From an optimization exercise on the open Yosys and OpenROAD flow, aimed at small area, a short achievable clock period and few clock cycles; shortcuts taken in it are not production practice.
RTL that was checked went through simulation tests only; none was proved equivalent to the original.
The series may have gaps, and a smaller design here may also do less where the tests do not look.
No functional check of the RTL was part of runs 2 to 6 and 8 to 10.

Fig. 1: run 1, PDN straps and rails
Pins as bars on the die edge.
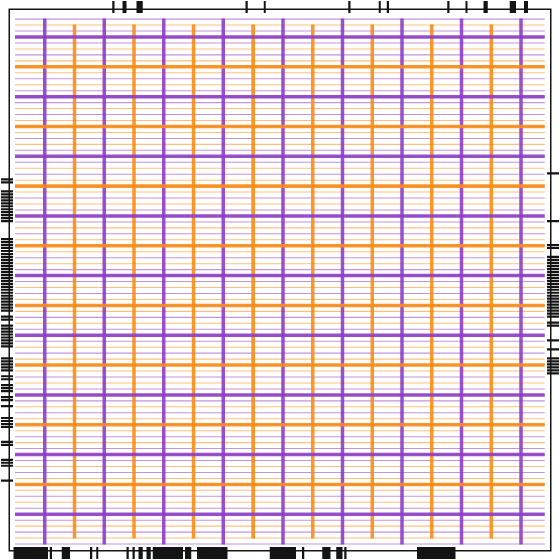
Fig. 2: run 1, placed cells, one color a class
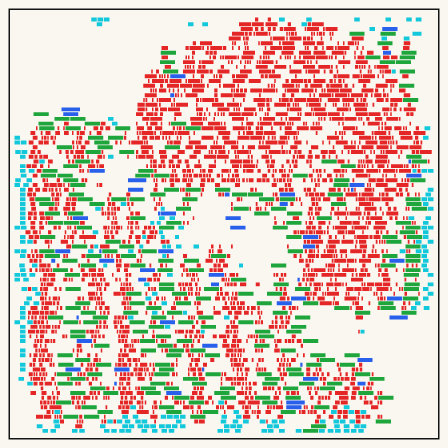
Fig. 3: run 1, clock network drawn from the DEF
The bar under the picture is 50 um long.
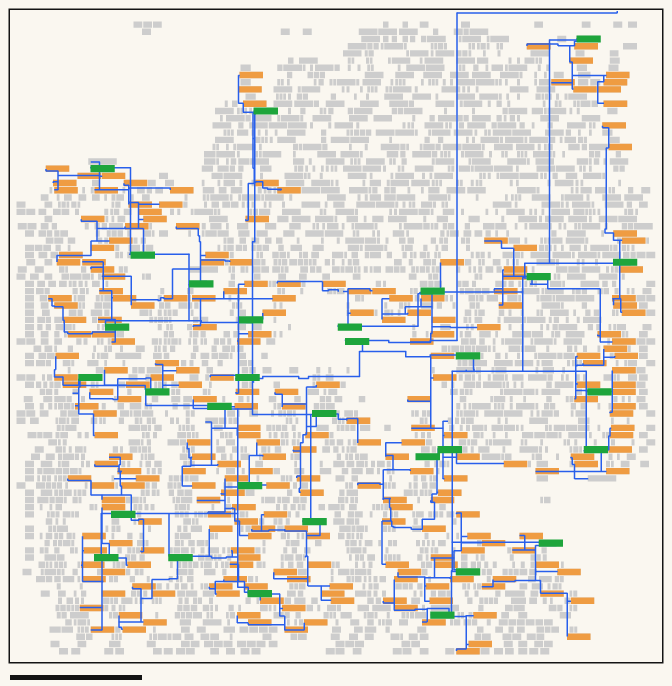
==> design.v <==
module matmul 
#(
    parameter DIM_BITS = 16,
    parameter MEM_AW = 16,
    parameter MEM_DW = 32,
    parameter PREC = 16)
(
    input [MEM_AW-1:0] aBASE,
    input [DIM_BITS-1:0] aCOLS,
    input [DIM_BITS-1:0] aROWS,
    input [DIM_BITS-1:0] aSTRIDE,
    input [MEM_AW-1:0] bBASE,
    input [DIM_BITS-1:0] bCOLS,
    input [DIM_BITS-1:0] bSTRIDE,
    input [MEM_AW-1:0] cBASE,
    input [DIM_BITS-1:0] cSTRIDE,
    input clk,
    input go,
    input [MEM_DW-1:0] mem_rdata,
    input rst_n,
    output reg [MEM_AW-1:0] mem_addr,
    output reg mem_req,
    output reg [MEM_DW-1:0] mem_wdata,
    output reg mem_write,
    output reg ret
);
localparam SM_MATMUL_FSM_S0=0;
localparam SM_MATMUL_FSM_S1=1;
localparam SM_MATMUL_FSM_S2=2;
localparam SM_MATMUL_FSM_S3=3;
localparam SM_MATMUL_FSM_S4=4;
localparam SM_MATMUL_FSM_S5=5;
localparam SM_MATMUL_FSM_S6=6;
localparam SM_MATMUL_FSM_S7=7;
localparam SM_MATMUL_FSM_S8=8;
localparam SM_MATMUL_FSM_S9=9;
localparam SM_MATMUL_FSM_S10=10;
localparam SM_MATMUL_FSM_S11=11;
reg [PREC-1:0] a;
reg [MEM_AW-1:0] a_i0;
reg [MEM_AW-1:0] a_ik;
reg [MEM_DW-1:0] acc;
reg [MEM_AW-1:0] b_0j;
reg [MEM_AW-1:0] b_kj;
reg [MEM_AW-1:0] c_i0;
reg [MEM_AW-1:0] c_ij;
reg [DIM_BITS-1:0] i;
reg [DIM_BITS-1:0] j;
reg [DIM_BITS-1:0] k;
reg [3:0] matmul_fsm_state;
always @(posedge clk or negedge rst_n) begin : matmul_fsm_clocked
    if (~rst_n) begin
        a <= 0;
        a_i0 <= 0;
        a_ik <= 0;
        acc <= 0;
        b_0j <= 0;
        b_kj <= 0;
        c_i0 <= 0;
        c_ij <= 0;
        i <= 0;
        j <= 0;
        k <= 0;
        matmul_fsm_state <= SM_MATMUL_FSM_S0;
        mem_addr <= 0;
        mem_req <= 0;
        mem_wdata <= 0;
        mem_write <= 0;
        ret <= 0;
    end
    else begin
        case (matmul_fsm_state)
            SM_MATMUL_FSM_S0 : begin
                ret <= 0;
                matmul_fsm_state <= SM_MATMUL_FSM_S1;
            end
            SM_MATMUL_FSM_S1 : begin
                if (~go) begin
                end
                else begin
                    a_i0 <= aBASE;
                    c_i0 <= cBASE;
                    i <= 0;
                    matmul_fsm_state <= SM_MATMUL_FSM_S2;
                end
            end
            SM_MATMUL_FSM_S2 : begin
                if (aROWS != i) begin
                    b_0j <= bBASE;
                    c_ij <= c_i0;
                    j <= 0;
                    matmul_fsm_state <= SM_MATMUL_FSM_S3;
                end
                else begin
                    ret <= 1;
                    matmul_fsm_state <= SM_MATMUL_FSM_S11;
                end
            end
            SM_MATMUL_FSM_S3 : begin
                if (bCOLS != j) begin
                    a_ik <= a_i0;
                    b_kj <= b_0j;
                    acc <= 0;
                    k <= 0;
                    matmul_fsm_state <= SM_MATMUL_FSM_S4;
                end
                else begin
                    a_i0 <= a_i0 + aSTRIDE;
                    c_i0 <= c_i0 + cSTRIDE;
                    i <= i + 1;
                    matmul_fsm_state <= SM_MATMUL_FSM_S2;
                end
            end
            SM_MATMUL_FSM_S4 : begin
                mem_addr <= a_ik;
                mem_write <= 0;
                mem_req <= 1;
                a_ik <= a_ik + 1;
                matmul_fsm_state <= SM_MATMUL_FSM_S5;
            end
            SM_MATMUL_FSM_S5 : begin
                mem_addr <= b_kj;
                mem_write <= 0;
                mem_req <= 1;
                b_kj <= b_kj + bSTRIDE;
                if (aCOLS != k) begin
                    matmul_fsm_state <= SM_MATMUL_FSM_S6;
                end
                else begin
                    mem_req <= 0;
                    matmul_fsm_state <= SM_MATMUL_FSM_S9;
                end
            end
            SM_MATMUL_FSM_S6 : begin
                k <= k + 1;
                matmul_fsm_state <= SM_MATMUL_FSM_S7;
            end
            SM_MATMUL_FSM_S7 : begin
                mem_addr <= a_ik;
                mem_write <= 0;
                mem_req <= 1;
                a_ik <= a_ik + 1;
                a <= mem_rdata[PREC-1:0];
                matmul_fsm_state <= SM_MATMUL_FSM_S8;
            end
            SM_MATMUL_FSM_S8 : begin
                mem_addr <= b_kj;
                mem_write <= 0;
                mem_req <= 1;
                b_kj <= b_kj + bSTRIDE;
                acc <= acc + a[PREC-1:0] * mem_rdata[PREC-1:0];
                if (aCOLS != k) begin
                    matmul_fsm_state <= SM_MATMUL_FSM_S6;
                end
                else begin
                    mem_req <= 0;
                    matmul_fsm_state <= SM_MATMUL_FSM_S9;
                end
            end
            SM_MATMUL_FSM_S9 : begin
                mem_wdata <= acc;
                mem_addr <= c_ij;
                mem_write <= 1;
                mem_req <= 1;
                b_0j <= b_0j + 1;
                c_ij <= c_ij + 1;
                j <= j + 1;
                matmul_fsm_state <= SM_MATMUL_FSM_S10;
            end
            SM_MATMUL_FSM_S10 : begin
                mem_req <= 0;
                if (bCOLS != j) begin
                    a_ik <= a_i0;
                    b_kj <= b_0j;
                    acc <= 0;
                    k <= 0;
                    matmul_fsm_state <= SM_MATMUL_FSM_S4;
                end
                else begin
                    a_i0 <= a_i0 + aSTRIDE;
                    c_i0 <= c_i0 + cSTRIDE;
                    i <= i + 1;
                    matmul_fsm_state <= SM_MATMUL_FSM_S2;
                end
            end
            SM_MATMUL_FSM_S11 : begin
                matmul_fsm_state <= SM_MATMUL_FSM_S0;
            end
        endcase
    end
end
endmodule
==> run.sh <==
#!/bin/bash
# synth_recipe.tcl (not shown) runs the flow's synth.tcl, then flattens the netlist and writes it again
# the make line also repeats each setting of config.mk as NAME=value (left out here)
make -C /OpenROAD-flow-scripts/flow DESIGN_CONFIG=/design/flow/config.mk WORK_HOME=/design/flow/orfs CLKGATE_MAP_FILE= SYNTH_SCRIPT=/design/flow/synth_recipe.tcl finish
==> config.mk <==
export PLATFORM = sky130hd
export DESIGN_NAME = matmul
export DESIGN_NICKNAME = matmul
export VERILOG_FILES = /design/flow/design.v
export SDC_FILE = /design/flow/constraint.sdc
export NUM_CORES = 4
export LEC_CHECK = 0
export CAP_MARGIN = 20
export CORE_MARGIN = 2
export CORE_UTILIZATION = 40
export PLACE_DENSITY = 0.6
export SLEW_MARGIN = 20
==> constraint.sdc <==
create_clock -name core_clock -period 10.0 [get_ports {clk}]
set_input_delay 2.0000 -clock core_clock [delete_from_list [all_inputs] [get_ports {clk}]]
set_output_delay 2.0000 -clock core_clock [all_outputs]
set_load 0.01 [all_outputs]
==> flow_summary_export.csv, run 1 <==
group,metric,value,unit
outcome,status,"timing/DRC/antenna clean",
place,place_ws,1102,ps
synth,synth_seq_cells,247,
timing,timing.fmax,118.2,MHz
clocking,post_cts_resize_count,0,
timing,tightest_slew,1110,ps
timing,setup_viol,0,
timing,slew_violations,0,
clocking,root_buffer,"clkbuf_16",
setup_path,worstPathRequired,10450,ps
synth,yosysWarnings,1,
clocking,clock-sinks,247,
grt,grt_max_degree,84,
setup_path,crit_chain,"clkdlybuf4s50_1 -> and2_1 -> fa_1 -> inv_1 -> fa_1 -> fa_1 -> inv_1 -> fa_1 -> fa_1 -> inv_1 -> fa_1 -> inv_1 -> ha_1 -> a21oi_1 -> o21ai_0 -> a31oi_1 -> o21ai_0 -> o41ai_1 -> o211ai_1 -> xnor2_1 -> o22ai_1",
grt,met1_usage,0.2902,
grt,antenna_found_initial,6,
setup_path,reg2reg_slack,3110,ps
setup_path,rr_endpoint,"acc[30]",
routing,dr.first_iter.drc_count,1039,
grt,grt.met3_usage,0.03834,
timing,hold_viol,0,
clocking,cts_tree,"yes",
finish,final_cell_mix,"419 x nand2_1, 378 x inv_1, 247 x dfrtp_1, 228 x fa_1, 212 x clkdlybuf4s50_1",
flow_run,cap_violations,0,
clocking,htree_num_levels,1,
finish,finalNetCount,3440,
clocking,hold_buffers,0,
grt,grtUsageMet2,0.3596,
hold_path,holdCritPathClass,"reg2reg",
setup_path,critPathBufInv,5,
routing,wirelength,64.48,mm
floorplan,initial_core_util,0.4060,
synth,synthesis.nets,3289,
synth,synth.area.mux_share,0.01199,
timing,rsz0062_at_grt,"false",
synth,syn_area,23470,sq um
floorplan,io_pins,230,
finish,area_delta_synth_final,16.50,%
timing,setup_tns,0,ps
place,gp_congestion,0.8928,
synth,synth_compound_area_frac,0.1340,
setup_path,crit_fanout,17,
grt,grt_usage,0.2183,
setup_path,crit_path_frequent_cell,"fa_1",
setup_path,worstSetupStartpointType,"primary input",
finish,drive_gt1_frac,0.03824,
synth,synth_edf_count,0,
place,io_buffers,213,
setup_path,cp_data_arrival_time,8910,ps
routing,drc,0,
clocking,clk_path_buf_depth,3,
synth,synth_top_family_by_area,"adder cells",
routing,postRouteAntennaNets,0,
clocking,cts_made_buffers,31,
synth,yosys.area_share.simple,0.1881,
clocking,cts_setup_buffers,0,
routing,vias_per_cell,5.326,
synth,synth-xor-area-share,0.04846,
synth,synthTopCellsByArea,"dfrtp_1 26%, fa_1 19%, ha_1 8.0%",
grt,grt-ovfl-total,0,
synth,synth-adder-area-share,0.2744,
timing,fin_crit,8459,ps
grt,grt.busiest_layer,"met2",
setup_path,critPathMaxStageDelay,830,ps
finish,final_core_util,0.4730,
synth,syn_area_per_cell,8.591,sq um
setup_path,cp_slowest_cell,"clkdlybuf4s50_1",
place,hpwlAfterDp,49.15,mm
clocking,clk_pin_slew,60,ps
finish,layout_commonest_cell,"nand2_1",
Testbench counts for the RTL of run 1, summed over its fixed seeds: cycles 149,008.
Notes on Fig. 1 above:
- VSS: purple
- VDD: orange
- met5 straps: 17
- rows: 88
- signal pins: 230
core area: 57810 sq um
die height: 246.2 um
Die X-Extent: 246.2 um

Notes on Fig. 2 above:
- remaining logic cells: red (cells 2371; share of their area 64%)
- registers: green (cells 247; share of their area 23%)
- clock drivers and dummy loads: blue (cells 53; share of their area 4.0%)
- remaining buffers and delay cells: cyan (cells 232; share of their area 8.6%)
post-route cell area: 27340 sq um
row cnt: 88

Notes on Fig. 3 above:
- clock-net drivers: green (count 31)
- clock wires: blue (length 3980 um)
- flip-flops: orange (count 247)
- routed clock nets: 32
Clock Latency Late Sink: 600 ps
Post-Route Skew: 14.58 ps

## run 1: synthesized netlist by cell type (10+ instances only)
cell and count:
a211oi_1 20, a21o_1 19, a21oi_1 129, a22oi_1 18, a31oi_1 33, and2_1 130, and3_1 27, clkbuf_1 104
dfrtp_1 247, fa_1 228, ha_1 150, inv_1 378, mux2_2 17, nand2_1 419, nand2b_1 19, nand3_1 57
nand4_1 30, nor2_1 170, nor2b_1 12, nor3_1 31, nor4_1 13, o211ai_1 19, o21a_1 13, o21ai_0 155
o22ai_1 32, or3_1 10, xnor2_1 63, xor2_1 65
## run 1: registers in the layout (all words and copies together) (netlist names)
signal and flops:
mem_req 1, mem_wdata 32, c_ij 16, b_kj 16
a 16, mem_addr 16, acc 32, mem_write 1
j 16, a_i0 16, i 16, b_0j 16
a_ik 16, k 16, ret 1, matmul_fsm_state 4
c_i0 16
## run 1: through the flow
stage,hold slack (ps),cell area [sq um]
5_1_grt,498.5,27340
2_1_floorplan,448.5,23470
3_5_place_dp,463.5,26280
4_1_cts,477.2,27330
3_3_place_gp,461.6,26280
6_report,474.0,27340
## run 1: cells by family after synthesis
kind of cell             after synthesis
buffers and inverters                492
AND/OR/NAND/NOR                      948
multiplexers                          26
XOR/XNOR                             129
flip-flops                           247
adder cells (fa/ha/maj)              378
AO/OA/AOI/OAI                        512
## run 1: per-layer routing
metal | vias to the layer above | part of all wire | wire [um]
met2 | 528 | 0.47 | 30520
met5 | - | 0.00020 | 13
met1 | 9675 | 0.44 | 28240
met4 | 2 | 0.031 | 1984
li1 | 9253 | - | -
met3 | 105 | 0.058 | 3716
## run 1: final cells by class
class | count | area, sq um
Antenna cell | 5 | 12.51
Clock buffer | 40 | 859.6
Clock inverter | 13 | 188.9
Fill cell | 5656 | 30460
Inverter | 378 | 1419
Multi-Input combinational cell | 1993 | 15450
Sequential cell | 247 | 6181
Tap cell | 765 | 957.2
Timing Repair Buffer | 232 | 2280
## run 1: worst max path at each step
stage / from / end / slack [ps] / depth (start not counted)
global placement: mem_rdata[1] / acc[30] / 1090 / 20
floorplan: mem_rdata[9] / acc[30] / 2420 / 23
CTS: mem_rdata[10] / acc[30] / 1690 / 21
finish: mem_rdata[4] / acc[30] / 1540 / 21
global route: mem_rdata[1] / acc[30] / 1370 / 20
detailed placement: mem_rdata[10] / acc[30] / 1100 / 21
## run 1: worst reg2reg max path, stage by stage, from the launching register on
cell and delay [ps]:
dfrtp_1 870, nand2_1 170, fa_1 530, inv_1 50, fa_1 500, inv_1 60, fa_1 530, inv_1 50
fa_1 410, fa_1 530, inv_1 50, fa_1 480, inv_1 40, ha_1 340, a21oi_1 360, o21ai_0 130
a31oi_1 240, o21ai_0 140, o41ai_1 730, o211ai_1 240, xnor2_1 200, o22ai_1 100
## Run 2: files that changed since run 1, shown whole
==> design.v <==
module matmul
#(
    parameter DIM_BITS = 16,
    parameter MEM_AW = 16,
    parameter MEM_DW = 32,
    parameter PREC = 16)
(
    input [MEM_AW-1:0] aBASE,
    input [DIM_BITS-1:0] aCOLS,
    input [DIM_BITS-1:0] aROWS,
    input [DIM_BITS-1:0] aSTRIDE,
    input [MEM_AW-1:0] bBASE,
    input [DIM_BITS-1:0] bCOLS,
    input [DIM_BITS-1:0] bSTRIDE,
    input [MEM_AW-1:0] cBASE,
    input [DIM_BITS-1:0] cSTRIDE,
    input clk,
    input go,
    input [MEM_DW-1:0] mem_rdata,
    input rst_n,
    output reg [MEM_AW-1:0] mem_addr,
    output reg mem_req,
    output [MEM_DW-1:0] mem_wdata,
    output reg mem_write,
    output reg ret
);
localparam S_IDLE = 2'd0;
localparam S_RD   = 2'd1;
localparam S_GAP  = 2'd2;
localparam S_WR   = 2'd3;
localparam K_A0 = 2'd0;
localparam K_B0 = 2'd1;
localparam K_B1 = 2'd2;
localparam K_A1 = 2'd3;
reg [1:0] st;
reg [1:0] ph;           
reg       gcnt;         
reg       kfirst;       
reg       wpend;        
reg       zero;         
reg       shortk;       
reg       w_r1, w_c1;   
reg       w_nrow;       
reg       w_done;       
reg [15:0] krem, jrem, irem;
reg [15:0] a_row, a_ptr, b_col, b_ptr, c_row, c_ptr;
reg       q_v, d1_v, d2_v;
reg       q_f, d1_f, d2_f;
reg [1:0] q_k, d1_k, d2_k;
reg [15:0] ha0, ha1, hb0, hb1;
reg m_v, m_f, m_x, m_y, pend;
reg [31:0] prod;
reg p_v, p_f;
reg [31:0] acc0, acc1, acc2, acc3;
assign mem_wdata = acc3;
wire klast = (krem[15:1] == 15'd0);
wire jlast = (jrem[15:2] == 14'd0) && (jrem[1:0] != 2'd3);
wire ilast = (irem[15:2] == 14'd0) && (irem[1:0] != 2'd3);
wire [15:0] a_step2 = {aSTRIDE[14:0], 1'b0};
wire [15:0] c_step2 = {cSTRIDE[14:0], 1'b0};
always @(posedge clk or negedge rst_n) begin
    if (~rst_n) begin
        st <= S_IDLE;
        mem_req <= 1'b0;
        ret <= 1'b0;
        q_v <= 1'b0;
        d1_v <= 1'b0;
        d2_v <= 1'b0;
        m_v <= 1'b0;
        pend <= 1'b0;
        p_v <= 1'b0;
    end
    else begin
        q_v <= 1'b0;
        mem_req <= 1'b0;
        ret <= 1'b0;
        case (st)
            S_IDLE: begin
                if (go) begin
                    if (aROWS == 16'd0 || bCOLS == 16'd0) begin
                        st <= S_WR;
                        ph <= 2'd3;
                        w_r1 <= 1'b1;
                        w_c1 <= 1'b1;
                        w_done <= 1'b1;
                    end
                    else begin
                        st <= S_RD;
                        ph <= 2'd0;
                    end
                end
            end
            S_RD: begin
                mem_req <= 1'b1;
                mem_write <= 1'b0;
                q_v <= 1'b1;
                q_f <= kfirst;
                q_k <= ph;
                case (ph)
                    2'd0: begin
                        mem_addr <= a_ptr;
                        ph <= 2'd1;
                    end
                    2'd1: begin
                        mem_addr <= b_ptr;
                        ph <= 2'd2;
                        if (wpend) begin
                            st <= S_WR;
                            ph <= 2'd0;
                            wpend <= 1'b0;
                        end
                    end
                    2'd2: begin
                        mem_addr <= b_ptr + 16'd1;
                        ph <= 2'd3;
                    end
                    2'd3: begin
                        mem_addr <= a_ptr + aSTRIDE;
                        ph <= 2'd0;
                        if (!klast) begin
                            krem <= krem - 16'd1;
                            kfirst <= 1'b0;
                            a_ptr <= a_ptr + 16'd1;
                            b_ptr <= b_ptr + bSTRIDE;
                        end
                        else begin
                            kfirst <= 1'b1;
                            krem <= aCOLS;
                            w_r1 <= (irem[15:1] == 15'd0);
                            w_c1 <= (jrem[15:1] == 15'd0);
                            w_nrow <= jlast;
                            w_done <= jlast & ilast;
                            if (!jlast) begin
                                a_ptr <= a_row;
                                b_col <= b_col + 16'd2;
                                b_ptr <= b_col + 16'd2;
                                jrem <= jrem - 16'd2;
                            end
                            else begin
                                a_row <= a_row + a_step2;
                                a_ptr <= a_row + a_step2;
                                b_col <= bBASE;
                                b_ptr <= bBASE;
                                jrem <= bCOLS;
                                irem <= irem - 16'd2;
                            end
                            if ((jlast & ilast) | shortk) begin
                                st <= S_GAP;
                                gcnt <= 1'b0;
                            end
                            else begin
                                wpend <= 1'b1;
                            end
                        end
                    end
                endcase
            end
            S_GAP: begin
                gcnt <= 1'b1;
                if (gcnt) begin
                    st <= S_WR;
                    ph <= 2'd0;
                end
            end
            S_WR: begin
                mem_write <= 1'b1;
                case (ph)
                    2'd0: begin
                        mem_addr <= c_ptr;
                        mem_req <= 1'b1;
                        ph <= 2'd1;
                    end
                    2'd1: begin
                        mem_addr <= c_ptr + 16'd1;
                        mem_req <= ~w_c1;
                        ph <= 2'd2;
                    end
                    2'd2: begin
                        mem_addr <= c_ptr + cSTRIDE;
                        mem_req <= ~w_r1;
                        ph <= 2'd3;
                    end
                    2'd3: begin
                        mem_addr <= mem_addr + 16'd1;
                        mem_req <= ~w_r1 & ~w_c1;
                        if (w_nrow) begin
                            c_row <= c_row + c_step2;
                            c_ptr <= c_row + c_step2;
                        end
                        else begin
                            c_ptr <= c_ptr + 16'd2;
                        end
                        if (w_done) begin
                            st <= S_IDLE;
                            ret <= 1'b1;
                        end
                        else begin
                            st <= S_RD;
                            ph <= shortk ? 2'd0 : 2'd2;
                        end
                    end
                endcase
            end
        endcase
        d1_v <= q_v;
        d2_v <= d1_v;
        m_v <= 1'b0;
        pend <= 1'b0;
        if (pend) begin
            m_v <= 1'b1;
            m_x <= 1'b1;
            m_y <= 1'b1;
        end
        else if (d2_v && d2_k != K_A0) begin
            m_v <= 1'b1;
            m_f <= d2_f;
            m_x <= (d2_k == K_A1);
            m_y <= (d2_k == K_B1);
            pend <= (d2_k == K_A1);
        end
        p_v <= m_v;
    end
end
always @(posedge clk) begin
    if (st == S_IDLE && go) begin
        krem <= aCOLS;
        jrem <= bCOLS;
        irem <= aROWS;
        a_row <= aBASE;
        a_ptr <= aBASE;
        b_col <= bBASE;
        b_ptr <= bBASE;
        c_row <= cBASE;
        c_ptr <= cBASE;
        kfirst <= 1'b1;
        wpend <= 1'b0;
        zero <= (aCOLS == 16'd0);
        shortk <= (aCOLS[15:1] == 15'd0);
    end
end
always @(posedge clk) begin
    d1_f <= q_f;
    d1_k <= q_k;
    d2_f <= d1_f;
    d2_k <= d1_k;
    if (d2_v) begin
        case (d2_k)
            K_A0: ha0 <= mem_rdata[15:0];
            K_B0: hb0 <= mem_rdata[15:0];
            K_B1: hb1 <= mem_rdata[15:0];
            K_A1: ha1 <= mem_rdata[15:0];
        endcase
    end
    p_f <= m_f;
    if (m_v)
        prod <= (zero ? 16'd0 : (m_x ? ha1 : ha0)) * (m_y ? hb1 : hb0);
    if (p_v) begin
        acc3 <= (p_f ? 32'd0 : acc0) + prod;
        acc2 <= acc3;
        acc1 <= acc2;
        acc0 <= acc1;
    end
end
endmodule
==> flow_summary_export.csv, run 2 <==
group,metric,value,unit
outcome,lastStage,"synthesis",
outcome,error,"ERROR: Assert `count_id(cell->name) == 0' failed in kernel/rtlil.cc:2970.",
outcome,status,"did not finish",
synth,yosysWarnings,1,
==> run 3: a larger rewrite; changed files in full <==
==> design.v <==
module matmul
#(
    parameter DIM_BITS = 16,
    parameter MEM_AW = 16,
    parameter MEM_DW = 32,
    parameter PREC = 16)
(
    input [MEM_AW-1:0] aBASE,
    input [DIM_BITS-1:0] aCOLS,
    input [DIM_BITS-1:0] aROWS,
    input [DIM_BITS-1:0] aSTRIDE,
    input [MEM_AW-1:0] bBASE,
    input [DIM_BITS-1:0] bCOLS,
    input [DIM_BITS-1:0] bSTRIDE,
    input [MEM_AW-1:0] cBASE,
    input [DIM_BITS-1:0] cSTRIDE,
    input clk,
    input go,
    input [MEM_DW-1:0] mem_rdata,
    input rst_n,
    output reg [MEM_AW-1:0] mem_addr,
    output reg mem_req,
    output [MEM_DW-1:0] mem_wdata,
    output reg mem_write,
    output reg ret
);
localparam S_IDLE = 2'd0;
localparam S_RD   = 2'd1;
localparam S_GAP  = 2'd2;
localparam S_WR   = 2'd3;
localparam K_A0 = 2'd0;
localparam K_B0 = 2'd1;
localparam K_B1 = 2'd2;
localparam K_A1 = 2'd3;
reg [1:0] st;
reg [1:0] ph;           
reg       gcnt;         
reg       kfirst;       
reg       wpend;        
reg       zero;         
reg       shortk;       
reg       w_r1, w_c1;   
reg       w_nrow;       
reg       w_done;       
reg [15:0] krem, jrem, irem;
reg [15:0] a_row, a_ptr, b_col, b_ptr, c_row, c_ptr;
reg       q_v, d1_v, d2_v;
reg       q_f, d1_f, d2_f;
reg [1:0] q_k, d1_k, d2_k;
reg [15:0] ha0, ha1, hb0, hb1;
reg m_v, m_f, m_x, m_y, pend;
reg [31:0] prod;
reg p_v, p_f;
reg [31:0] acc0, acc1, acc2, acc3;
assign mem_wdata = acc3;
wire klast = (krem[15:1] == 15'd0);
wire jlast = (jrem[15:2] == 14'd0) && (jrem[1:0] != 2'd3);
wire ilast = (irem[15:2] == 14'd0) && (irem[1:0] != 2'd3);
wire [15:0] a_step2 = {aSTRIDE[14:0], 1'b0};
wire [15:0] c_step2 = {cSTRIDE[14:0], 1'b0};
reg [1:0]  st_n, ph_n, q_k_n;
reg        mem_req_n, ret_n, q_v_n, q_f_n, mem_write_n;
reg        gcnt_n, kfirst_n, wpend_n, zero_n, shortk_n;
reg        w_r1_n, w_c1_n, w_nrow_n, w_done_n;
reg [15:0] mem_addr_n, krem_n, jrem_n, irem_n;
reg [15:0] a_row_n, a_ptr_n, b_col_n, b_ptr_n, c_row_n, c_ptr_n;
always @* begin
    st_n = st;
    ph_n = ph;
    gcnt_n = gcnt;
    kfirst_n = kfirst;
    wpend_n = wpend;
    zero_n = zero;
    shortk_n = shortk;
    w_r1_n = w_r1;
    w_c1_n = w_c1;
    w_nrow_n = w_nrow;
    w_done_n = w_done;
    krem_n = krem;
    jrem_n = jrem;
    irem_n = irem;
    a_row_n = a_row;
    a_ptr_n = a_ptr;
    b_col_n = b_col;
    b_ptr_n = b_ptr;
    c_row_n = c_row;
    c_ptr_n = c_ptr;
    mem_addr_n = mem_addr;
    mem_write_n = mem_write;
    mem_req_n = 1'b0;
    ret_n = 1'b0;
    q_v_n = 1'b0;
    q_f_n = kfirst;
    q_k_n = ph;
    case (st)
        S_IDLE: begin
            if (go) begin
                krem_n = aCOLS;
                jrem_n = bCOLS;
                irem_n = aROWS;
                a_row_n = aBASE;
                a_ptr_n = aBASE;
                b_col_n = bBASE;
                b_ptr_n = bBASE;
                c_row_n = cBASE;
                c_ptr_n = cBASE;
                kfirst_n = 1'b1;
                wpend_n = 1'b0;
                zero_n = (aCOLS == 16'd0);
                shortk_n = (aCOLS[15:1] == 15'd0);
                if (aROWS == 16'd0 || bCOLS == 16'd0) begin
                    st_n = S_WR;
                    ph_n = 2'd3;
                    w_r1_n = 1'b1;
                    w_c1_n = 1'b1;
                    w_done_n = 1'b1;
                end
                else begin
                    st_n = S_RD;
                    ph_n = 2'd0;
                end
            end
        end
        S_RD: begin
            mem_req_n = 1'b1;
            mem_write_n = 1'b0;
            q_v_n = 1'b1;
            case (ph)
                2'd0: begin
                    mem_addr_n = a_ptr;
                    ph_n = 2'd1;
                end
                2'd1: begin
                    mem_addr_n = b_ptr;
                    ph_n = 2'd2;
                    if (wpend) begin
                        st_n = S_WR;
                        ph_n = 2'd0;
                        wpend_n = 1'b0;
                    end
                end
                2'd2: begin
                    mem_addr_n = b_ptr + 16'd1;
                    ph_n = 2'd3;
                end
                2'd3: begin
                    mem_addr_n = a_ptr + aSTRIDE;
                    ph_n = 2'd0;
                    if (!klast) begin
                        krem_n = krem - 16'd1;
                        kfirst_n = 1'b0;
                        a_ptr_n = a_ptr + 16'd1;
                        b_ptr_n = b_ptr + bSTRIDE;
                    end
                    else begin
                        kfirst_n = 1'b1;
                        krem_n = aCOLS;
                        w_r1_n = (irem[15:1] == 15'd0);
                        w_c1_n = (jrem[15:1] == 15'd0);
                        w_nrow_n = jlast;
                        w_done_n = jlast & ilast;
                        if (!jlast) begin
                            a_ptr_n = a_row;
                            b_col_n = b_col + 16'd2;
                            b_ptr_n = b_col + 16'd2;
                            jrem_n = jrem - 16'd2;
                        end
                        else begin
                            a_row_n = a_row + a_step2;
                            a_ptr_n = a_row + a_step2;
                            b_col_n = bBASE;
                            b_ptr_n = bBASE;
                            jrem_n = bCOLS;
                            irem_n = irem - 16'd2;
                        end
                        if ((jlast & ilast) | shortk) begin
                            st_n = S_GAP;
                            gcnt_n = 1'b0;
                        end
                        else begin
                            wpend_n = 1'b1;
                        end
                    end
                end
            endcase
        end
        S_GAP: begin
            gcnt_n = 1'b1;
            if (gcnt) begin
                st_n = S_WR;
                ph_n = 2'd0;
            end
        end
        S_WR: begin
            mem_write_n = 1'b1;
            case (ph)
                2'd0: begin
                    mem_addr_n = c_ptr;
                    mem_req_n = 1'b1;
                    ph_n = 2'd1;
                end
                2'd1: begin
                    mem_addr_n = c_ptr + 16'd1;
                    mem_req_n = ~w_c1;
                    ph_n = 2'd2;
                end
                2'd2: begin
                    mem_addr_n = c_ptr + cSTRIDE;
                    mem_req_n = ~w_r1;
                    ph_n = 2'd3;
                end
                2'd3: begin
                    mem_addr_n = mem_addr + 16'd1;
                    mem_req_n = ~w_r1 & ~w_c1;
                    if (w_nrow) begin
                        c_row_n = c_row + c_step2;
                        c_ptr_n = c_row + c_step2;
                    end
                    else begin
                        c_ptr_n = c_ptr + 16'd2;
                    end
                    if (w_done) begin
                        st_n = S_IDLE;
                        ret_n = 1'b1;
                    end
                    else begin
                        st_n = S_RD;
                        ph_n = shortk ? 2'd0 : 2'd2;
                    end
                end
            endcase
        end
    endcase
end
always @(posedge clk or negedge rst_n) begin
    if (~rst_n) begin
        st <= S_IDLE;
        mem_req <= 1'b0;
        ret <= 1'b0;
        q_v <= 1'b0;
        d1_v <= 1'b0;
        d2_v <= 1'b0;
        m_v <= 1'b0;
        pend <= 1'b0;
        p_v <= 1'b0;
    end
    else begin
        st <= st_n;
        mem_req <= mem_req_n;
        ret <= ret_n;
        q_v <= q_v_n;
        d1_v <= q_v;
        d2_v <= d1_v;
        m_v <= pend | (d2_v && d2_k != K_A0);
        pend <= ~pend & d2_v & (d2_k == K_A1);
        p_v <= m_v;
    end
end
always @(posedge clk) begin
    ph <= ph_n;
    gcnt <= gcnt_n;
    kfirst <= kfirst_n;
    wpend <= wpend_n;
    zero <= zero_n;
    shortk <= shortk_n;
    w_r1 <= w_r1_n;
    w_c1 <= w_c1_n;
    w_nrow <= w_nrow_n;
    w_done <= w_done_n;
    krem <= krem_n;
    jrem <= jrem_n;
    irem <= irem_n;
    a_row <= a_row_n;
    a_ptr <= a_ptr_n;
    b_col <= b_col_n;
    b_ptr <= b_ptr_n;
    c_row <= c_row_n;
    c_ptr <= c_ptr_n;
    mem_addr <= mem_addr_n;
    mem_write <= mem_write_n;
    q_f <= q_f_n;
    q_k <= q_k_n;
    if (!pend) begin
        m_f <= d2_f;
        m_x <= (d2_k == K_A1);
        m_y <= (d2_k == K_B1);
    end
    else begin
        m_x <= 1'b1;
        m_y <= 1'b1;
    end
end
always @(posedge clk) begin
    d1_f <= q_f;
    d1_k <= q_k;
    d2_f <= d1_f;
    d2_k <= d1_k;
    if (d2_v) begin
        case (d2_k)
            K_A0: ha0 <= mem_rdata[15:0];
            K_B0: hb0 <= mem_rdata[15:0];
            K_B1: hb1 <= mem_rdata[15:0];
            K_A1: ha1 <= mem_rdata[15:0];
        endcase
    end
    p_f <= m_f;
    if (m_v)
        prod <= (zero ? 16'd0 : (m_x ? ha1 : ha0)) * (m_y ? hb1 : hb0);
    if (p_v) begin
        acc3 <= (p_f ? 32'd0 : acc0) + prod;
        acc2 <= acc3;
        acc1 <= acc2;
        acc0 <= acc1;
    end
end
endmodule
Fig. 4: run 3, the clock network
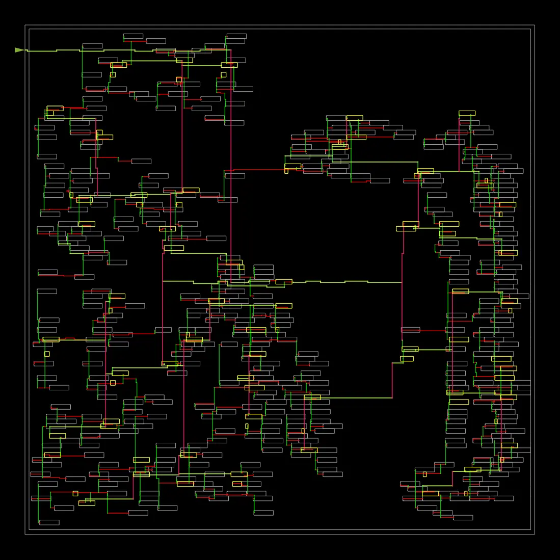
Clock Latency Late Sink: 640 ps
Seq cells: 419
CLK BUF: 60
clk sinks: 419

Fig. 5: run 3, placed cells, one color a class
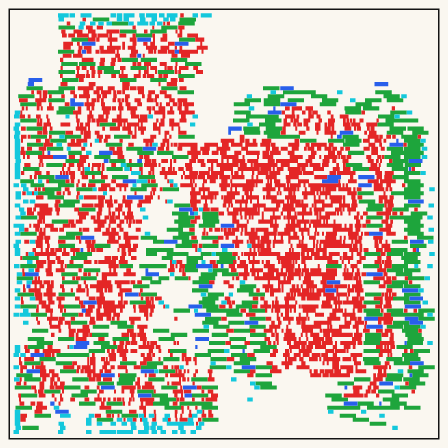
- registers: green (cells 419; share of their area 34%)
- remaining logic cells: red (cells 2628; share of their area 54%)
- clock drivers and dummy loads: blue (cells 94; share of their area 5.1%)
- remaining buffers and delay cells: cyan (cells 242; share of their area 6.5%)
final core utilization: 0.4667
core area: 80160 sq um

Fig. 6: run 3, PDN straps and rails
Pins as bars on the die edge.
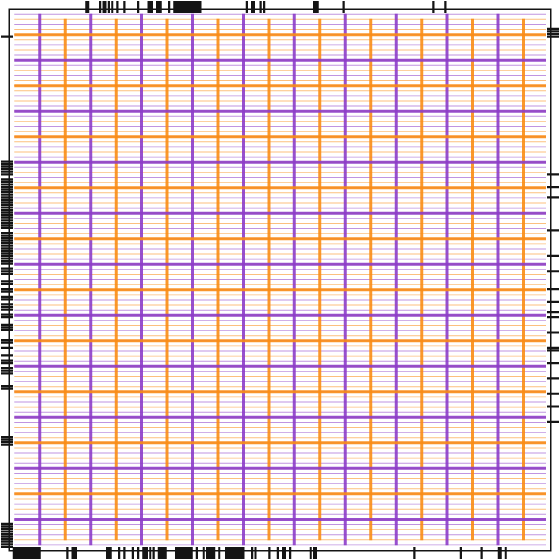
- VSS: purple
- VDD: orange
- met5 straps: 20
- met1 rails: 105
- rows: 104
- signal pins: 230
Die X-Extent: 287.9 um

==> flow_summary_export.csv, run 3 <==
group,metric,value,unit
floorplan,rows,104,
synth,synthesis.nets,3749,
routing,wl_met3,5.370,mm
grt,antenna_found_initial,5,
clocking,post_cts_resize_count,0,
setup_path,reg2reg_slack,2030,ps
timing,timing.fmax,125.5,MHz
finish,finalNetCount,3941,
hold_path,holdCritPathClass,"reg2reg",
routing,drc,0,
clocking,root_buffer,"clkbuf_16",
synth,synth-xor-area-share,0.05625,
clocking,cts_tree,"yes",
place,place_ws,2029,ps
routing,met1_length,34.68,mm
timing,finClkSkew,54.68,ps
timing,rsz0062_at_grt,"false",
synth,synthTopCellsByArea,"edfxtp_1 37%, fa_1 12%, ha_1 8.6%",
synth,synth-adder-area-share,0.2100,
timing,fin_crit,7969,ps
clocking,clk_path_buf_depth,3,
clocking,clk_pin_slew,60,ps
setup_path,critPathLaunch,"m_x",
routing,highest_layer,"met5",
finish,area_delta_synth_final,16.08,%
finish,layout_commonest_cell,"edfxtp_1",
routing,postRouteAntennaNets,0,
clocking,cts_setup_buffers,0,
finish,final_cell_area,37410,sq um
synth,synth_common_cells,"397 x edfxtp_1, 350 x nand2_1, 305 x nor2_1, 288 x inv_1, 221 x ha_1",
place,hpwlAfterDp,62.89,mm
synth,synth_edf_count,397,
synth,yosys.cell_count.top_type,"edfxtp_1",
timing,slew_violations,0,
timing,hold_viol,0,
routing,vias_per_cell,5.333,
floorplan,initial_core_util,0.4021,
timing,setup_tns,0,ps
synth,synth_top_family_by_area,"adder cells",
synth,syn_area,32230,sq um
synth,syn_area_per_cell,10.23,sq um
routing,wirelength,82.59,mm
grt,grt_max_degree,77,
grt,grt_usage,0.2016,
synth,yosys.area_share.simple,0.1488,
setup_path,worstSetupStartpointType,"flip-flop",
timing,tightest_slew,1137,ps
outcome,status,"timing/DRC/antenna clean",
grt,grt-ovfl-total,0,
setup_path,crit_fanout,16,
place,io_buffers,213,
synth,synth_seq_cells,419,
## run 3: worst max-delay path by stage
stage	end	slack, ps
after floorplan	prod[31]	3140
after global placement	prod[31]	2030
after detailed placement	prod[31]	2030
after CTS	prod[31]	1950
after global routing	prod[31]	1270
final	prod[31]	2030
## run 3: area by class of cell
type,instances,area [sq um]
Tap cell,1060,1326
Clock inverter,34,470.5
Antenna cell,3,7.507
Inverter,292,1101
Multi-Input combinational cell,2336,18360
Sequential cell,419,12420
Timing Repair Buffer,242,2350
Fill cell,7629,42740
Clock buffer,60,1384
## run 3: metal layers
layer / vias to the layer above / track usage
met5: - / 0
li1: 11455 / -
met1: 11517 / 0.2538
met4: 4 / 0.06192
met2: 598 / 0.3487
met3: 136 / 0.03970
## run 3: cell families (layout without fill, tap and decap cells)
kind of cell | Yosys count | after routing
XOR/XNOR | 207 | 207
buffers and inverters | 394 | 628
flip-flops | 419 | 419
adder cells (fa/ha/maj) | 421 | 421
AND/OR/NAND/NOR | 1035 | 1035
other | 0 | 3
multiplexers | 91 | 91
AO/OA/AOI/OAI | 582 | 582
## run 3: per-stage QoR
stage	hold slack (ps)	instances
2_1_floorplan	309.6	3149
3_3_place_gp	310.2	4349
3_5_place_dp	312.1	4349
4_1_cts	326.5	4443
5_1_grt	331.9	4443
6_report	325.5	4446
## run 3: worst max-delay path, stage by stage (launching register included)
cell       delay [ps]
dfxtp_1          1010
mux2i_1           320
nor2_1            810
nand2_1           180
fa_1              550
fa_1              520
fa_1              540
inv_1              70
fa_1              480
fa_1              490
inv_1              50
fa_1              470
inv_1              40
ha_1              330
a21oi_1           200
nor3b_1           100
o311ai_0          450
o2111ai_1         260
nand2_1           170
o21ai_1           170
a221oi_1          350
xnor2_1           110
Fig. 7: run 3, clock network drawn from the DEF
The bar under the picture is 100 um long.
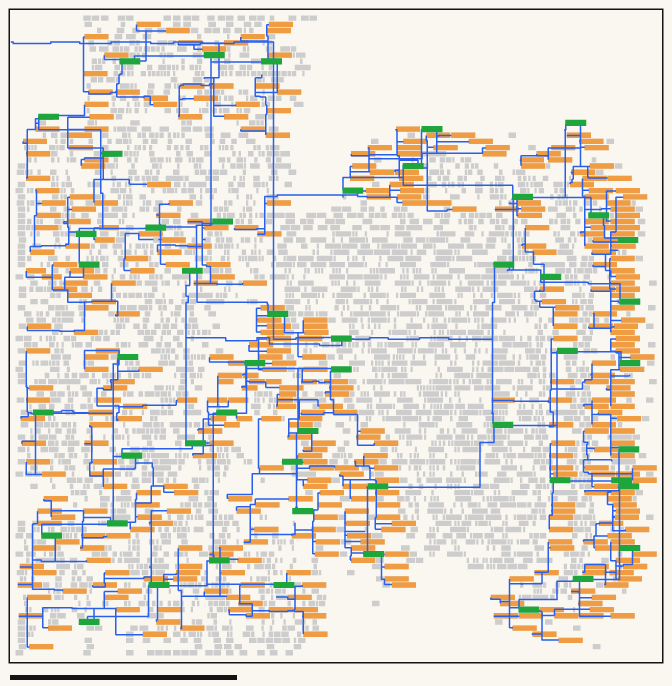

==> run 3 -> run 4 <==
--- a/design.v
+++ b/design.v
@@ -50,7 +50,7 @@
 reg [15:0] ha0, ha1, hb0, hb1;
 reg m_v, m_f, m_x, m_y, pend;
 reg [31:0] prod;
-reg p_v, p_f;
+reg p_f;
 reg [31:0] acc0, acc1, acc2, acc3;
 assign mem_wdata = acc3;
 wire klast = (krem[15:1] == 15'd0);
@@ -242,7 +242,6 @@
         d2_v <= 1'b0;
         m_v <= 1'b0;
         pend <= 1'b0;
-        p_v <= 1'b0;
     end
     else begin
         st <= st_n;
@@ -253,7 +252,6 @@
         d2_v <= d1_v;
         m_v <= pend | (d2_v && d2_k != K_A0);
         pend <= ~pend & d2_v & (d2_k == K_A1);
-        p_v <= m_v;
     end
 end
 always @(posedge clk) begin
@@ -303,14 +301,11 @@
             K_A1: ha1 <= mem_rdata[15:0];
         endcase
     end
-    p_f <= m_f;
-    if (m_v)
-        prod <= (zero ? 16'd0 : (m_x ? ha1 : ha0)) * (m_y ? hb1 : hb0);
-    if (p_v) begin
-        acc3 <= (p_f ? 32'd0 : acc0) + prod;
-        acc2 <= acc3;
-        acc1 <= acc2;
-        acc0 <= acc1;
-    end
+    p_f <= m_v & m_f;
+    prod <= ((m_v & ~zero) ? (m_x ? ha1 : ha0) : 16'd0) * (m_y ? hb1 : hb0);
+    acc3 <= (p_f ? 32'd0 : acc0) + prod;
+    acc2 <= acc3;
+    acc1 <= acc2;
+    acc0 <= acc1;
 end
 endmodule
--- a/config.mk
+++ b/config.mk
@@ -5,8 +5,10 @@
 export SDC_FILE = /design/flow/constraint.sdc
 export NUM_CORES = 4
 export LEC_CHECK = 0
+export ABC_CLOCK_PERIOD_IN_PS = 3000
 export CAP_MARGIN = 20
 export CORE_MARGIN = 2
 export CORE_UTILIZATION = 40
 export PLACE_DENSITY = 0.6
+export SETUP_SLACK_MARGIN = 5
 export SLEW_MARGIN = 20
Fig. 8: run 4, clock network drawn from the DEF
The bar under the picture is 100 um long.
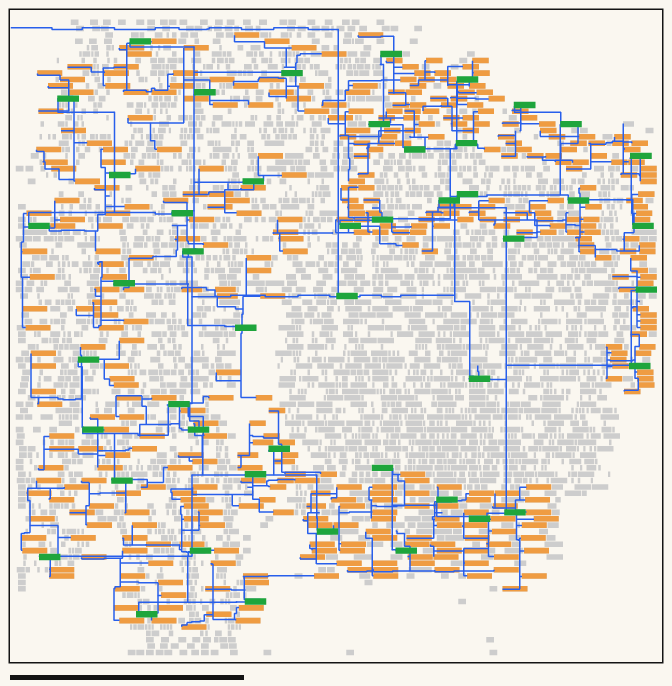
- clock wires: blue (length 6070 um)
- flip-flops: orange (count 418)
- clock-net drivers: green (count 47)
- routed clock nets: 48
Clock Latency Late Sink: 590 ps
Post-Route Skew: 17.76 ps

Fig. 9: run 4, PDN straps and rails
Pins as bars on the die edge.
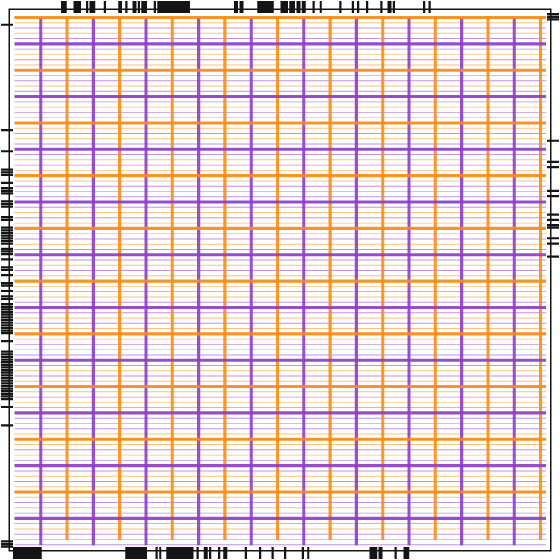
- VDD: orange
- VSS: purple
- met5 straps: 20
- met4 straps: 20
Die X-Extent: 278.6 um
die height: 278.6 um

Fig. 10: run 4, metal layers overlaid
The bar under the picture is 100 um long.
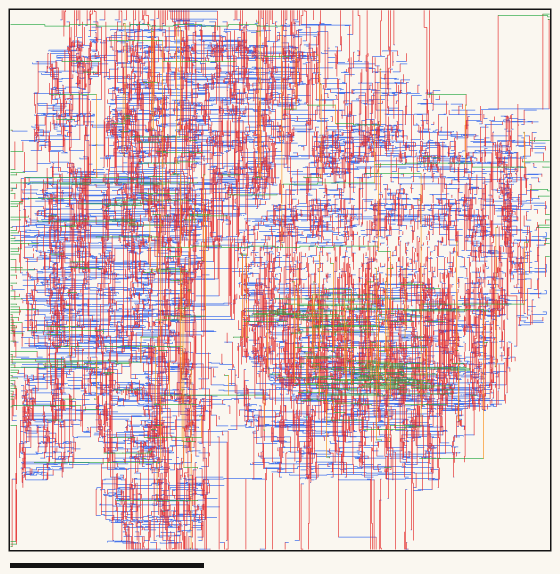
- M4: orange (wire length 3230 um)
- M1: blue (wire length 32.9 mm)
- M3: green (wire length 4470 um)
- M2: red (wire length 41.9 mm)
gr usage total: 0.2137
Vias: 23301
Routed WL: 82.45 mm
wire length per cell: 18.78 um

==> flow_summary_export.csv, run 4 <==
group,metric,value,unit
outcome,status,"timing/DRC/antenna clean",
synth,synthesis.nets,3677,
finish,final_cell_mix,"321 x nand2_1, 283 x nor2_1, 265 x inv_1, 237 x edfxtp_1, 213 x clkdlybuf4s50_1",
timing,max_slew_margin,0.3255,
setup_path,crit_path_end_kind,"flip-flop",
hold_path,holdCritPathClass,"reg2reg",
timing,timing.fmax,163.9,MHz
finish,layout_commonest_cell,"nand2_1",
clocking,root_buffer,"clkbuf_16",
synth,synthTopCellsByArea,"edfxtp_1 24%, fa_1 13%, dfxtp_1 11%",
place,gp_congestion,0.8901,
synth,synth.distinct_cells,84,
clocking,htree_num_levels,2,
timing,tightest_slew,1011,ps
synth,synth_seq_cells,418,
finish,drive_gt1_frac,0.1366,
setup_path,crit_chain,"buf_12 -> mux2_4 -> and2_4 -> buf_4 -> nand2_1 -> fa_1 -> inv_1 -> fa_1 -> fa_2 -> fa_1 -> fa_1 -> inv_1 -> fa_1 -> inv_2 -> ha_4 -> a21oi_2 -> o21ai_1 -> a21o_1 -> nor3_4 -> nor3_4 -> or3_4 -> a31oi_4 -> xnor2_1",
clocking,cts_made_buffers,47,
grt,antenna_found_initial,2,
finish,area_delta_synth_final,22.93,%
clocking,hold_buffers,0,
setup_path,rr_worst_depth,23,
setup_path,cp_slowest_cell,"fa_2",
setup_path,rr_endpoint,"prod[25]",
setup_path,critPathKind,"reg2reg",
flow_run,cap_violations,0,
synth,yosysSeqAreaShare,0.3576,
synth,synth_edf_count,237,
setup_path,cp_data_arrival_time,6610,ps
timing,setup_viol,0,
grt,grt-ovfl-total,0,
setup_path,worstSetupStartpointType,"flip-flop",
timing,slew_violations,0,
synth,syn_area,30160,sq um
hold_path,min_from,"acc1[12]",
routing,drc,0,
floorplan,dieArea,77610,sq um
setup_path,reg2reg_slack,3900,ps
place,hpwlAfterDp,60.54,mm
floorplan,rows,100,
floorplan,initial_core_util,0.4044,
clocking,cts_tree,"yes",
synth,synth-async-reset-ratio,0.02153,
finish,finalNetCount,3981,
timing,fin_crit,6101,ps
setup_path,worstPathRequired,10510,ps
place,dp_cells,4179,
floorplan,core_area,74570,sq um
setup_path,crit_path_frequent_cell,"fa_1",
grt,first_global_vias,24189,
setup_path,crit_fanout,5,
routing,dr.pass1.iters,8,
grt,grt_pass1_wl,129.9,mm
grt,grt_max_degree,65,
synth,synth_top_area_frac,0.2360,
synth,yosysWarnings,1,
timing,timing.final.crit_share,0.6101,
synth,yosys.cell_count.top_type,"nand2_1",
synth,syn-instance-count,3077,
finish,fin_cells,4390,
clocking,clk_pin_slew,60,ps
floorplan,io_pins,230,
place,io_buffers,213,
hold_path,holdPathStages,0,
synth,synth_common_cells,"346 x nand2_1, 303 x nor2_1, 271 x inv_1, 237 x edfxtp_1, 221 x ha_1",
timing,hold_viol,0,
timing,rsz0062_at_grt,"true",
clocking,clock-sinks,418,
timing,setup_tns,0,ps
synth,yosys.area.top_type,"edfxtp_1",
synth,synth_ff_type,"edfxtp_1",
synth,syn_area_per_cell,9.801,sq um
routing,dr.first_iter.drc_count,1457,
hold_path,whs_endpoint,"acc0[12]",
routing,postRouteAntennaNets,0,
setup_path,critPathMaxStageDelay,590,ps
setup_path,rr_startpoint,"m_x",
routing,vias_per_cell,5.308,
clocking,clk_path_buf_depth,3,
==> run 4: cell types whose count changed after synthesis, sizes merged, moves of 10 or more <==
| cell | change |
|---|---|
| dfxtp | +160 |
| edfxtp | -160 |
| a21oi | +21 |
| inv | -17 |
| o21ai | +17 |
| or2 | -17 |
| a21o | -15 |
| xnor2 | +15 |
| mux2 | +13 |
| mux2i | -13 |
| nor3 | -11 |
| o211ai | -10 |
==> run 4: timing repair <==
| item | in CTS | in global routing |
|---|---|---|
| pin swaps | 54 | 27 |
| endpoints found under the hold margin | 0 | 0 |
| setup buffers | 98 | 17 |
| gates resized for setup | 167 | 36 |
| cloned | 7 | 0 |
| endpoints found under the setup margin | 26 | 24 |
==> run 4: metrics by stage <==
stage	cell area, sq um	hold WS [ps]	worst slack (ps)	utilization
detailed placement	33530	312.1	2845	0.4497
global route	37070	325.7	3607	0.4972
floorplan	30520	309.6	4116	-
finish	37070	322.3	3899	0.4972
global placement	33530	309.8	2968	0.4497
CTS	36790	323.7	3904	0.4934
==> run 4: worst max path at each step <==
stage / start / endpoint / slack [ps] / cells past startpoint
floorplan: m_x / prod[30] / 4120 / 25
global placement: m_y / prod[30] / 2970 / 23
detailed placement: m_y / prod[30] / 2840 / 23
CTS: m_x / prod[30] / 3900 / 24
global route: zero / prod[31] / 3610 / 24
finish: m_x / prod[25] / 3900 / 23
==> run 4: area by class of cell <==
class | instances | area, sq um
diodes | 2 | 5.005
clock buffers | 63 | 1339
clock inverters | 24 | 231.5
fillers | 6857 | 37500
inverters | 274 | 1041
multi-input cells | 2281 | 18900
flip-flops and latches | 418 | 10790
well taps | 969 | 1212
repair buffers | 359 | 3552
==> run 4: logic make-up after synthesis <==
group	Yosys count	share of synthesized area
simple gates	982	0.1481
compound gates	560	0.1155
xor+xnor	223	0.06476
buf+inv	379	0.04900
mux	94	0.04049
flops	418	0.3576
fa+ha+maj	421	0.2245
==> run 4: metal layers <==
layer / global-route usage / routed length (um)
met5: 0 / 0
met3: 0.03467 / 4472
met2: 0.3854 / 41880
met1: 0.2538 / 32870
met4: 0.08326 / 3225
==> run 4: worst max-delay path: cells and delay by family, from the launching register on <==
kind	cells	cell delay (ps)
multiplexers	1	320
AO/OA/AOI/OAI	4	640
AND/OR/NAND/NOR	5	950
XOR/XNOR	1	130
adder cells (fa/ha/maj)	7	3080
flip-flops	1	430
buffers and inverters	5	470
Fig. 11: run 4, placed cells, one color a class
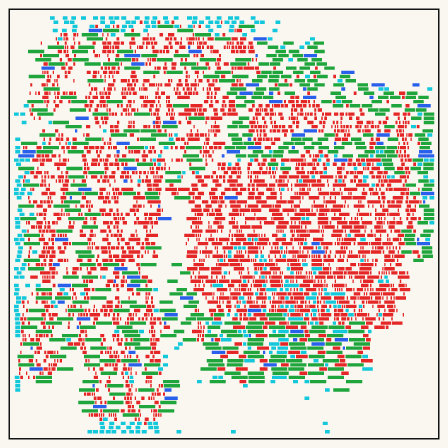

## Run 5: large edit since run 4, in outline
design.v: 311 -> 845 lines; modules unchanged: 0
  matmul: edited, 311 -> 319 lines
  matmul_csmul: new, 526 lines
==> module matmul as of run 5 <==
module matmul
#(
    parameter DIM_BITS = 16,
    parameter MEM_AW = 16,
    parameter MEM_DW = 32,
    parameter PREC = 16)
(
    input [MEM_AW-1:0] aBASE,
    input [DIM_BITS-1:0] aCOLS,
    input [DIM_BITS-1:0] aROWS,
    input [DIM_BITS-1:0] aSTRIDE,
    input [MEM_AW-1:0] bBASE,
    input [DIM_BITS-1:0] bCOLS,
    input [DIM_BITS-1:0] bSTRIDE,
    input [MEM_AW-1:0] cBASE,
    input [DIM_BITS-1:0] cSTRIDE,
    input clk,
    input go,
    input [MEM_DW-1:0] mem_rdata,
    input rst_n,
    output reg [MEM_AW-1:0] mem_addr,
    output reg mem_req,
    output [MEM_DW-1:0] mem_wdata,
    output reg mem_write,
    output reg ret
);
localparam S_IDLE = 2'd0;
localparam S_RD   = 2'd1;
localparam S_GAP  = 2'd2;
localparam S_WR   = 2'd3;
localparam K_A0 = 2'd0;
localparam K_B0 = 2'd1;
localparam K_B1 = 2'd2;
localparam K_A1 = 2'd3;
reg [1:0] st;
reg [1:0] ph;           
reg       gcnt;         
reg       kfirst;       
reg       wpend;        
reg       zero;         
reg       shortk;       
reg       w_r1, w_c1;   
reg       w_nrow;       
reg       w_done;       
reg [15:0] krem, jrem, irem;
reg [15:0] a_row, a_ptr, b_col, b_ptr, c_row, c_ptr;
reg       q_v, d1_v, d2_v;
reg       q_f, d1_f, d2_f;
reg [1:0] q_k, d1_k, d2_k;
reg [15:0] ha0, ha1, hb0, hb1;
reg m_v, m_f, m_x, m_y, pend;
reg [31:0] ps, pc;       
wire [31:0] ms, mc;
wire [15:0] mx = (m_v & ~zero) ? (m_x ? ha1 : ha0) : 16'd0;
wire [15:0] my = m_y ? hb1 : hb0;
matmul_csmul u_mul (.x(mx), .y(my), .s(ms), .c(mc));
wire [31:0] acc_a = p_f ? 32'd0 : acc0;
wire [31:0] acc_s = acc_a ^ ps ^ pc;
wire [31:0] acc_c = ((acc_a & ps) | (acc_a & pc) | (ps & pc));
reg p_f;
reg [31:0] acc0, acc1, acc2, acc3;
assign mem_wdata = acc3;
wire klast = (krem[15:1] == 15'd0);
wire jlast = (jrem[15:2] == 14'd0) && (jrem[1:0] != 2'd3);
wire ilast = (irem[15:2] == 14'd0) && (irem[1:0] != 2'd3);
wire [15:0] a_step2 = {aSTRIDE[14:0], 1'b0};
wire [15:0] c_step2 = {cSTRIDE[14:0], 1'b0};
reg [1:0]  st_n, ph_n, q_k_n;
reg        mem_req_n, ret_n, q_v_n, q_f_n, mem_write_n;
reg        gcnt_n, kfirst_n, wpend_n, zero_n, shortk_n;
reg        w_r1_n, w_c1_n, w_nrow_n, w_done_n;
reg [15:0] mem_addr_n, krem_n, jrem_n, irem_n;
reg [15:0] a_row_n, a_ptr_n, b_col_n, b_ptr_n, c_row_n, c_ptr_n;
always @* begin
    st_n = st;
    ph_n = ph;
    gcnt_n = gcnt;
    kfirst_n = kfirst;
    wpend_n = wpend;
    zero_n = zero;
    shortk_n = shortk;
    w_r1_n = w_r1;
    w_c1_n = w_c1;
    w_nrow_n = w_nrow;
    w_done_n = w_done;
    krem_n = krem;
    jrem_n = jrem;
    irem_n = irem;
    a_row_n = a_row;
    a_ptr_n = a_ptr;
    b_col_n = b_col;
    b_ptr_n = b_ptr;
    c_row_n = c_row;
    c_ptr_n = c_ptr;
    mem_addr_n = mem_addr;
    mem_write_n = mem_write;
    mem_req_n = 1'b0;
    ret_n = 1'b0;
    q_v_n = 1'b0;
    q_f_n = kfirst;
    q_k_n = ph;
    case (st)
        S_IDLE: begin
            if (go) begin
                krem_n = aCOLS;
                jrem_n = bCOLS;
                irem_n = aROWS;
                a_row_n = aBASE;
                a_ptr_n = aBASE;
                b_col_n = bBASE;
                b_ptr_n = bBASE;
                c_row_n = cBASE;
                c_ptr_n = cBASE;
                kfirst_n = 1'b1;
                wpend_n = 1'b0;
                zero_n = (aCOLS == 16'd0);
                shortk_n = (aCOLS[15:1] == 15'd0);
                if (aROWS == 16'd0 || bCOLS == 16'd0) begin
                    st_n = S_WR;
                    ph_n = 2'd3;
                    w_r1_n = 1'b1;
                    w_c1_n = 1'b1;
                    w_done_n = 1'b1;
                end
                else begin
                    st_n = S_RD;
                    ph_n = 2'd0;
                end
            end
        end
        S_RD: begin
            mem_req_n = 1'b1;
            mem_write_n = 1'b0;
            q_v_n = 1'b1;
            case (ph)
                2'd0: begin
                    mem_addr_n = a_ptr;
                    ph_n = 2'd1;
                end
                2'd1: begin
                    mem_addr_n = b_ptr;
                    ph_n = 2'd2;
                    if (wpend) begin
                        st_n = S_WR;
                        ph_n = 2'd0;
                        wpend_n = 1'b0;
                    end
                end
                2'd2: begin
                    mem_addr_n = b_ptr + 16'd1;
                    ph_n = 2'd3;
                end
                2'd3: begin
                    mem_addr_n = a_ptr + aSTRIDE;
                    ph_n = 2'd0;
                    if (!klast) begin
                        krem_n = krem - 16'd1;
                        kfirst_n = 1'b0;
                        a_ptr_n = a_ptr + 16'd1;
                        b_ptr_n = b_ptr + bSTRIDE;
                    end
                    else begin
                        kfirst_n = 1'b1;
                        krem_n = aCOLS;
                        w_r1_n = (irem[15:1] == 15'd0);
                        w_c1_n = (jrem[15:1] == 15'd0);
                        w_nrow_n = jlast;
                        w_done_n = jlast & ilast;
                        if (!jlast) begin
                            a_ptr_n = a_row;
                            b_col_n = b_col + 16'd2;
                            b_ptr_n = b_col + 16'd2;
                            jrem_n = jrem - 16'd2;
                        end
                        else begin
                            a_row_n = a_row + a_step2;
                            a_ptr_n = a_row + a_step2;
                            b_col_n = bBASE;
                            b_ptr_n = bBASE;
                            jrem_n = bCOLS;
                            irem_n = irem - 16'd2;
                        end
                        if ((jlast & ilast) | shortk) begin
                            st_n = S_GAP;
                            gcnt_n = 1'b0;
                        end
                        else begin
                            wpend_n = 1'b1;
                        end
                    end
                end
            endcase
        end
        S_GAP: begin
            gcnt_n = 1'b1;
            if (gcnt) begin
                st_n = S_WR;
                ph_n = 2'd0;
            end
        end
        S_WR: begin
            mem_write_n = 1'b1;
            case (ph)
                2'd0: begin
                    mem_addr_n = c_ptr;
                    mem_req_n = 1'b1;
                    ph_n = 2'd1;
                end
                2'd1: begin
                    mem_addr_n = c_ptr + 16'd1;
                    mem_req_n = ~w_c1;
                    ph_n = 2'd2;
                end
                2'd2: begin
                    mem_addr_n = c_ptr + cSTRIDE;
                    mem_req_n = ~w_r1;
                    ph_n = 2'd3;
                end
                2'd3: begin
                    mem_addr_n = mem_addr + 16'd1;
                    mem_req_n = ~w_r1 & ~w_c1;
                    if (w_nrow) begin
                        c_row_n = c_row + c_step2;
                        c_ptr_n = c_row + c_step2;
                    end
                    else begin
                        c_ptr_n = c_ptr + 16'd2;
                    end
                    if (w_done) begin
                        st_n = S_IDLE;
                        ret_n = 1'b1;
                    end
                    else begin
                        st_n = S_RD;
                        ph_n = shortk ? 2'd0 : 2'd2;
                    end
                end
            endcase
        end
    endcase
end
always @(posedge clk or negedge rst_n) begin
    if (~rst_n) begin
        st <= S_IDLE;
        mem_req <= 1'b0;
        ret <= 1'b0;
        q_v <= 1'b0;
        d1_v <= 1'b0;
        d2_v <= 1'b0;
        m_v <= 1'b0;
        pend <= 1'b0;
    end
    else begin
        st <= st_n;
        mem_req <= mem_req_n;
        ret <= ret_n;
        q_v <= q_v_n;
        d1_v <= q_v;
        d2_v <= d1_v;
        m_v <= pend | (d2_v && d2_k != K_A0);
        pend <= ~pend & d2_v & (d2_k == K_A1);
    end
end
always @(posedge clk) begin
    ph <= ph_n;
    gcnt <= gcnt_n;
    kfirst <= kfirst_n;
    wpend <= wpend_n;
    zero <= zero_n;
    shortk <= shortk_n;
    w_r1 <= w_r1_n;
    w_c1 <= w_c1_n;
    w_nrow <= w_nrow_n;
    w_done <= w_done_n;
    krem <= krem_n;
    jrem <= jrem_n;
    irem <= irem_n;
    a_row <= a_row_n;
    a_ptr <= a_ptr_n;
    b_col <= b_col_n;
    b_ptr <= b_ptr_n;
    c_row <= c_row_n;
    c_ptr <= c_ptr_n;
    mem_addr <= mem_addr_n;
    mem_write <= mem_write_n;
    q_f <= q_f_n;
    q_k <= q_k_n;
    if (!pend) begin
        m_f <= d2_f;
        m_x <= (d2_k == K_A1);
        m_y <= (d2_k == K_B1);
    end
    else begin
        m_x <= 1'b1;
        m_y <= 1'b1;
    end
end
always @(posedge clk) begin
    d1_f <= q_f;
    d1_k <= q_k;
    d2_f <= d1_f;
    d2_k <= d1_k;
    if (d2_v) begin
        case (d2_k)
            K_A0: ha0 <= mem_rdata[15:0];
            K_B0: hb0 <= mem_rdata[15:0];
            K_B1: hb1 <= mem_rdata[15:0];
            K_A1: ha1 <= mem_rdata[15:0];
        endcase
    end
    p_f <= m_v & m_f;
    ps <= ms;
    pc <= mc;
    acc3 <= acc_s + {acc_c[30:0], 1'b0};
    acc2 <= acc3;
    acc1 <= acc2;
    acc0 <= acc1;
end
endmodule
Fig. 12: run 5, placed cells, one color a class
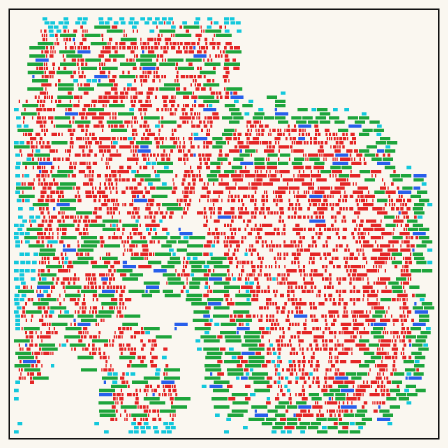
- remaining logic cells: red (cells 2695; share of their area 55%)
- clock drivers and dummy loads: blue (cells 96; share of their area 4.8%)
- remaining buffers and delay cells: cyan (cells 260; share of their area 7.3%)
- registers: green (cells 449; share of their area 33%)
post-route cell area: 35660 sq um
final core utilization: 0.4679

Fig. 13: run 5, metal layers overlaid
The bar under the picture is 100 um long.
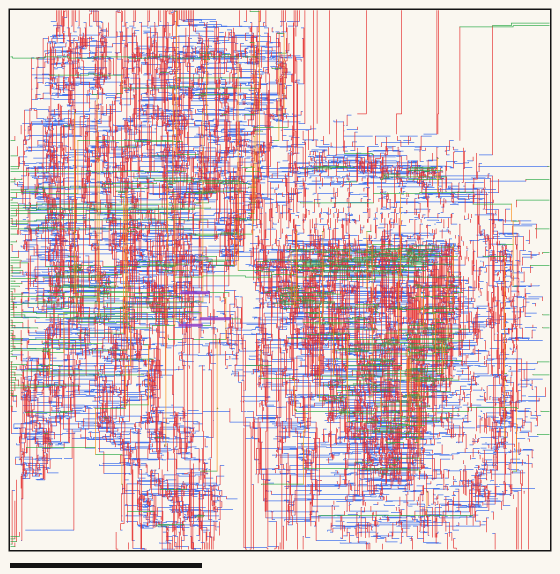
- M5: purple (wire length 39.6 um)
- M4: orange (wire length 2800 um)
- M1: blue (wire length 35.4 mm)
- M3: green (wire length 7150 um)
- M2: red (wire length 41.0 mm)
Routed WL: 86.38 mm
Vias: 25648
wire length per cell: 19.06 um
gr usage total: 0.2167

Fig. 14: run 5, the clock network
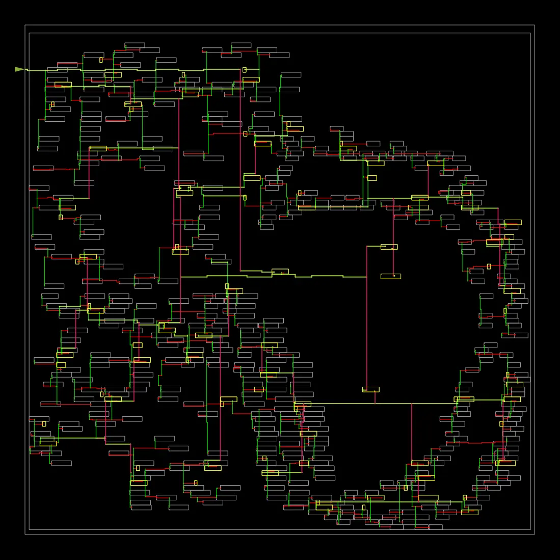
Seq cells: 449

==> flow_summary_export.csv, run 5 <==
group,metric,value,unit
setup_path,crit_fanout,23,
place,gp_congestion,0.9267,
synth,syn_area,30890,sq um
synth,synthTopCellsByArea,"edfxtp_1 23%, dfxtp_1 13%, fa_1 8.7%",
synth,yosys.area_share.simple,0.1316,
finish,final_cell_mix,"293 x a21oi_1, 265 x nand2_1, 265 x inv_1, 257 x o21ai_0, 237 x edfxtp_1",
timing,setup_viol,0,
outcome,status,"timing/DRC/antenna clean",
synth,synth-adder-area-share,0.1454,
finish,nFillCells,7276,
synth,synth_seq_cells,449,
flow_run,cap_violations,0,
routing,drc,0,
setup_path,crit_chain,"buf_6 -> mux2i_2 -> buf_4 -> nand2_1 -> nand2_1 -> nand2_1 -> o22ai_1 -> a21oi_1 -> fa_1 -> inv_1 -> fa_1 -> inv_1 -> fa_1 -> inv_1 -> fa_1",
timing,slew_violations,0,
clocking,clock-sinks,449,
place,dp_cells,4428,
clocking,htree_num_levels,2,
synth,synth_common_cells,"294 x a21oi_1, 275 x nand2_1, 268 x inv_1, 257 x o21ai_0, 237 x edfxtp_1",
synth,synth_top_family_by_area,"compound AO/OA/AOI/OAI gates",
finish,drive_gt1_frac,0.06914,
floorplan,rows,101,
clocking,root_buffer,"clkbuf_16",
finish,finalNetCount,3914,
finish,fin_cells,4532,
grt,grt_pass1_wl,136.9,mm
clocking,clk_pin_slew,60,ps
place,hpwlAfterDp,62.32,mm
routing,dr.first_iter.drc_count,2443,
setup_path,path_delay_family,"adder cells",
synth,synth-xor-area-share,0.05671,
timing,timing.final.crit_share,0.4780,
synth,yosys.cell_count.top_type,"a21oi_1",
timing,setup_tns,0,ps
synth,yosysWarnings,1,
floorplan,die_x,281.9,um
floorplan,core_area,76200,sq um
synth,synth-async-reset-ratio,0.02004,
synth,synth.distinct_cells,87,
setup_path,cp_slowest_cell,"fa_1",
place,io_buffers,213,
synth,synthesis.nets,3817,
synth,synth.area.mux_share,0.03447,
synth,synth_edf_count,237,
finish,layout_commonest_cell,"a21oi_1",
timing,rsz0062_at_grt,"false",
clocking,clk_path_buf_depth,3,
floorplan,die_y,281.9,um
synth,syn_area_per_cell,9.193,sq um
setup_path,worstSetupStartpointType,"flip-flop",
synth,synth_top_area_frac,0.2304,
finish,area_delta_synth_final,15.44,%
grt,first_global_vias,24629,
synth,syn-instance-count,3360,
floorplan,io_pins,230,
setup_path,critPathMaxStageDelay,550,ps
timing,max_slew_margin,0.3404,
timing,timing.fmax,209.2,MHz
setup_path,cp_data_arrival_time,5250,ps
routing,dr.pass1.iters,8,
setup_path,crit_path_frequent_cell,"fa_1",
setup_path,critPathKind,"reg2reg",
routing,vias_per_cell,5.659,
floorplan,dieArea,79460,sq um
synth,synth_compound_area_frac,0.2019,
timing,finClkSkew,32.87,ps
timing,fin_crit,4780,ps
hold_path,holdCritPathClass,"reg2reg",
grt,grt-ovfl-total,0,
timing,tightest_slew,985.8,ps
grt,grt_max_degree,82,
setup_path,crit_path_end_kind,"flip-flop",
clocking,clk_latency,610,ps
setup_path,worstPathRequired,10460,ps
setup_path,critPathBufInv,5,
clocking,cts_made_buffers,51,
routing,postRouteAntennaNets,0,
floorplan,initial_core_util,0.4053,
synth,synth_ff_type,"edfxtp_1",
clocking,hold_buffers,0,
grt,antenna_found_initial,4,
clocking,cts_tree,"yes",
synth,yosysSeqAreaShare,0.3693,
place,placed_area,33880,sq um
synth,yosys.area.top_type,"edfxtp_1",
timing,hold_viol,0,
## run 5: timing repair
action	in CTS	in global routing
setup buffers	0	3
endpoints found under the setup margin	27	24
gates resized for setup	11	15
gates cloned	1	1
## run 5: area by class of cell
type | count | area [sq um] | share of cell area
antenna | 2 | 5.005 | 0.0001404
clock buffer | 68 | 1410 | 0.03955
tap | 1030 | 1289 | 0.03614
timing repair buffer | 260 | 2505 | 0.07025
clock inverter | 28 | 226.5 | 0.006351
inverter | 273 | 1041 | 0.02919
sequential | 449 | 11410 | 0.3199
timing repair inverter | 2 | 10.01 | 0.0002807
multi-input combinational | 2420 | 17760 | 0.4982
## run 5: cell families (layout without fill, tap and decap cells)
kind of cell               Yosys count  in the layout
AOI/OAI and AO/OA                 1005           1005
other                                0              2
adders and majority gates          278            278
DFF                                449            449
muxes                               85             85
buffers and inverters              491            631
and+or+nand+nor                    852            852
xor gates and xnor gates           200            200
## run 5: stage by stage
step	worst slack (ps)	hold slack, ps
after floorplan	4784	309.6
after global placement	4333	310.1
after detailed placement	4295	312.1
after CTS	5010	317.7
after global routing	5030	326.8
final	5220	307.3
## run 5: final timing paths
path | depth (start not counted) | startpoint | to | slack [ps]
min in group asynchronous | 1 | rst_n | ret | 1740
setup / recovery | 15 | m_y | ps[21] | 5220
setup reg to reg | 15 | m_y | ps[21] | 5220
hold reg to reg | 0 | acc1[31] | acc0[31] | 310
hold / removal | 0 | acc1[31] | acc0[31] | 310
max in group asynchronous | 1 | rst_n | d1_v | 7890
## run 5: per-layer routing
metal,track usage,vias up,share of wire
li1,-,12285,-
met1,0.2752,12244,0.41
met2,0.3631,940,0.47
met3,0.04723,173,0.083
met4,0.07610,6,0.032
met5,0,-,0.00045
## run 5: worst register-to-register path, delay by kind of cell, from the launching register on
family          cells  cell delay (ps)
fa+ha+maj           4             2000
buf+inv             5              710
mux                 1              510
flops               1              320
compound gates      2              380
simple gates        3              710
Fig. 15: run 5, clock network drawn from the DEF
The bar under the picture is 100 um long.
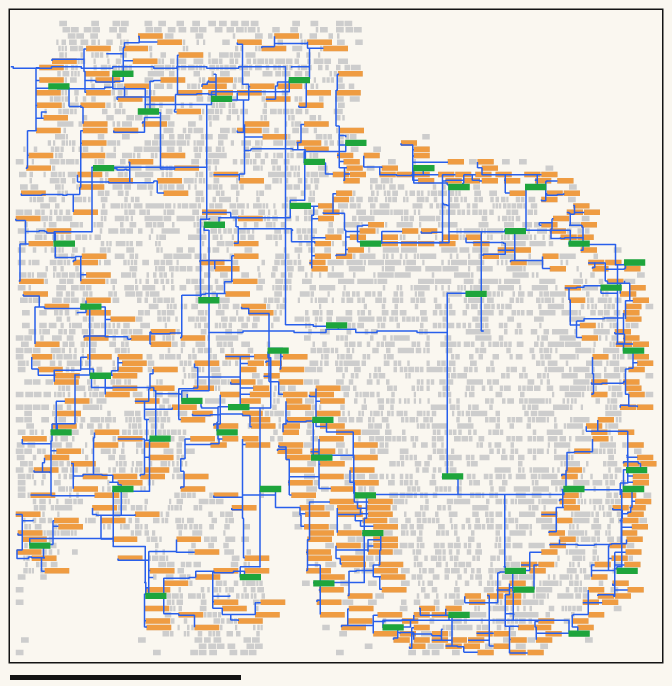

==> run 5 -> run 6 <==
==> flow/run.sh (new file) <==
#!/bin/bash
set -euo pipefail
bash standard.sh SETUP_SLACK_MARGIN=6.5 finish > standard_make.log 2>&1
==> standard.sh (new file) <==
#!/bin/bash
# synth_recipe.tcl (not shown) runs the flow's synth.tcl, then flattens the netlist and writes it again
# the make line also repeats each setting of config.mk as NAME=value (left out here)
make -C /OpenROAD-flow-scripts/flow DESIGN_CONFIG=/design/flow/config.mk WORK_HOME=/design/flow/orfs CLKGATE_MAP_FILE= SYNTH_SCRIPT=/design/flow/synth_recipe.tcl "${@:-finish}"
--- a/config.mk
+++ b/config.mk
@@ -10,5 +10,4 @@
 export CORE_MARGIN = 2
 export CORE_UTILIZATION = 40
 export PLACE_DENSITY = 0.6
-export SETUP_SLACK_MARGIN = 5
 export SLEW_MARGIN = 20
removed: run.sh
Fig. 16: run 6, clock network drawn from the DEF
The bar under the picture is 100 um long.
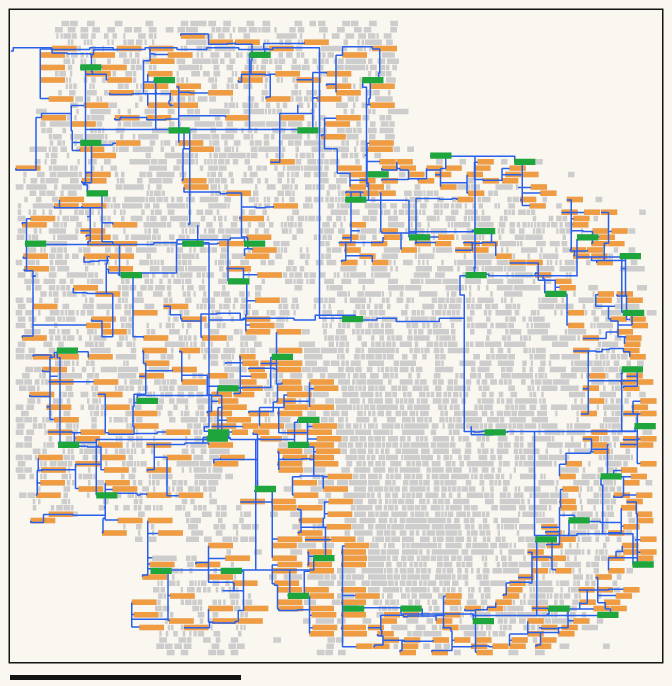
- clock-net drivers: green (count 52)
- clock wires: blue (length 6300 um)
- flip-flops: orange (count 449)
- routed clock nets: 53
Post-Route Skew: 29.77 ps
Clock Latency Late Sink: 610 ps

Fig. 17: run 6, metal layers overlaid
The bar under the picture is 100 um long.
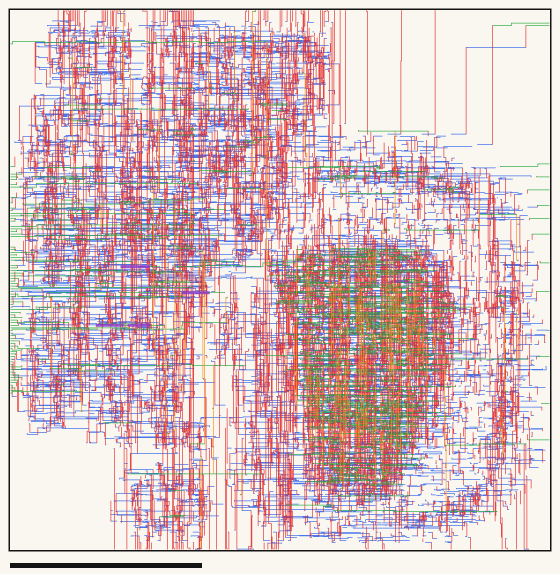
- M3: green (wire length 8850 um)
- M2: red (wire length 46.5 mm)
- M5: purple (wire length 49.7 um)
- M1: blue (wire length 39.2 mm)
- M4: orange (wire length 3870 um)
gr usage total: 0.2394
Vias: 27707

==> flow_summary_export.csv, run 6 <==
group,metric,value,unit
outcome,status,"timing/DRC/antenna clean",
routing,postRouteAntennaNets,0,
synth,synth.area.mux_share,0.03447,
routing,dr.pass1.iters,8,
routing,wirelength,98.53,mm
grt,grt_max_degree,83,
timing,setup_tns,0,ps
floorplan,initial_core_util,0.4053,
finish,drive_gt1_frac,0.2320,
synth,synth_compound_area_frac,0.2019,
floorplan,dieArea,79460,sq um
synth,syn_area_per_cell,9.193,sq um
clocking,cts_made_buffers,52,
setup_path,crit_fanout,6,
timing,fin_crit,3978,ps
timing,tightest_slew,918.7,ps
synth,synth-adder-area-share,0.1454,
setup_path,worstSetupStartpointType,"flip-flop",
finish,fin_cells,4783,
grt,first_global_vias,26390,
place,dp_cells,4422,
setup_path,rr_worst_depth,17,
synth,yosysSeqAreaShare,0.3693,
hold_path,holdPathStages,0,
setup_path,path_delay_family,"adder cells",
synth,yosys.area_share.simple,0.1316,
hold_path,holdCritPathClass,"reg2reg",
hold_path,whs_endpoint,"acc1[17]",
setup_path,crit_chain,"buf_12 -> mux2i_4 -> buf_8 -> clkinvlp_4 -> buf_6 -> nand2_8 -> buf_4 -> buf_6 -> buf_6 -> o221ai_2 -> a21oi_2 -> fa_2 -> inv_2 -> fa_1 -> fa_1 -> inv_1 -> fa_2",
synth,synth-async-reset-ratio,0.02004,
routing,dr.first_iter.drc_count,3067,
synth,yosys.cell_count.top_type,"a21oi_1",
timing,whs,309.0,ps
clocking,clk_pin_slew,60,ps
clocking,clock-sinks,449,
setup_path,critPathBufInv,9,
clocking,root_buffer,"clkbuf_16",
setup_path,critPathMaxStageDelay,500,ps
place,gp_congestion,0.9193,
finish,final_cell_mix,"245 x inv_1, 243 x nand2_1, 242 x a21oi_1, 237 x edfxtp_1, 204 x buf_4",
synth,synth_common_cells,"294 x a21oi_1, 275 x nand2_1, 268 x inv_1, 257 x o21ai_0, 237 x edfxtp_1",
setup_path,reg2reg_slack,6020,ps
timing,rsz0062_at_grt,"true",
grt,antenna_found_initial,9,
setup_path,crit_path_end_kind,"flip-flop",
hold_path,min_from,"acc2[17]",
finish,finalNetCount,4164,
timing,timing.fmax,251.4,MHz
synth,yosysWarnings,1,
clocking,htree_num_levels,2,
timing,slew_violations,0,
timing,setup_viol,0,
synth,syn_area,30890,sq um
routing,vias_per_cell,5.793,
synth,synth.distinct_cells,87,
synth,synth_edf_count,237,
synth,synth-xor-area-share,0.05671,
synth,synth_ff_type,"edfxtp_1",
finish,area_delta_synth_final,32.96,%
place,hpwlAfterDp,62.98,mm
floorplan,die_y,281.9,um
floorplan,die_x,281.9,um
synth,synthTopCellsByArea,"edfxtp_1 23%, dfxtp_1 13%, fa_1 8.7%",
setup_path,rr_endpoint,"ps[12]",
timing,hold_viol,0,
setup_path,rr_startpoint,"m_y",
synth,synth_top_family_by_area,"compound AO/OA/AOI/OAI gates",
setup_path,worstPathRequired,10560,ps
synth,synth_seq_cells,449,
place,io_buffers,213,
synth,synthesis.nets,3817,
setup_path,crit_path_frequent_cell,"buf_6",
synth,synth_top_area_frac,0.2304,
grt,grt_pass1_wl,150.2,mm
synth,syn-instance-count,3360,
clocking,clk_path_buf_depth,3,
timing,timing.final.crit_share,0.3978,
routing,drc,0,
setup_path,cp_data_arrival_time,4530,ps
grt,grt-ovfl-total,0,
timing,max_slew_margin,0.3869,
clocking,cts_tree,"yes",
flow_run,cap_violations,0,
finish,layout_commonest_cell,"inv_1",
synth,yosys.area.top_type,"edfxtp_1",
setup_path,cp_slowest_cell,"fa_2",
floorplan,io_pins,230,
routing,routedWlPerCell,20.60,um
setup_path,critPathKind,"reg2reg",
Fig. 18: run 6, placed cells, one color a class
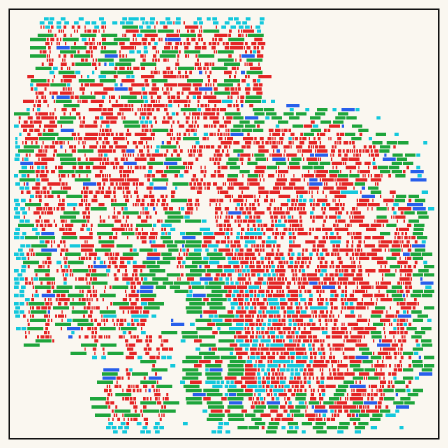
- remaining logic cells: red (cells 2713; share of their area 55%)
- remaining buffers and delay cells: cyan (cells 491; share of their area 12%)
- clock drivers and dummy loads: blue (cells 97; share of their area 4.3%)
- registers: green (cells 449; share of their area 29%)
final core utilization: 0.5390
row cnt: 101
sequential share of cell area: 0.2780
core area: 76200 sq um
post-route cell area: 41070 sq um

==> run 6: cell counts after synthesis <==
No cell type changed its count.
==> run 6: final cells by class <==
type / count / area (sq um)
repair inverters: 7 / 68.82
flip-flops and latches: 449 / 11420
well taps: 1030 / 1289
clock buffers: 66 / 1374
fillers: 6762 / 35130
diodes: 3 / 7.507
multi-input cells: 2433 / 20560
clock inverters: 31 / 329.1
inverters: 273 / 1129
repair buffers: 491 / 4897
==> run 6: metrics by stage <==
| stage | instance area, sq um | setup WS [ps] | utilization |
|---|---|---|---|
| global placement | 34670 | 4618 | 0.4549 |
| global route | 41070 | 5915 | 0.5389 |
| detailed placement | 34670 | 4599 | 0.4549 |
| CTS | 39610 | 6004 | 0.5198 |
| finish | 41070 | 6022 | 0.5390 |
| floorplan | 32140 | 4785 | - |
==> run 6: worst max-delay path by stage <==
| stage | start | to | slack (ps) | cells after the start |
|---|---|---|---|---|
| finish | m_y | ps[12] | 6020 | 17 |
| global route | m_x | ps[19] | 5910 | 12 |
| CTS | m_y | ps[19] | 6000 | 14 |
| detailed placement | m_y | ps[21] | 4600 | 14 |
| global placement | m_y | ps[21] | 4620 | 14 |
| floorplan | go | a_row[10] | 4790 | 4 |
==> run 6: repair_timing <==
item	4_1_cts	5_1_grt
resized for setup	478	180
setup endpoints to repair	259	158
pin swaps	130	101
setup buffers	148	81
hold buffers	0	0
cloned	26	6
==> run 6: metal layers <==
metal / up-vias / global-route usage / wire, um
met3: 339 / 0.04881 / 8852
li1: 12859 / - / -
met5: - / 0 / 49
met2: 1360 / 0.4007 / 46520
met1: 13141 / 0.3072 / 39230
met4: 8 / 0.08183 / 3873
==> run 6: worst reg2reg max path, cell delays in order (launching register included) <==
cell and delay [ps]:
dfxtp_4 430, buf_12 160, mux2i_4 270, buf_8 130, clkinvlp_4 110, buf_6 150, nand2_8 100, buf_4 120
buf_6 90, buf_6 100, o221ai_2 90, a21oi_2 180, fa_2 460, inv_2 80, fa_1 420, fa_1 490
inv_1 50, fa_2 500
==> run 6: logic make-up after synthesis <==
kind of cell    count (synthesis)
compound gates               1005
xor+xnor                      200
fa+ha+maj                     278
buf+inv                       491
flops                         449
mux                            85
simple gates                  852
Fig. 19: run 6, the clock network
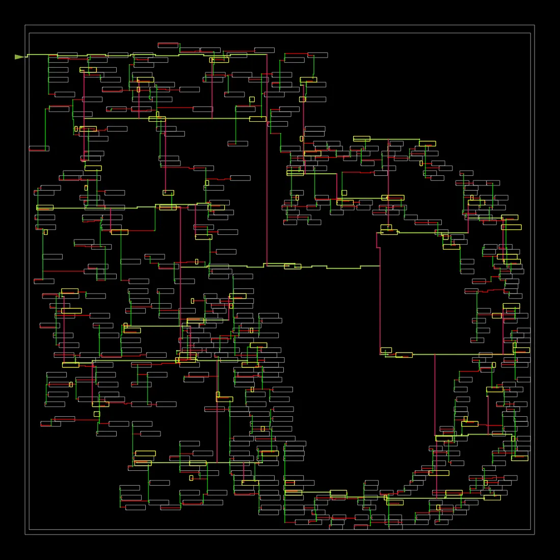

==> run 6 -> run 7 <==
--- a/design.v
+++ b/design.v
@@ -47,19 +47,22 @@
 reg       q_v, d1_v, d2_v;
 reg       q_f, d1_f, d2_f;
 reg [1:0] q_k, d1_k, d2_k;
-reg [15:0] ha0, ha1, hb0, hb1;
-reg m_v, m_f, m_x, m_y, pend;
+reg [15:0] ha0, hb0, hb1;
+reg [15:0] xr, yr;
+reg m_v, m_f, pend;
 reg [31:0] ps, pc;       
 wire [31:0] ms, mc;
-wire [15:0] mx = (m_v & ~zero) ? (m_x ? ha1 : ha0) : 16'd0;
-wire [15:0] my = m_y ? hb1 : hb0;
-matmul_csmul u_mul (.x(mx), .y(my), .s(ms), .c(mc));
+matmul_csmul u_mul (.x(xr), .y(yr), .s(ms), .c(mc));
 wire [31:0] acc_a = p_f ? 32'd0 : acc0;
 wire [31:0] acc_s = acc_a ^ ps ^ pc;
 wire [31:0] acc_c = ((acc_a & ps) | (acc_a & pc) | (ps & pc));
 reg p_f;
 reg [31:0] acc0, acc1, acc2, acc3;
 assign mem_wdata = acc3;
+wire arr_a0 = d2_v & (d2_k == K_A0);
+wire arr_b0 = d2_v & (d2_k == K_B0);
+wire arr_b1 = d2_v & (d2_k == K_B1);
+wire arr_a1 = d2_v & (d2_k == K_A1);
 wire klast = (krem[15:1] == 15'd0);
 wire jlast = (jrem[15:2] == 14'd0) && (jrem[1:0] != 2'd3);
 wire ilast = (irem[15:2] == 14'd0) && (irem[1:0] != 2'd3);
@@ -285,29 +288,31 @@
     mem_write <= mem_write_n;
     q_f <= q_f_n;
     q_k <= q_k_n;
-    if (!pend) begin
+    if (!pend)
         m_f <= d2_f;
-        m_x <= (d2_k == K_A1);
-        m_y <= (d2_k == K_B1);
-    end
-    else begin
-        m_x <= 1'b1;
-        m_y <= 1'b1;
-    end
 end
 always @(posedge clk) begin
     d1_f <= q_f;
     d1_k <= q_k;
     d2_f <= d1_f;
     d2_k <= d1_k;
-    if (d2_v) begin
-        case (d2_k)
-            K_A0: ha0 <= mem_rdata[15:0];
-            K_B0: hb0 <= mem_rdata[15:0];
-            K_B1: hb1 <= mem_rdata[15:0];
-            K_A1: ha1 <= mem_rdata[15:0];
-        endcase
-    end
+    if (arr_a0) ha0 <= mem_rdata[15:0];
+    if (arr_b0) hb0 <= mem_rdata[15:0];
+    if (arr_b1) hb1 <= mem_rdata[15:0];
+    if (zero)
+        xr <= 16'd0;
+    else if (arr_b0 | arr_b1)
+        xr <= ha0;
+    else if (arr_a1)
+        xr <= mem_rdata[15:0];
+    else if (!pend)
+        xr <= 16'd0;
+    if (arr_a1)
+        yr <= hb0;
+    else if (pend)
+        yr <= hb1;
+    else
+        yr <= mem_rdata[15:0];
     p_f <= m_v & m_f;
     ps <= ms;
     pc <= mc;
==> run.sh (new file) <==
#!/bin/bash
# synth_recipe.tcl (not shown) runs the flow's synth.tcl, then flattens the netlist and writes it again
# the make line also repeats each setting of config.mk as NAME=value (left out here)
make -C /OpenROAD-flow-scripts/flow DESIGN_CONFIG=/design/flow/config.mk WORK_HOME=/design/flow/orfs CLKGATE_MAP_FILE= SYNTH_SCRIPT=/design/flow/synth_recipe.tcl finish
--- a/config.mk
+++ b/config.mk
@@ -10,4 +10,5 @@
 export CORE_MARGIN = 2
 export CORE_UTILIZATION = 40
 export PLACE_DENSITY = 0.6
+export SETUP_SLACK_MARGIN = 5
 export SLEW_MARGIN = 20
removed: flow/run.sh
removed: standard.sh
Fig. 20: run 7, the clock network
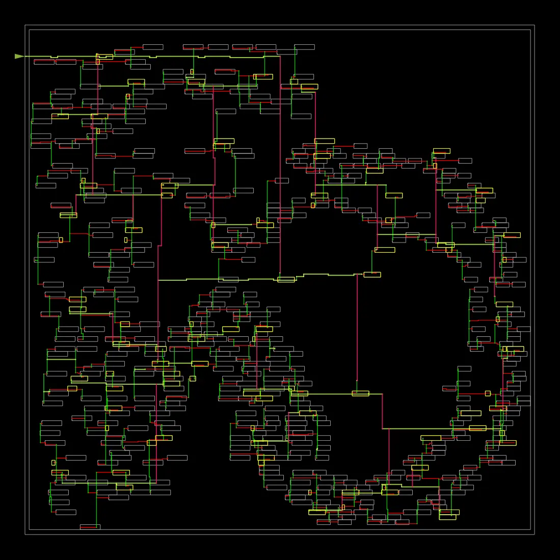
Seq cells: 463
CLK BUF: 66

Fig. 21: run 7, metal layers overlaid
The bar under the picture is 100 um long.
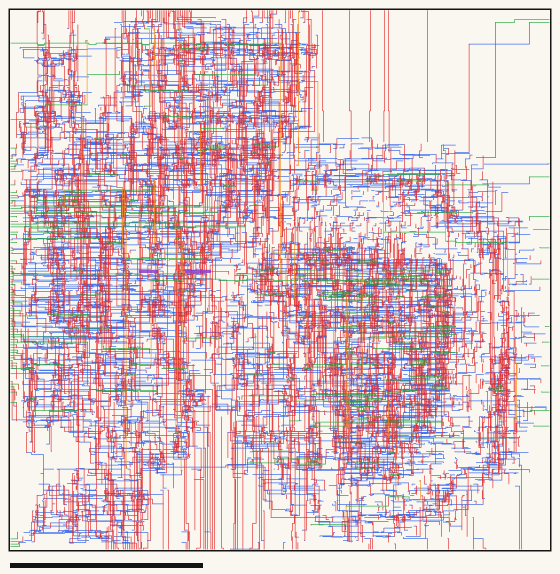
- M2: red (wire length 39.3 mm)
- M1: blue (wire length 35.3 mm)
- M3: green (wire length 5090 um)
- M5: purple (wire length 20.2 um)
- M4: orange (wire length 2250 um)
Vias: 24295
Routed WL: 82.03 mm
wire length per cell: 18.31 um
gr usage total: 0.2078

==> flow_summary_export.csv, run 7 <==
group,metric,value,unit
grt,first_global_vias,23480,
synth,yosysSeqAreaShare,0.3781,
timing,max_slew_margin,0.3309,
finish,final_cell_mix,"438 x nand2_1, 273 x inv_1, 260 x a21oi_1, 233 x dfxtp_1, 222 x nor2_1",
synth,syn-instance-count,3341,
synth,yosys.area.top_type,"edfxtp_1",
finish,nFillCells,7177,
clocking,post_cts_resize_count,0,
setup_path,critPathBufInv,2,
timing,slew_violations,0,
synth,synthTopCellsByArea,"edfxtp_1 22%, dfxtp_1 15%, fa_1 9.0%",
clocking,htree_num_levels,2,
grt,antenna_found_initial,2,
place,hpwlAfterDp,59.40,mm
setup_path,crit_chain,"and2_0 -> nand2_1 -> a21oi_1 -> nor2_1 -> a221oi_1 -> fa_1 -> inv_1 -> fa_1 -> fa_1 -> inv_1 -> fa_1",
synth,synth-async-reset-ratio,0.01944,
timing,finClkSkew,35.16,ps
finish,insertedDiodeCount,0,
flow_run,cap_violations,0,
routing,dr.pass1.iters,6,
finish,multi_input_area,17190,sq um
synth,yosys.cell_count.top_type,"nand2_1",
timing,rsz0062_at_grt,"false",
timing,fin_crit,4600,ps
place,gp_congestion,0.8956,
finish,area_delta_synth_final,16.13,%
setup_path,cp_data_arrival_time,5090,ps
setup_path,cp_slowest_cell,"dfxtp_1",
setup_path,path_delay_family,"adder cells",
setup_path,crit_fanout,25,
outcome,status,"timing/DRC/antenna clean",
synth,synth_ff_type,"dfxtp_1",
finish,seq_area,11530,sq um
synth,synth_top_area_frac,0.2177,
timing,hold_viol,0,
setup_path,crit_path_end_kind,"flip-flop",
setup_path,worstPathRequired,10490,ps
place,io_buffers,213,
setup_path,crit_path_frequent_cell,"fa_1",
routing,vias_per_cell,5.422,
clocking,cts_made_buffers,54,
clocking,clock-sinks,463,
timing,tightest_slew,1002,ps
Testbench counts for the RTL of run 7, summed over its fixed seeds: cycles 52,372.
Fig. 22: run 7, PDN straps and rails
Pins as bars on the die edge.
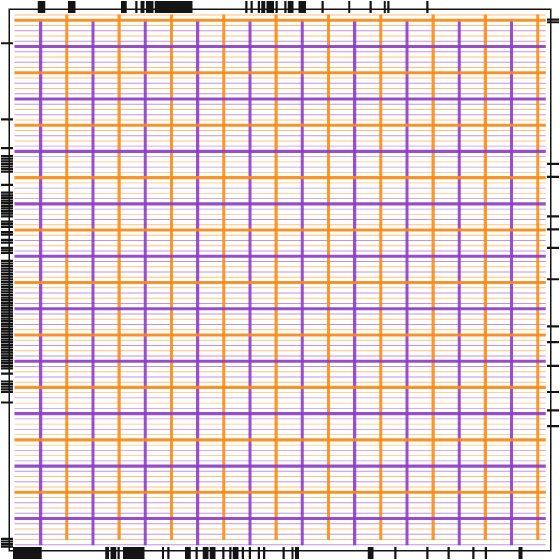
- VDD: orange
- VSS: purple
- signal pins: 230
- met1 rails: 102
Die X-Extent: 280.1 um
die height: 280.1 um
core area: 75700 sq um

run 7: metrics by stage:
stage	std cells	setup slack, ps	utilization
after global routing	4481	5072	0.4676
after global placement	4378	4833	0.4422
after floorplan	3341	4671	-
final	4481	5400	0.4676
after detailed placement	4378	4816	0.4422
after CTS	4480	5363	0.4674
run 7: metal layers:
| layer | track usage | vias to the layer above | part of all wire |
|---|---|---|---|
| li1 | - | 11876 | - |
| met4 | 0.06170 | 4 | 0.027 |
| met5 | 0 | - | 0.00024 |
| met2 | 0.3540 | 776 | 0.48 |
| met1 | 0.2718 | 11522 | 0.43 |
| met3 | 0.03223 | 117 | 0.062 |
run 7: layout make-up:
cell class                      instances  area share
Inverter                              277     0.02948
Tap cell                              978     0.03457
Clock buffer                           66     0.04298
Sequential cell                       463      0.3256
Timing Repair Buffer                  262     0.07097
Multi-Input combinational cell       2399      0.4855
Clock inverter                         36     0.01085
run 7: cell families after synthesis:
| group | count (synthesis) | synth area share |
|---|---|---|
| and+or+nand+nor | 1007 | 0.1519 |
| DFF | 463 | 0.3781 |
| AOI/OAI and AO/OA | 830 | 0.1726 |
| xor gates and xnor gates | 220 | 0.06321 |
| adders and majority gates | 280 | 0.1487 |
| muxes | 62 | 0.02574 |
| buffers and inverters | 479 | 0.05972 |
run 7: worst paths after layout:
path / slack, ps / from / cells after the start / to
max reg2reg: 5400 / yr[5] / 11 / ps[17]
max in group asynchronous: 7740 / rst_n / 1 / d2_v
min: 320 / acc1[31] / 0 / acc0[31]
max: 5400 / yr[5] / 11 / ps[17]
min in group asynchronous: 1800 / rst_n / 1 / st[0]
min reg2reg: 320 / acc1[31] / 0 / acc0[31]
Fig. 23: run 7, placed cells, one color a class
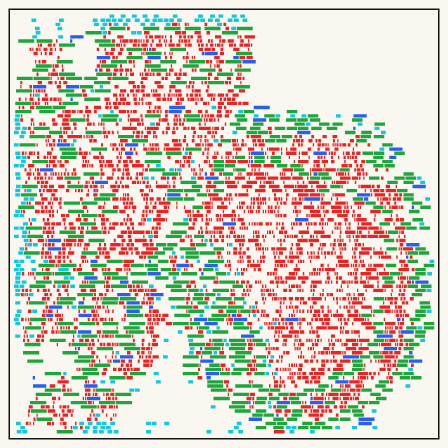

==> run 8: too many edits to list; what changed since run 7 <==
design.v: 850 -> 883 lines; modules unchanged: 0
  matmul: edited, 324 -> 325 lines
  matmul_booth_enc: new, 34 lines
  matmul_csmul: edited, 526 -> 524 lines
==> module matmul_booth_enc as of run 8 <==
module matmul_booth_enc (
    input [15:0] y,
    output [8:0] one,
    output [8:0] two,
    output [8:0] neg
);
assign one[0] = y[0] ^ 1'b0;
assign two[0] = (y[1] & ~y[0] & ~1'b0) | (~y[1] & y[0] & 1'b0);
assign neg[0] = y[1];
assign one[1] = y[2] ^ y[1];
assign two[1] = (y[3] & ~y[2] & ~y[1]) | (~y[3] & y[2] & y[1]);
assign neg[1] = y[3];
assign one[2] = y[4] ^ y[3];
assign two[2] = (y[5] & ~y[4] & ~y[3]) | (~y[5] & y[4] & y[3]);
assign neg[2] = y[5];
assign one[3] = y[6] ^ y[5];
assign two[3] = (y[7] & ~y[6] & ~y[5]) | (~y[7] & y[6] & y[5]);
assign neg[3] = y[7];
assign one[4] = y[8] ^ y[7];
assign two[4] = (y[9] & ~y[8] & ~y[7]) | (~y[9] & y[8] & y[7]);
assign neg[4] = y[9];
assign one[5] = y[10] ^ y[9];
assign two[5] = (y[11] & ~y[10] & ~y[9]) | (~y[11] & y[10] & y[9]);
assign neg[5] = y[11];
assign one[6] = y[12] ^ y[11];
assign two[6] = (y[13] & ~y[12] & ~y[11]) | (~y[13] & y[12] & y[11]);
assign neg[6] = y[13];
assign one[7] = y[14] ^ y[13];
assign two[7] = (y[15] & ~y[14] & ~y[13]) | (~y[15] & y[14] & y[13]);
assign neg[7] = y[15];
assign one[8] = 1'b0 ^ y[15];
assign two[8] = (1'b0 & ~1'b0 & ~y[15]) | (~1'b0 & 1'b0 & y[15]);
assign neg[8] = 1'b0;
endmodule
Fig. 24: run 8, placed cells, one color a class
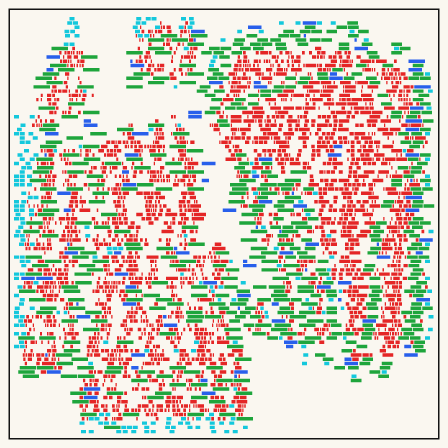
- clock drivers and dummy loads: blue (cells 99; share of their area 5.9%)
- remaining buffers and delay cells: cyan (cells 241; share of their area 7.2%)
- remaining logic cells: red (cells 2280; share of their area 51%)
- registers: green (cells 471; share of their area 36%)
post-route cell area: 33950 sq um
row cnt: 98
sequential share of cell area: 0.3442
final core utilization: 0.4733

Fig. 25: run 8, metal layers overlaid
The bar under the picture is 100 um long.
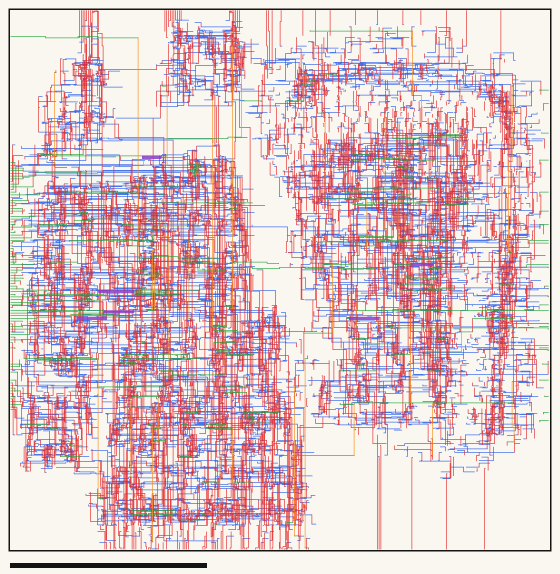
- M5: purple (wire length 76.4 um)
- M3: green (wire length 4410 um)
- M4: orange (wire length 1980 um)
- M2: red (wire length 37.3 mm)
- M1: blue (wire length 31.5 mm)
gr usage total: 0.2001
Vias: 21808
Routed WL: 75.31 mm
wire length per cell: 18.62 um

Fig. 26: run 8, PDN straps and rails
Pins as bars on the die edge.
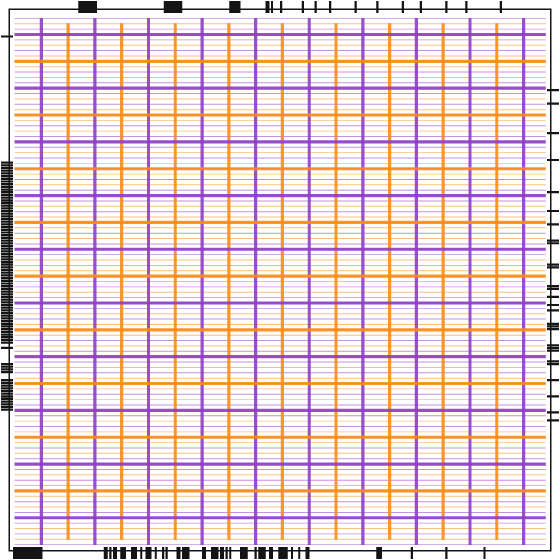
- VSS: purple
- VDD: orange
- met5 straps: 19
- met4 straps: 19
- rows: 98
- met1 rails: 99
die height: 273.5 um
Die X-Extent: 273.5 um
core area: 71730 sq um

==> flow_summary_export.csv, run 8 <==
group,metric,value,unit
timing,tightest_slew,1106,ps
synth,synth_ff_type,"dfxtp_1",
synth,synthTopCellsByArea,"edfxtp_1 23%, dfxtp_1 17%, fa_1 9.6%",
setup_path,crit_chain,"clkdlybuf4s50_1 -> ha_1 -> inv_1 -> fa_1 -> nor2b_1 -> o31a_1 -> o2111ai_1 -> nand3_1 -> a41oi_1 -> xnor2_1 -> a21boi_1 -> nor3_1 -> o22ai_1",
place,place_ws,4678,ps
setup_path,crit_path_end_kind,"flip-flop",
hold_path,holdCritPathClass,"reg2reg",
synth,synth_top_area_frac,0.2284,
clocking,cts_tree,"yes",
setup_path,cp_data_arrival_time,5060,ps
timing,setup_viol,0,
clocking,htree_num_levels,2,
finish,layout_commonest_cell,"inv_1",
synth,synthesis.nets,3366,
routing,dr.first_iter.drc_count,1551,
timing,rsz0062_at_grt,"false",
outcome,status,"timing/DRC/antenna clean",
finish,final_cell_mix,"248 x inv_1, 244 x xnor2_1, 241 x dfxtp_1, 221 x edfxtp_1, 219 x nand2_1",
grt,first_global_vias,22097,
synth,yosys.cell_count.top_type,"inv_1",
flow_run,cap_violations,0,
timing,max_slew_margin,0.2528,
setup_path,worstPathRequired,10360,ps
timing,setup_tns,0,ps
synth,syn_area,29060,sq um
place,io_buffers,213,
setup_path,crit_fanout,4,
clocking,root_buffer,"clkbuf_16",
setup_path,path_delay_family,"compound AO/OA/AOI/OAI gates",
place,gp_congestion,0.8751,
synth,synth.distinct_cells,87,
floorplan,initial_core_util,0.4051,
timing,slew_violations,0,
finish,drive_gt1_frac,0.05662,
clocking,clk_path_buf_depth,3,
setup_path,critPathKind,"in2reg",
clocking,clk_pin_slew,60,ps
clocking,clk_latency,640,ps
synth,synth_edf_count,221,
synth,syn_area_per_cell,9.985,sq um
synth,yosysSeqAreaShare,0.4022,
timing,timing.fmax,212.7,MHz
setup_path,worstSetupStartpointType,"primary input",
routing,vias_per_cell,5.391,
synth,syn-instance-count,2910,
routing,postRouteAntennaNets,0,
grt,grt_pass1_wl,119.5,mm
timing,finClkSkew,31.79,ps
timing,setup_slack,5298,ps
clocking,hold_buffers,0,
grt,antenna_found_initial,9,
floorplan,dieArea,74810,sq um
clocking,cts_setup_buffers,0,
grt,grt_max_degree,86,
setup_path,cp_slowest_cell,"clkdlybuf4s50_1",
clocking,cts_made_buffers,53,
timing,fin_crit,4702,ps
timing,hold_viol,0,
place,hpwlAfterDp,55.82,mm
floorplan,io_pins,230,
synth,synth_common_cells,"249 x inv_1, 244 x xnor2_1, 241 x dfxtp_1, 221 x edfxtp_1, 219 x nand2_1",
setup_path,critPathMaxStageDelay,650,ps
setup_path,critPathBufInv,2,
clocking,clock-sinks,471,
routing,dr.pass1.iters,5,
finish,finalNetCount,3503,
synth,yosysWarnings,1,
timing,timing.final.crit_share,0.4702,
finish,area_delta_synth_final,16.85,%
synth,yosys.area.top_type,"edfxtp_1",
synth,synth_seq_cells,471,
clocking,post_cts_resize_count,0,
routing,drc,0,
grt,grt-ovfl-total,0,
synth,synth-async-reset-ratio,0.01911,
run 8: cell count changes in the layout (fill, tap and decap cells not counted), sizes merged, moves of 14 or more:
| cell | before | now |
|---|---|---|
| a211oi | 36 | 22 |
| a22oi | 56 | 123 |
| xor2 | 76 | 91 |
| nand3 | 72 | 49 |
| inv | 280 | 252 |
| nand2 | 440 | 219 |
| a21oi | 262 | 157 |
| buf | 49 | 28 |
| a221oi | 60 | 3 |
| o21ai | 221 | 152 |
| xnor2 | 144 | 244 |
| nor2 | 222 | 186 |
run 8: area by class of cell:
type                    count  area [sq um]
repair buffers            241          2342
clock buffers              79          1605
multi-input cells        2026         15850
diodes                      4         10.01
well taps                 950          1189
clock inverters            20         314.1
fillers                  6637         37780
inverters                 254         953.4
flip-flops and latches    471         11690
run 8: per-layer routing:
layer,GRT usage,wire length (um),vias up
met3,0.03158,4411,135
li1,-,-,10381
met5,0,76,-
met2,0.3496,37300,629
met1,0.2521,31540,10651
met4,0.06514,1979,12
run 8: cell families after synthesis:
logic type                 Yosys count  share of synthesized area
buffers and inverters              413                    0.05370
xor gates and xnor gates           335                     0.1010
muxes                               50                    0.02222
adders and majority gates          277                     0.1552
DFF                                471                     0.4022
and+or+nand+nor                    700                     0.1150
AOI/OAI and AO/OA                  664                     0.1508
run 8: worst paths after layout:
kind,to,slack (ps),cells past startpoint,startpoint
setup / recovery,a_ptr[15],5300,13,aSTRIDE[0]
hold reg to reg,acc0[28],310,0,acc1[28]
hold / removal,acc0[28],310,0,acc1[28]
setup reg to reg,acc3[29],5930,15,p_f
min in group asynchronous,q_v,1680,1,rst_n
max in group asynchronous,mem_req,8000,1,rst_n
run 8: stage by stage:
step,cells,util,hold slack [ps],instance area (sq um)
after global routing,4042,0.4732,329.4,33950
after floorplan,2910,-,309.6,29070
after global placement,3942,0.4464,309.8,32020
final,4045,0.4733,314.0,33950
after detailed placement,3942,0.4464,312.1,32020
after CTS,4041,0.4731,324.4,33940
Fig. 27: run 8, the clock network
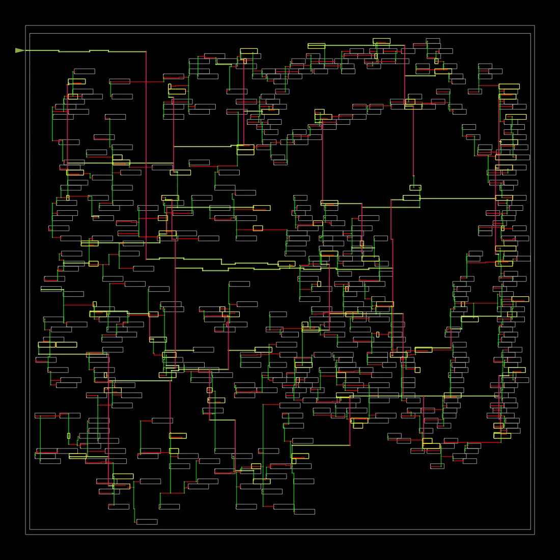

==> run 8 -> run 9 <==
--- a/design.v
+++ b/design.v
@@ -24,15 +24,16 @@
     output reg mem_write,
     output reg ret
 );
-localparam S_IDLE = 2'd0;
-localparam S_RD   = 2'd1;
-localparam S_GAP  = 2'd2;
-localparam S_WR   = 2'd3;
+localparam S_IDLE = 3'd0;
+localparam S_RD   = 3'd1;
+localparam S_GAP  = 3'd2;
+localparam S_WR   = 3'd3;
+localparam S_INIT = 3'd4;
 localparam K_A0 = 2'd0;
 localparam K_B0 = 2'd1;
 localparam K_B1 = 2'd2;
 localparam K_A1 = 2'd3;
-reg [1:0] st;
+reg [2:0] st;
 reg [1:0] ph;           
 reg       gcnt;         
 reg       kfirst;       
@@ -44,6 +45,8 @@
 reg       w_done;       
 reg [15:0] krem, jrem, irem;
 reg [15:0] a_row, a_ptr, b_col, b_ptr, c_row, c_ptr;
+reg [15:0] a_s, b_s, c_s;   
+reg        klast, jlast, ilast, r1, c1;   
 reg       q_v, d1_v, d2_v;
 reg       q_f, d1_f, d2_f;
 reg [1:0] q_k, d1_k, d2_k;
@@ -67,12 +70,10 @@
 reg p_f;
 reg [31:0] acc0, acc1, acc2, acc3;
 assign mem_wdata = acc3;
-wire klast = (krem[15:1] == 15'd0);
-wire jlast = (jrem[15:2] == 14'd0) && (jrem[1:0] != 2'd3);
-wire ilast = (irem[15:2] == 14'd0) && (irem[1:0] != 2'd3);
-wire [15:0] a_step2 = {aSTRIDE[14:0], 1'b0};
-wire [15:0] c_step2 = {cSTRIDE[14:0], 1'b0};
-reg [1:0]  st_n, ph_n, q_k_n;
+wire [15:0] a_step2 = {a_s[14:0], 1'b0};
+wire [15:0] c_step2 = {c_s[14:0], 1'b0};
+reg [2:0]  st_n;
+reg [1:0]  ph_n, q_k_n;
 reg        mem_req_n, ret_n, q_v_n, q_f_n, mem_write_n;
 reg        gcnt_n, kfirst_n, wpend_n, zero_n, shortk_n;
 reg        w_r1_n, w_c1_n, w_nrow_n, w_done_n;
@@ -108,31 +109,39 @@
     q_k_n = ph;
     case (st)
         S_IDLE: begin
-            if (go) begin
-                krem_n = aCOLS;
-                jrem_n = bCOLS;
-                irem_n = aROWS;
-                a_row_n = aBASE;
-                a_ptr_n = aBASE;
-                b_col_n = bBASE;
-                b_ptr_n = bBASE;
-                c_row_n = cBASE;
-                c_ptr_n = cBASE;
-                kfirst_n = 1'b1;
-                wpend_n = 1'b0;
-                zero_n = (aCOLS == 16'd0);
-                shortk_n = (aCOLS[15:1] == 15'd0);
-                if (aROWS == 16'd0 || bCOLS == 16'd0) begin
-                    st_n = S_WR;
-                    ph_n = 2'd3;
-                    w_r1_n = 1'b1;
-                    w_c1_n = 1'b1;
-                    w_done_n = 1'b1;
-                end
-                else begin
-                    st_n = S_RD;
-                    ph_n = 2'd0;
-                end
+            if (go)
+                st_n = S_INIT;
+        end
+        S_INIT: begin
+            krem_n = aCOLS;
+            jrem_n = bCOLS;
+            irem_n = aROWS;
+            a_row_n = aBASE;
+            a_ptr_n = aBASE;
+            b_col_n = bBASE;
+            b_ptr_n = bBASE;
+            c_row_n = cBASE;
+            c_ptr_n = cBASE;
+            kfirst_n = 1'b1;
+            wpend_n = 1'b0;
+            zero_n = (aCOLS == 16'd0);
+            shortk_n = (aCOLS[15:1] == 15'd0);
+            if (aROWS == 16'd0 || bCOLS == 16'd0) begin
+                st_n = S_WR;
+                ph_n = 2'd3;
+                w_r1_n = 1'b1;
+                w_c1_n = 1'b1;
+                w_done_n = 1'b1;
+            end
+            else begin
+                st_n = S_RD;
+                ph_n = 2'd1;
+                mem_addr_n = aBASE;
+                mem_req_n = 1'b1;
+                mem_write_n = 1'b0;
+                q_v_n = 1'b1;
+                q_f_n = 1'b1;
+                q_k_n = K_A0;
             end
         end
         S_RD: begin
@@ -158,19 +167,19 @@
                     ph_n = 2'd3;
                 end
                 2'd3: begin
-                    mem_addr_n = a_ptr + aSTRIDE;
+                    mem_addr_n = a_ptr + a_s;
                     ph_n = 2'd0;
                     if (!klast) begin
                         krem_n = krem - 16'd1;
                         kfirst_n = 1'b0;
                         a_ptr_n = a_ptr + 16'd1;
-                        b_ptr_n = b_ptr + bSTRIDE;
+                        b_ptr_n = b_ptr + b_s;
                     end
                     else begin
                         kfirst_n = 1'b1;
                         krem_n = aCOLS;
-                        w_r1_n = (irem[15:1] == 15'd0);
-                        w_c1_n = (jrem[15:1] == 15'd0);
+                        w_r1_n = r1;
+                        w_c1_n = c1;
                         w_nrow_n = jlast;
                         w_done_n = jlast & ilast;
                         if (!jlast) begin
@@ -219,7 +228,7 @@
                     ph_n = 2'd2;
                 end
                 2'd2: begin
-                    mem_addr_n = c_ptr + cSTRIDE;
+                    mem_addr_n = c_ptr + c_s;
                     mem_req_n = ~w_r1;
                     ph_n = 2'd3;
                 end
@@ -269,6 +278,16 @@
     end
 end
 always @(posedge clk) begin
+    if (st == S_INIT) begin
+        a_s <= aSTRIDE;
+        b_s <= bSTRIDE;
+        c_s <= cSTRIDE;
+    end
+    klast <= (krem[15:1] == 15'd0);
+    jlast <= (jrem[15:2] == 14'd0) && (jrem[1:0] != 2'd3);
+    ilast <= (irem[15:2] == 14'd0) && (irem[1:0] != 2'd3);
+    r1 <= (irem[15:1] == 15'd0);
+    c1 <= (jrem[15:1] == 15'd0);
     ph <= ph_n;
     gcnt <= gcnt_n;
     kfirst <= kfirst_n;
Fig. 28: run 9, the clock network
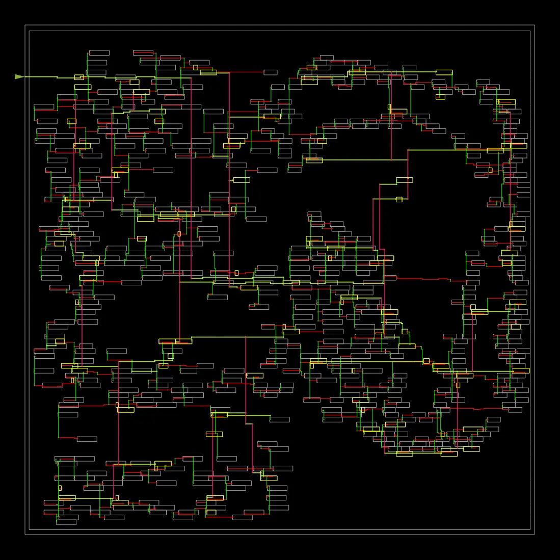
clk sinks: 525
Seq cells: 525
TritonCTS buffer count: 59

Fig. 29: run 9, placed cells, one color a class
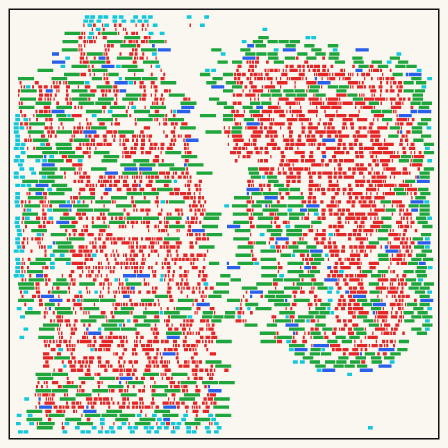
- remaining logic cells: red (cells 2409; share of their area 50%)
- registers: green (cells 525; share of their area 38%)
- remaining buffers and delay cells: cyan (cells 244; share of their area 6.8%)
- clock drivers and dummy loads: blue (cells 112; share of their area 5.7%)
core area: 77340 sq um
post-route cell area: 36230 sq um
row cnt: 102

Fig. 30: run 9, metal layers overlaid
The bar under the picture is 100 um long.
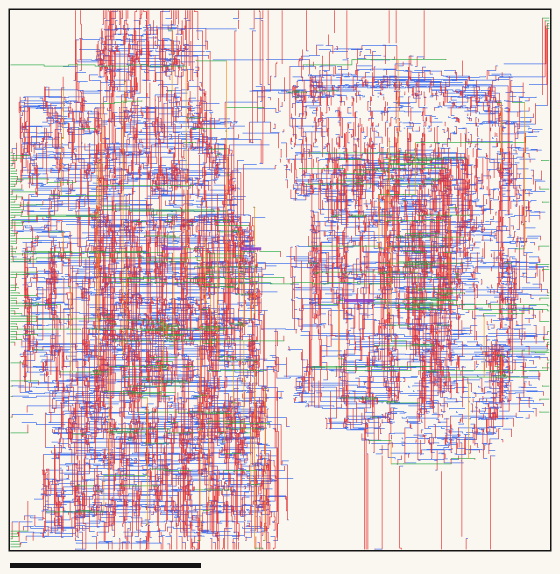
- M4: orange (wire length 2310 um)
- M2: red (wire length 39.2 mm)
- M1: blue (wire length 34.1 mm)
- M5: purple (wire length 32.2 um)
- M3: green (wire length 4790 um)
wire length per cell: 18.57 um
Routed WL: 80.47 mm
gr usage total: 0.1993
Vias: 23183

==> flow_summary_export.csv, run 9 <==
group,metric,value,unit
outcome,status,"timing/DRC/antenna clean",
synth,yosys.cell_count.top_type,"inv_1",
setup_path,critPathBufInv,1,
setup_path,cp_slowest_cell,"dfxtp_1",
setup_path,worstPathRequired,10570,ps
synth,synth.distinct_cells,91,
setup_path,critPathMaxStageDelay,720,ps
floorplan,die_y,283.5,um
timing,setup_tns,0,ps
clocking,clk_latency,640,ps
timing,timing.final.crit_share,0.4357,
setup_path,crit_fanout,21,
hold_path,min_from,"acc1[1]",
synth,synthesis.nets,3563,
synth,syn-instance-count,3111,
synth,synth_top_area_frac,0.2586,
timing,finClkSkew,25.29,ps
setup_path,crit_chain,"buf_4 -> nor2b_1 -> fa_1 -> ha_1 -> fa_1 -> a21o_1 -> a31oi_1 -> o21ai_1 -> a21o_1 -> a21oi_2 -> a41oi_2 -> or4_1 -> nand3_1",
synth,synth_common_cells,"275 x inv_1, 269 x edfxtp_1, 251 x nand2_1, 246 x dfxtp_1, 232 x xnor2_1",
timing,timing.fmax,229.5,MHz
clocking,clk_pin_slew,60,ps
grt,grt_pass1_wl,128.3,mm
finish,layout_commonest_cell,"inv_1",
timing,fin_crit,4357,ps
timing,max_slew_margin,0.2517,
setup_path,rr_startpoint,"p_f",
clocking,cts_tree,"yes",
floorplan,initial_core_util,0.4039,
timing,slew_violations,0,
floorplan,die_x,283.5,um
synth,synth-async-reset-ratio,0.01905,
routing,dr.first_iter.drc_count,1679,
setup_path,crit_path_end_kind,"flip-flop",
setup_path,worstSetupStartpointType,"flip-flop",
clocking,htree_num_levels,2,
clocking,clk_path_buf_depth,3,
finish,final_cell_mix,"273 x inv_1, 269 x edfxtp_1, 250 x nand2_1, 246 x dfxtp_1, 232 x xnor2_1",
routing,postRouteAntennaNets,0,
place,placed_area,34240,sq um
floorplan,io_pins,230,
setup_path,cp_data_arrival_time,4930,ps
routing,vias_per_cell,5.350,
flow_run,cap_violations,0,
place,io_buffers,213,
synth,synthTopCellsByArea,"edfxtp_1 26%, dfxtp_1 16%, fa_1 8.9%",
synth,yosys.area.top_type,"edfxtp_1",
clocking,cts_setup_buffers,0,
synth,syn_area_per_cell,10.04,sq um
synth,synth_seq_cells,525,
routing,dr.pass1.iters,9,
==> run 9: cell types whose count changed after synthesis, moves of 15 or more <==
cell      before  now
nor3_1        33   54
a21o_1        58   41
inv_1        249  275
edfxtp_1     221  269
nand4_1       10   25
nor2b_1       33   16
nand3_1       49   76
mux2i_1       24   39
nand2_1      219  251
==> run 9: layout make-up <==
type,count,area share
clock inverters,19,0.004559
repair buffers,244,0.06528
inverters,280,0.02905
clock buffers,93,0.05015
multi-input cells,2129,0.4490
well taps,1040,0.03592
flip-flops and latches,525,0.3658
diodes,3,0.0002072
==> run 9: per-stage QoR <==
| stage | cells | util | setup WS [ps] |
|---|---|---|---|
| floorplan | 3111 | - | 6074 |
| global placement | 4218 | 0.4427 | 5401 |
| detailed placement | 4218 | 0.4427 | 5343 |
| CTS | 4330 | 0.4683 | 5607 |
| global route | 4331 | 0.4684 | 5423 |
| finish | 4333 | 0.4684 | 5643 |
==> run 9: final timing paths <==
check / cells after the start / slack, ps / to
max: 13 / 5640 / acc3[31]
min: 0 / 320 / acc0[1]
max reg2reg: 13 / 5640 / acc3[31]
min reg2reg: 0 / 320 / acc0[1]
max in group asynchronous: 1 / 7810 / m_v
min in group asynchronous: 1 / 1760 / ret
==> run 9: cell families (layout without fill, tap and decap cells) <==
| family | count (synthesis) | count (layout) | share of synthesized area |
|---|---|---|---|
| and+or+nand+nor | 793 | 793 | 0.1217 |
| AOI/OAI and AO/OA | 684 | 684 | 0.1438 |
| DFF | 525 | 525 | 0.4243 |
| buffers and inverters | 457 | 636 | 0.05592 |
| xor gates and xnor gates | 316 | 316 | 0.08860 |
| adders and majority gates | 273 | 273 | 0.1428 |
| muxes | 63 | 63 | 0.02295 |
| other | 0 | 3 | 0 |
==> run 9: per-layer routing <==
metal | global-route usage | vias to the layer above | wire (um)
met5 | 0 | - | 32
met4 | 0.06204 | 6 | 2308
li1 | - | 11153 | -
met1 | 0.2544 | 11240 | 34130
met2 | 0.3442 | 655 | 39210
met3 | 0.03392 | 129 | 4792
Fig. 31: run 9, clock network drawn from the DEF
The bar under the picture is 100 um long.
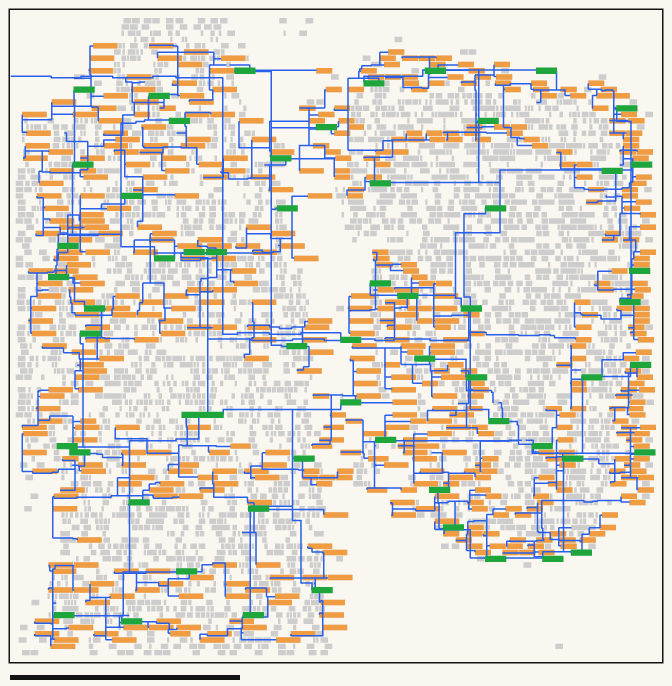

==> run 9 -> run 10 <==
==> flow/run.sh (new file) <==
#!/bin/bash
# The standard layout, with two changes to how it is made (the SDC and its
# 10 ns clock are unchanged): port buffers use the small buf_1 cell instead of
# the default delay buffer, and repair_timing aims for a larger setup margin.
set -euo pipefail
bash standard.sh 'BUFFER_PORTS_ARGS=-buffer_cell sky130_fd_sc_hd__buf_1' SETUP_SLACK_MARGIN=5 finish > standard_make.log 2>&1
==> standard.sh (new file) <==
#!/bin/bash
# synth_recipe.tcl (not shown) runs the flow's synth.tcl, then flattens the netlist and writes it again
# the make line also repeats each setting of config.mk as NAME=value (left out here)
make -C /OpenROAD-flow-scripts/flow DESIGN_CONFIG=/design/flow/config.mk WORK_HOME=/design/flow/orfs CLKGATE_MAP_FILE= SYNTH_SCRIPT=/design/flow/synth_recipe.tcl "${@:-finish}"
--- a/config.mk
+++ b/config.mk
@@ -10,5 +10,4 @@
 export CORE_MARGIN = 2
 export CORE_UTILIZATION = 40
 export PLACE_DENSITY = 0.6
-export SETUP_SLACK_MARGIN = 5
 export SLEW_MARGIN = 20
removed: run.sh
Fig. 32: run 10, clock network drawn from the DEF
The bar under the picture is 100 um long.
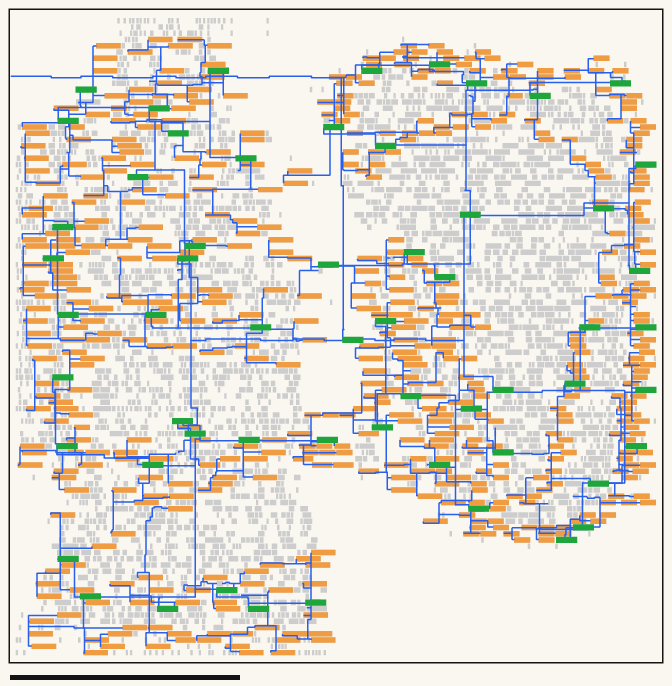
- flip-flops: orange (count 525)
- clock wires: blue (length 7060 um)
- clock-net drivers: green (count 58)
- flops lie: spread over the die
- routed clock nets: 59
Post-Route Skew: 13.25 ps

Fig. 33: run 10, PDN straps and rails
Pins as bars on the die edge.
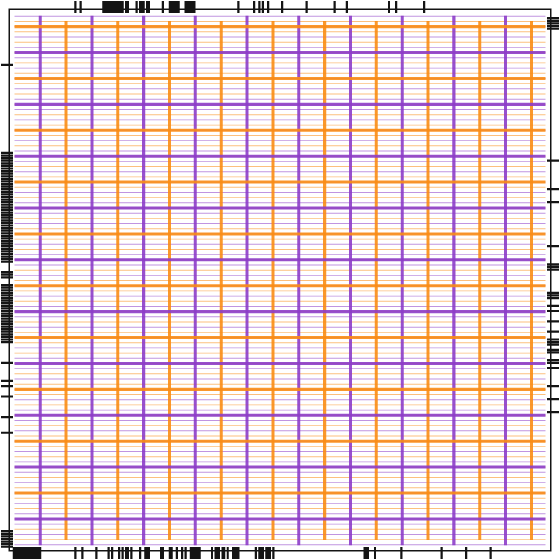
- VSS: purple
- VDD: orange
- rows: 102
- met5 straps: 20
- met1 rails: 103
- signal pins: 230
die height: 283.5 um

Fig. 34: run 10, placed cells, one color a class
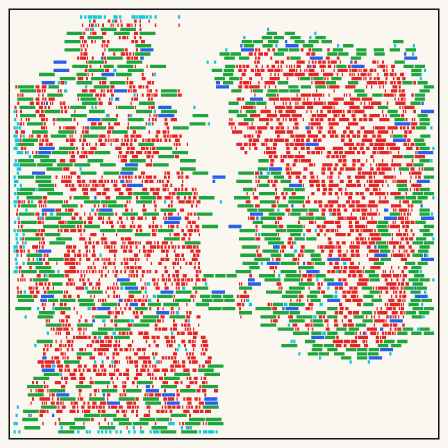
- clock drivers and dummy loads: blue (cells 110; share of their area 6.1%)
- remaining buffers and delay cells: cyan (cells 241; share of their area 3.0%)
- remaining logic cells: red (cells 2409; share of their area 52%)
- registers: green (cells 525; share of their area 39%)
sequential share of cell area: 0.3795
post-route cell area: 34930 sq um

==> flow_summary_export.csv, run 10 <==
group,metric,value,unit
synth,synth.distinct_cells,91,
setup_path,critPathKind,"reg2reg",
setup_path,critPathMaxStageDelay,700,ps
timing,setup_viol,0,
synth,yosysWarnings,1,
synth,synthesis.nets,3563,
floorplan,rows,102,
timing,timing.fmax,233.8,MHz
setup_path,critPathBufInv,2,
floorplan,core_area,77340,sq um
place,gp_congestion,0.8934,
setup_path,cp_data_arrival_time,4790,ps
routing,dr.first_iter.drc_count,1429,
floorplan,dieArea,80340,sq um
grt,grt-ovfl-total,0,
synth,synth-xor-area-share,0.08860,
setup_path,worstPathRequired,10510,ps
routing,vias_per_cell,5.356,
finish,final_cell_mix,"273 x inv_1, 269 x edfxtp_1, 250 x nand2_1, 246 x dfxtp_1, 232 x xnor2_1",
clocking,post_cts_resize_count,0,
synth,synth_compound_area_frac,0.1438,
synth,yosysSeqAreaShare,0.4243,
setup_path,worstSetupStartpointType,"flip-flop",
clocking,cts_made_buffers,58,
routing,routedWlPerCell,18.29,um
timing,rsz0062_at_grt,"false",
synth,yosys.cell_count.top_type,"inv_1",
finish,final_core_util,0.4516,
clocking,clk_path_buf_depth,3,
synth,syn_area,31240,sq um
grt,grt_pass1_wl,125.1,mm
setup_path,cp_slowest_cell,"dfxtp_1",
synth,synth_ff_type,"edfxtp_1",
timing,whs,318.6,ps
timing,max_slew_margin,0.2686,
routing,wirelength,79.14,mm
synth,syn_area_per_cell,10.04,sq um
outcome,status,"timing/DRC/antenna clean",
[run 10: cell type report]
type	instances	area, sq um	area share
multi-input cells	2129	16270	0.4659
flip-flops and latches	525	13250	0.3795
clock buffers	72	1602	0.04586
well taps	1040	1301	0.03726
inverters	280	1052	0.03013
repair buffers	241	1010	0.02891
clock inverters	38	432.9	0.01240
diodes	1	2.502	0.00007165
[run 10: worst paths after layout]
kind / from / end / slack (ps)
max: p_f / acc3[24] / 5720
min: d1_f / d2_f / 320
max reg2reg: p_f / acc3[24] / 5720
min reg2reg: d1_f / d2_f / 320
max in group asynchronous: rst_n / st[1] / 8080
min in group asynchronous: rst_n / ret / 1420
[run 10: kinds of logic after synthesis]
kind of cell    Yosys count
flops                   525
mux                      63
xor+xnor                316
simple gates            793
fa+ha+maj               273
compound gates          684
buf+inv                 457
[run 10: layer usage]
layer | up-vias | share of wire | track usage | wire length [um]
met5 | - | 0.00069 | 0 | 55
met4 | 10 | 0.029 | 0.06310 | 2323
met3 | 129 | 0.059 | 0.03014 | 4678
met2 | 655 | 0.48 | 0.3360 | 38290
met1 | 11225 | 0.43 | 0.2484 | 33790
li1 | 11150 | - | - | -
[run 10: worst register-to-register path, delay by kind of cell, from the launching register on]
family          cells  cell delay [ps]
compound gates      6             1970
flops               1              700
fa+ha+maj           2              660
buf+inv             2              430
simple gates        2              260
xor+xnor            1              130
[run 10: metrics by stage]
| stage | instances | instance area, sq um |
|---|---|---|
| final | 4326 | 34930 |
| after global routing | 4326 | 34930 |
| after CTS | 4325 | 34920 |
| after detailed placement | 4215 | 32890 |
| after global placement | 4215 | 32890 |
| after floorplan | 3111 | 31240 |

==> re-timing with driven ports <==
No port has a modelled driver above. Below, the same layouts with a new extraction and two added sets of constraints. Step 1 (the two cells are an assumption about what drives the block):
set clk [get_ports {clk}]
set_driving_cell -lib_cell sky130_fd_sc_hd__clkbuf_16 $clk
set_driving_cell -lib_cell sky130_fd_sc_hd__buf_2 [delete_from_list [all_inputs] $clk]
Step 2 moves the port delays by t, midway between the first and last clock arrival at a register: inputs arrive t later, outputs are due t later. That takes back most of the time a late clock gives input paths. Three values: no drivers, after step 1, after step 2; two values: the first two.
run	t (ns)	setup slack, ns	hold WS [ns]	cell pins on the clock port's net
run 1	0.645	1.541 / 1.575 / 0.929	0.474 / 0.474 / 0.474	1
run 3	0.678	2.031 / 2.031 / 2.031	0.325 / 0.325 / 0.325	1
run 4	0.651	3.899 / 3.899 / 3.899	0.322 / 0.322 / 0.322	1
run 5	0.668	5.220 / 5.220 / 4.584	0.307 / 0.307 / 0.307	1
run 6	0.671	6.022 / 6.022 / 5.492	0.309 / 0.309 / 0.309	1
run 7	0.678	5.400 / 5.400 / 4.777	0.324 / 0.324 / 0.324	1
run 8	0.686	5.298 / 5.333 / 4.647	0.314 / 0.314 / 0.314	1
run 9	0.689	5.643 / 5.643 / 5.419	0.315 / 0.315 / 0.315	1
run 10	0.673	5.723 / 5.723 / 5.723	0.319 / 0.319 / 0.319	1
After both steps setup and hold are still met in every run listed. The setup slack of run 8, which loses most, moves by +0.035 ns with the drivers and by -0.651 ns with both steps.
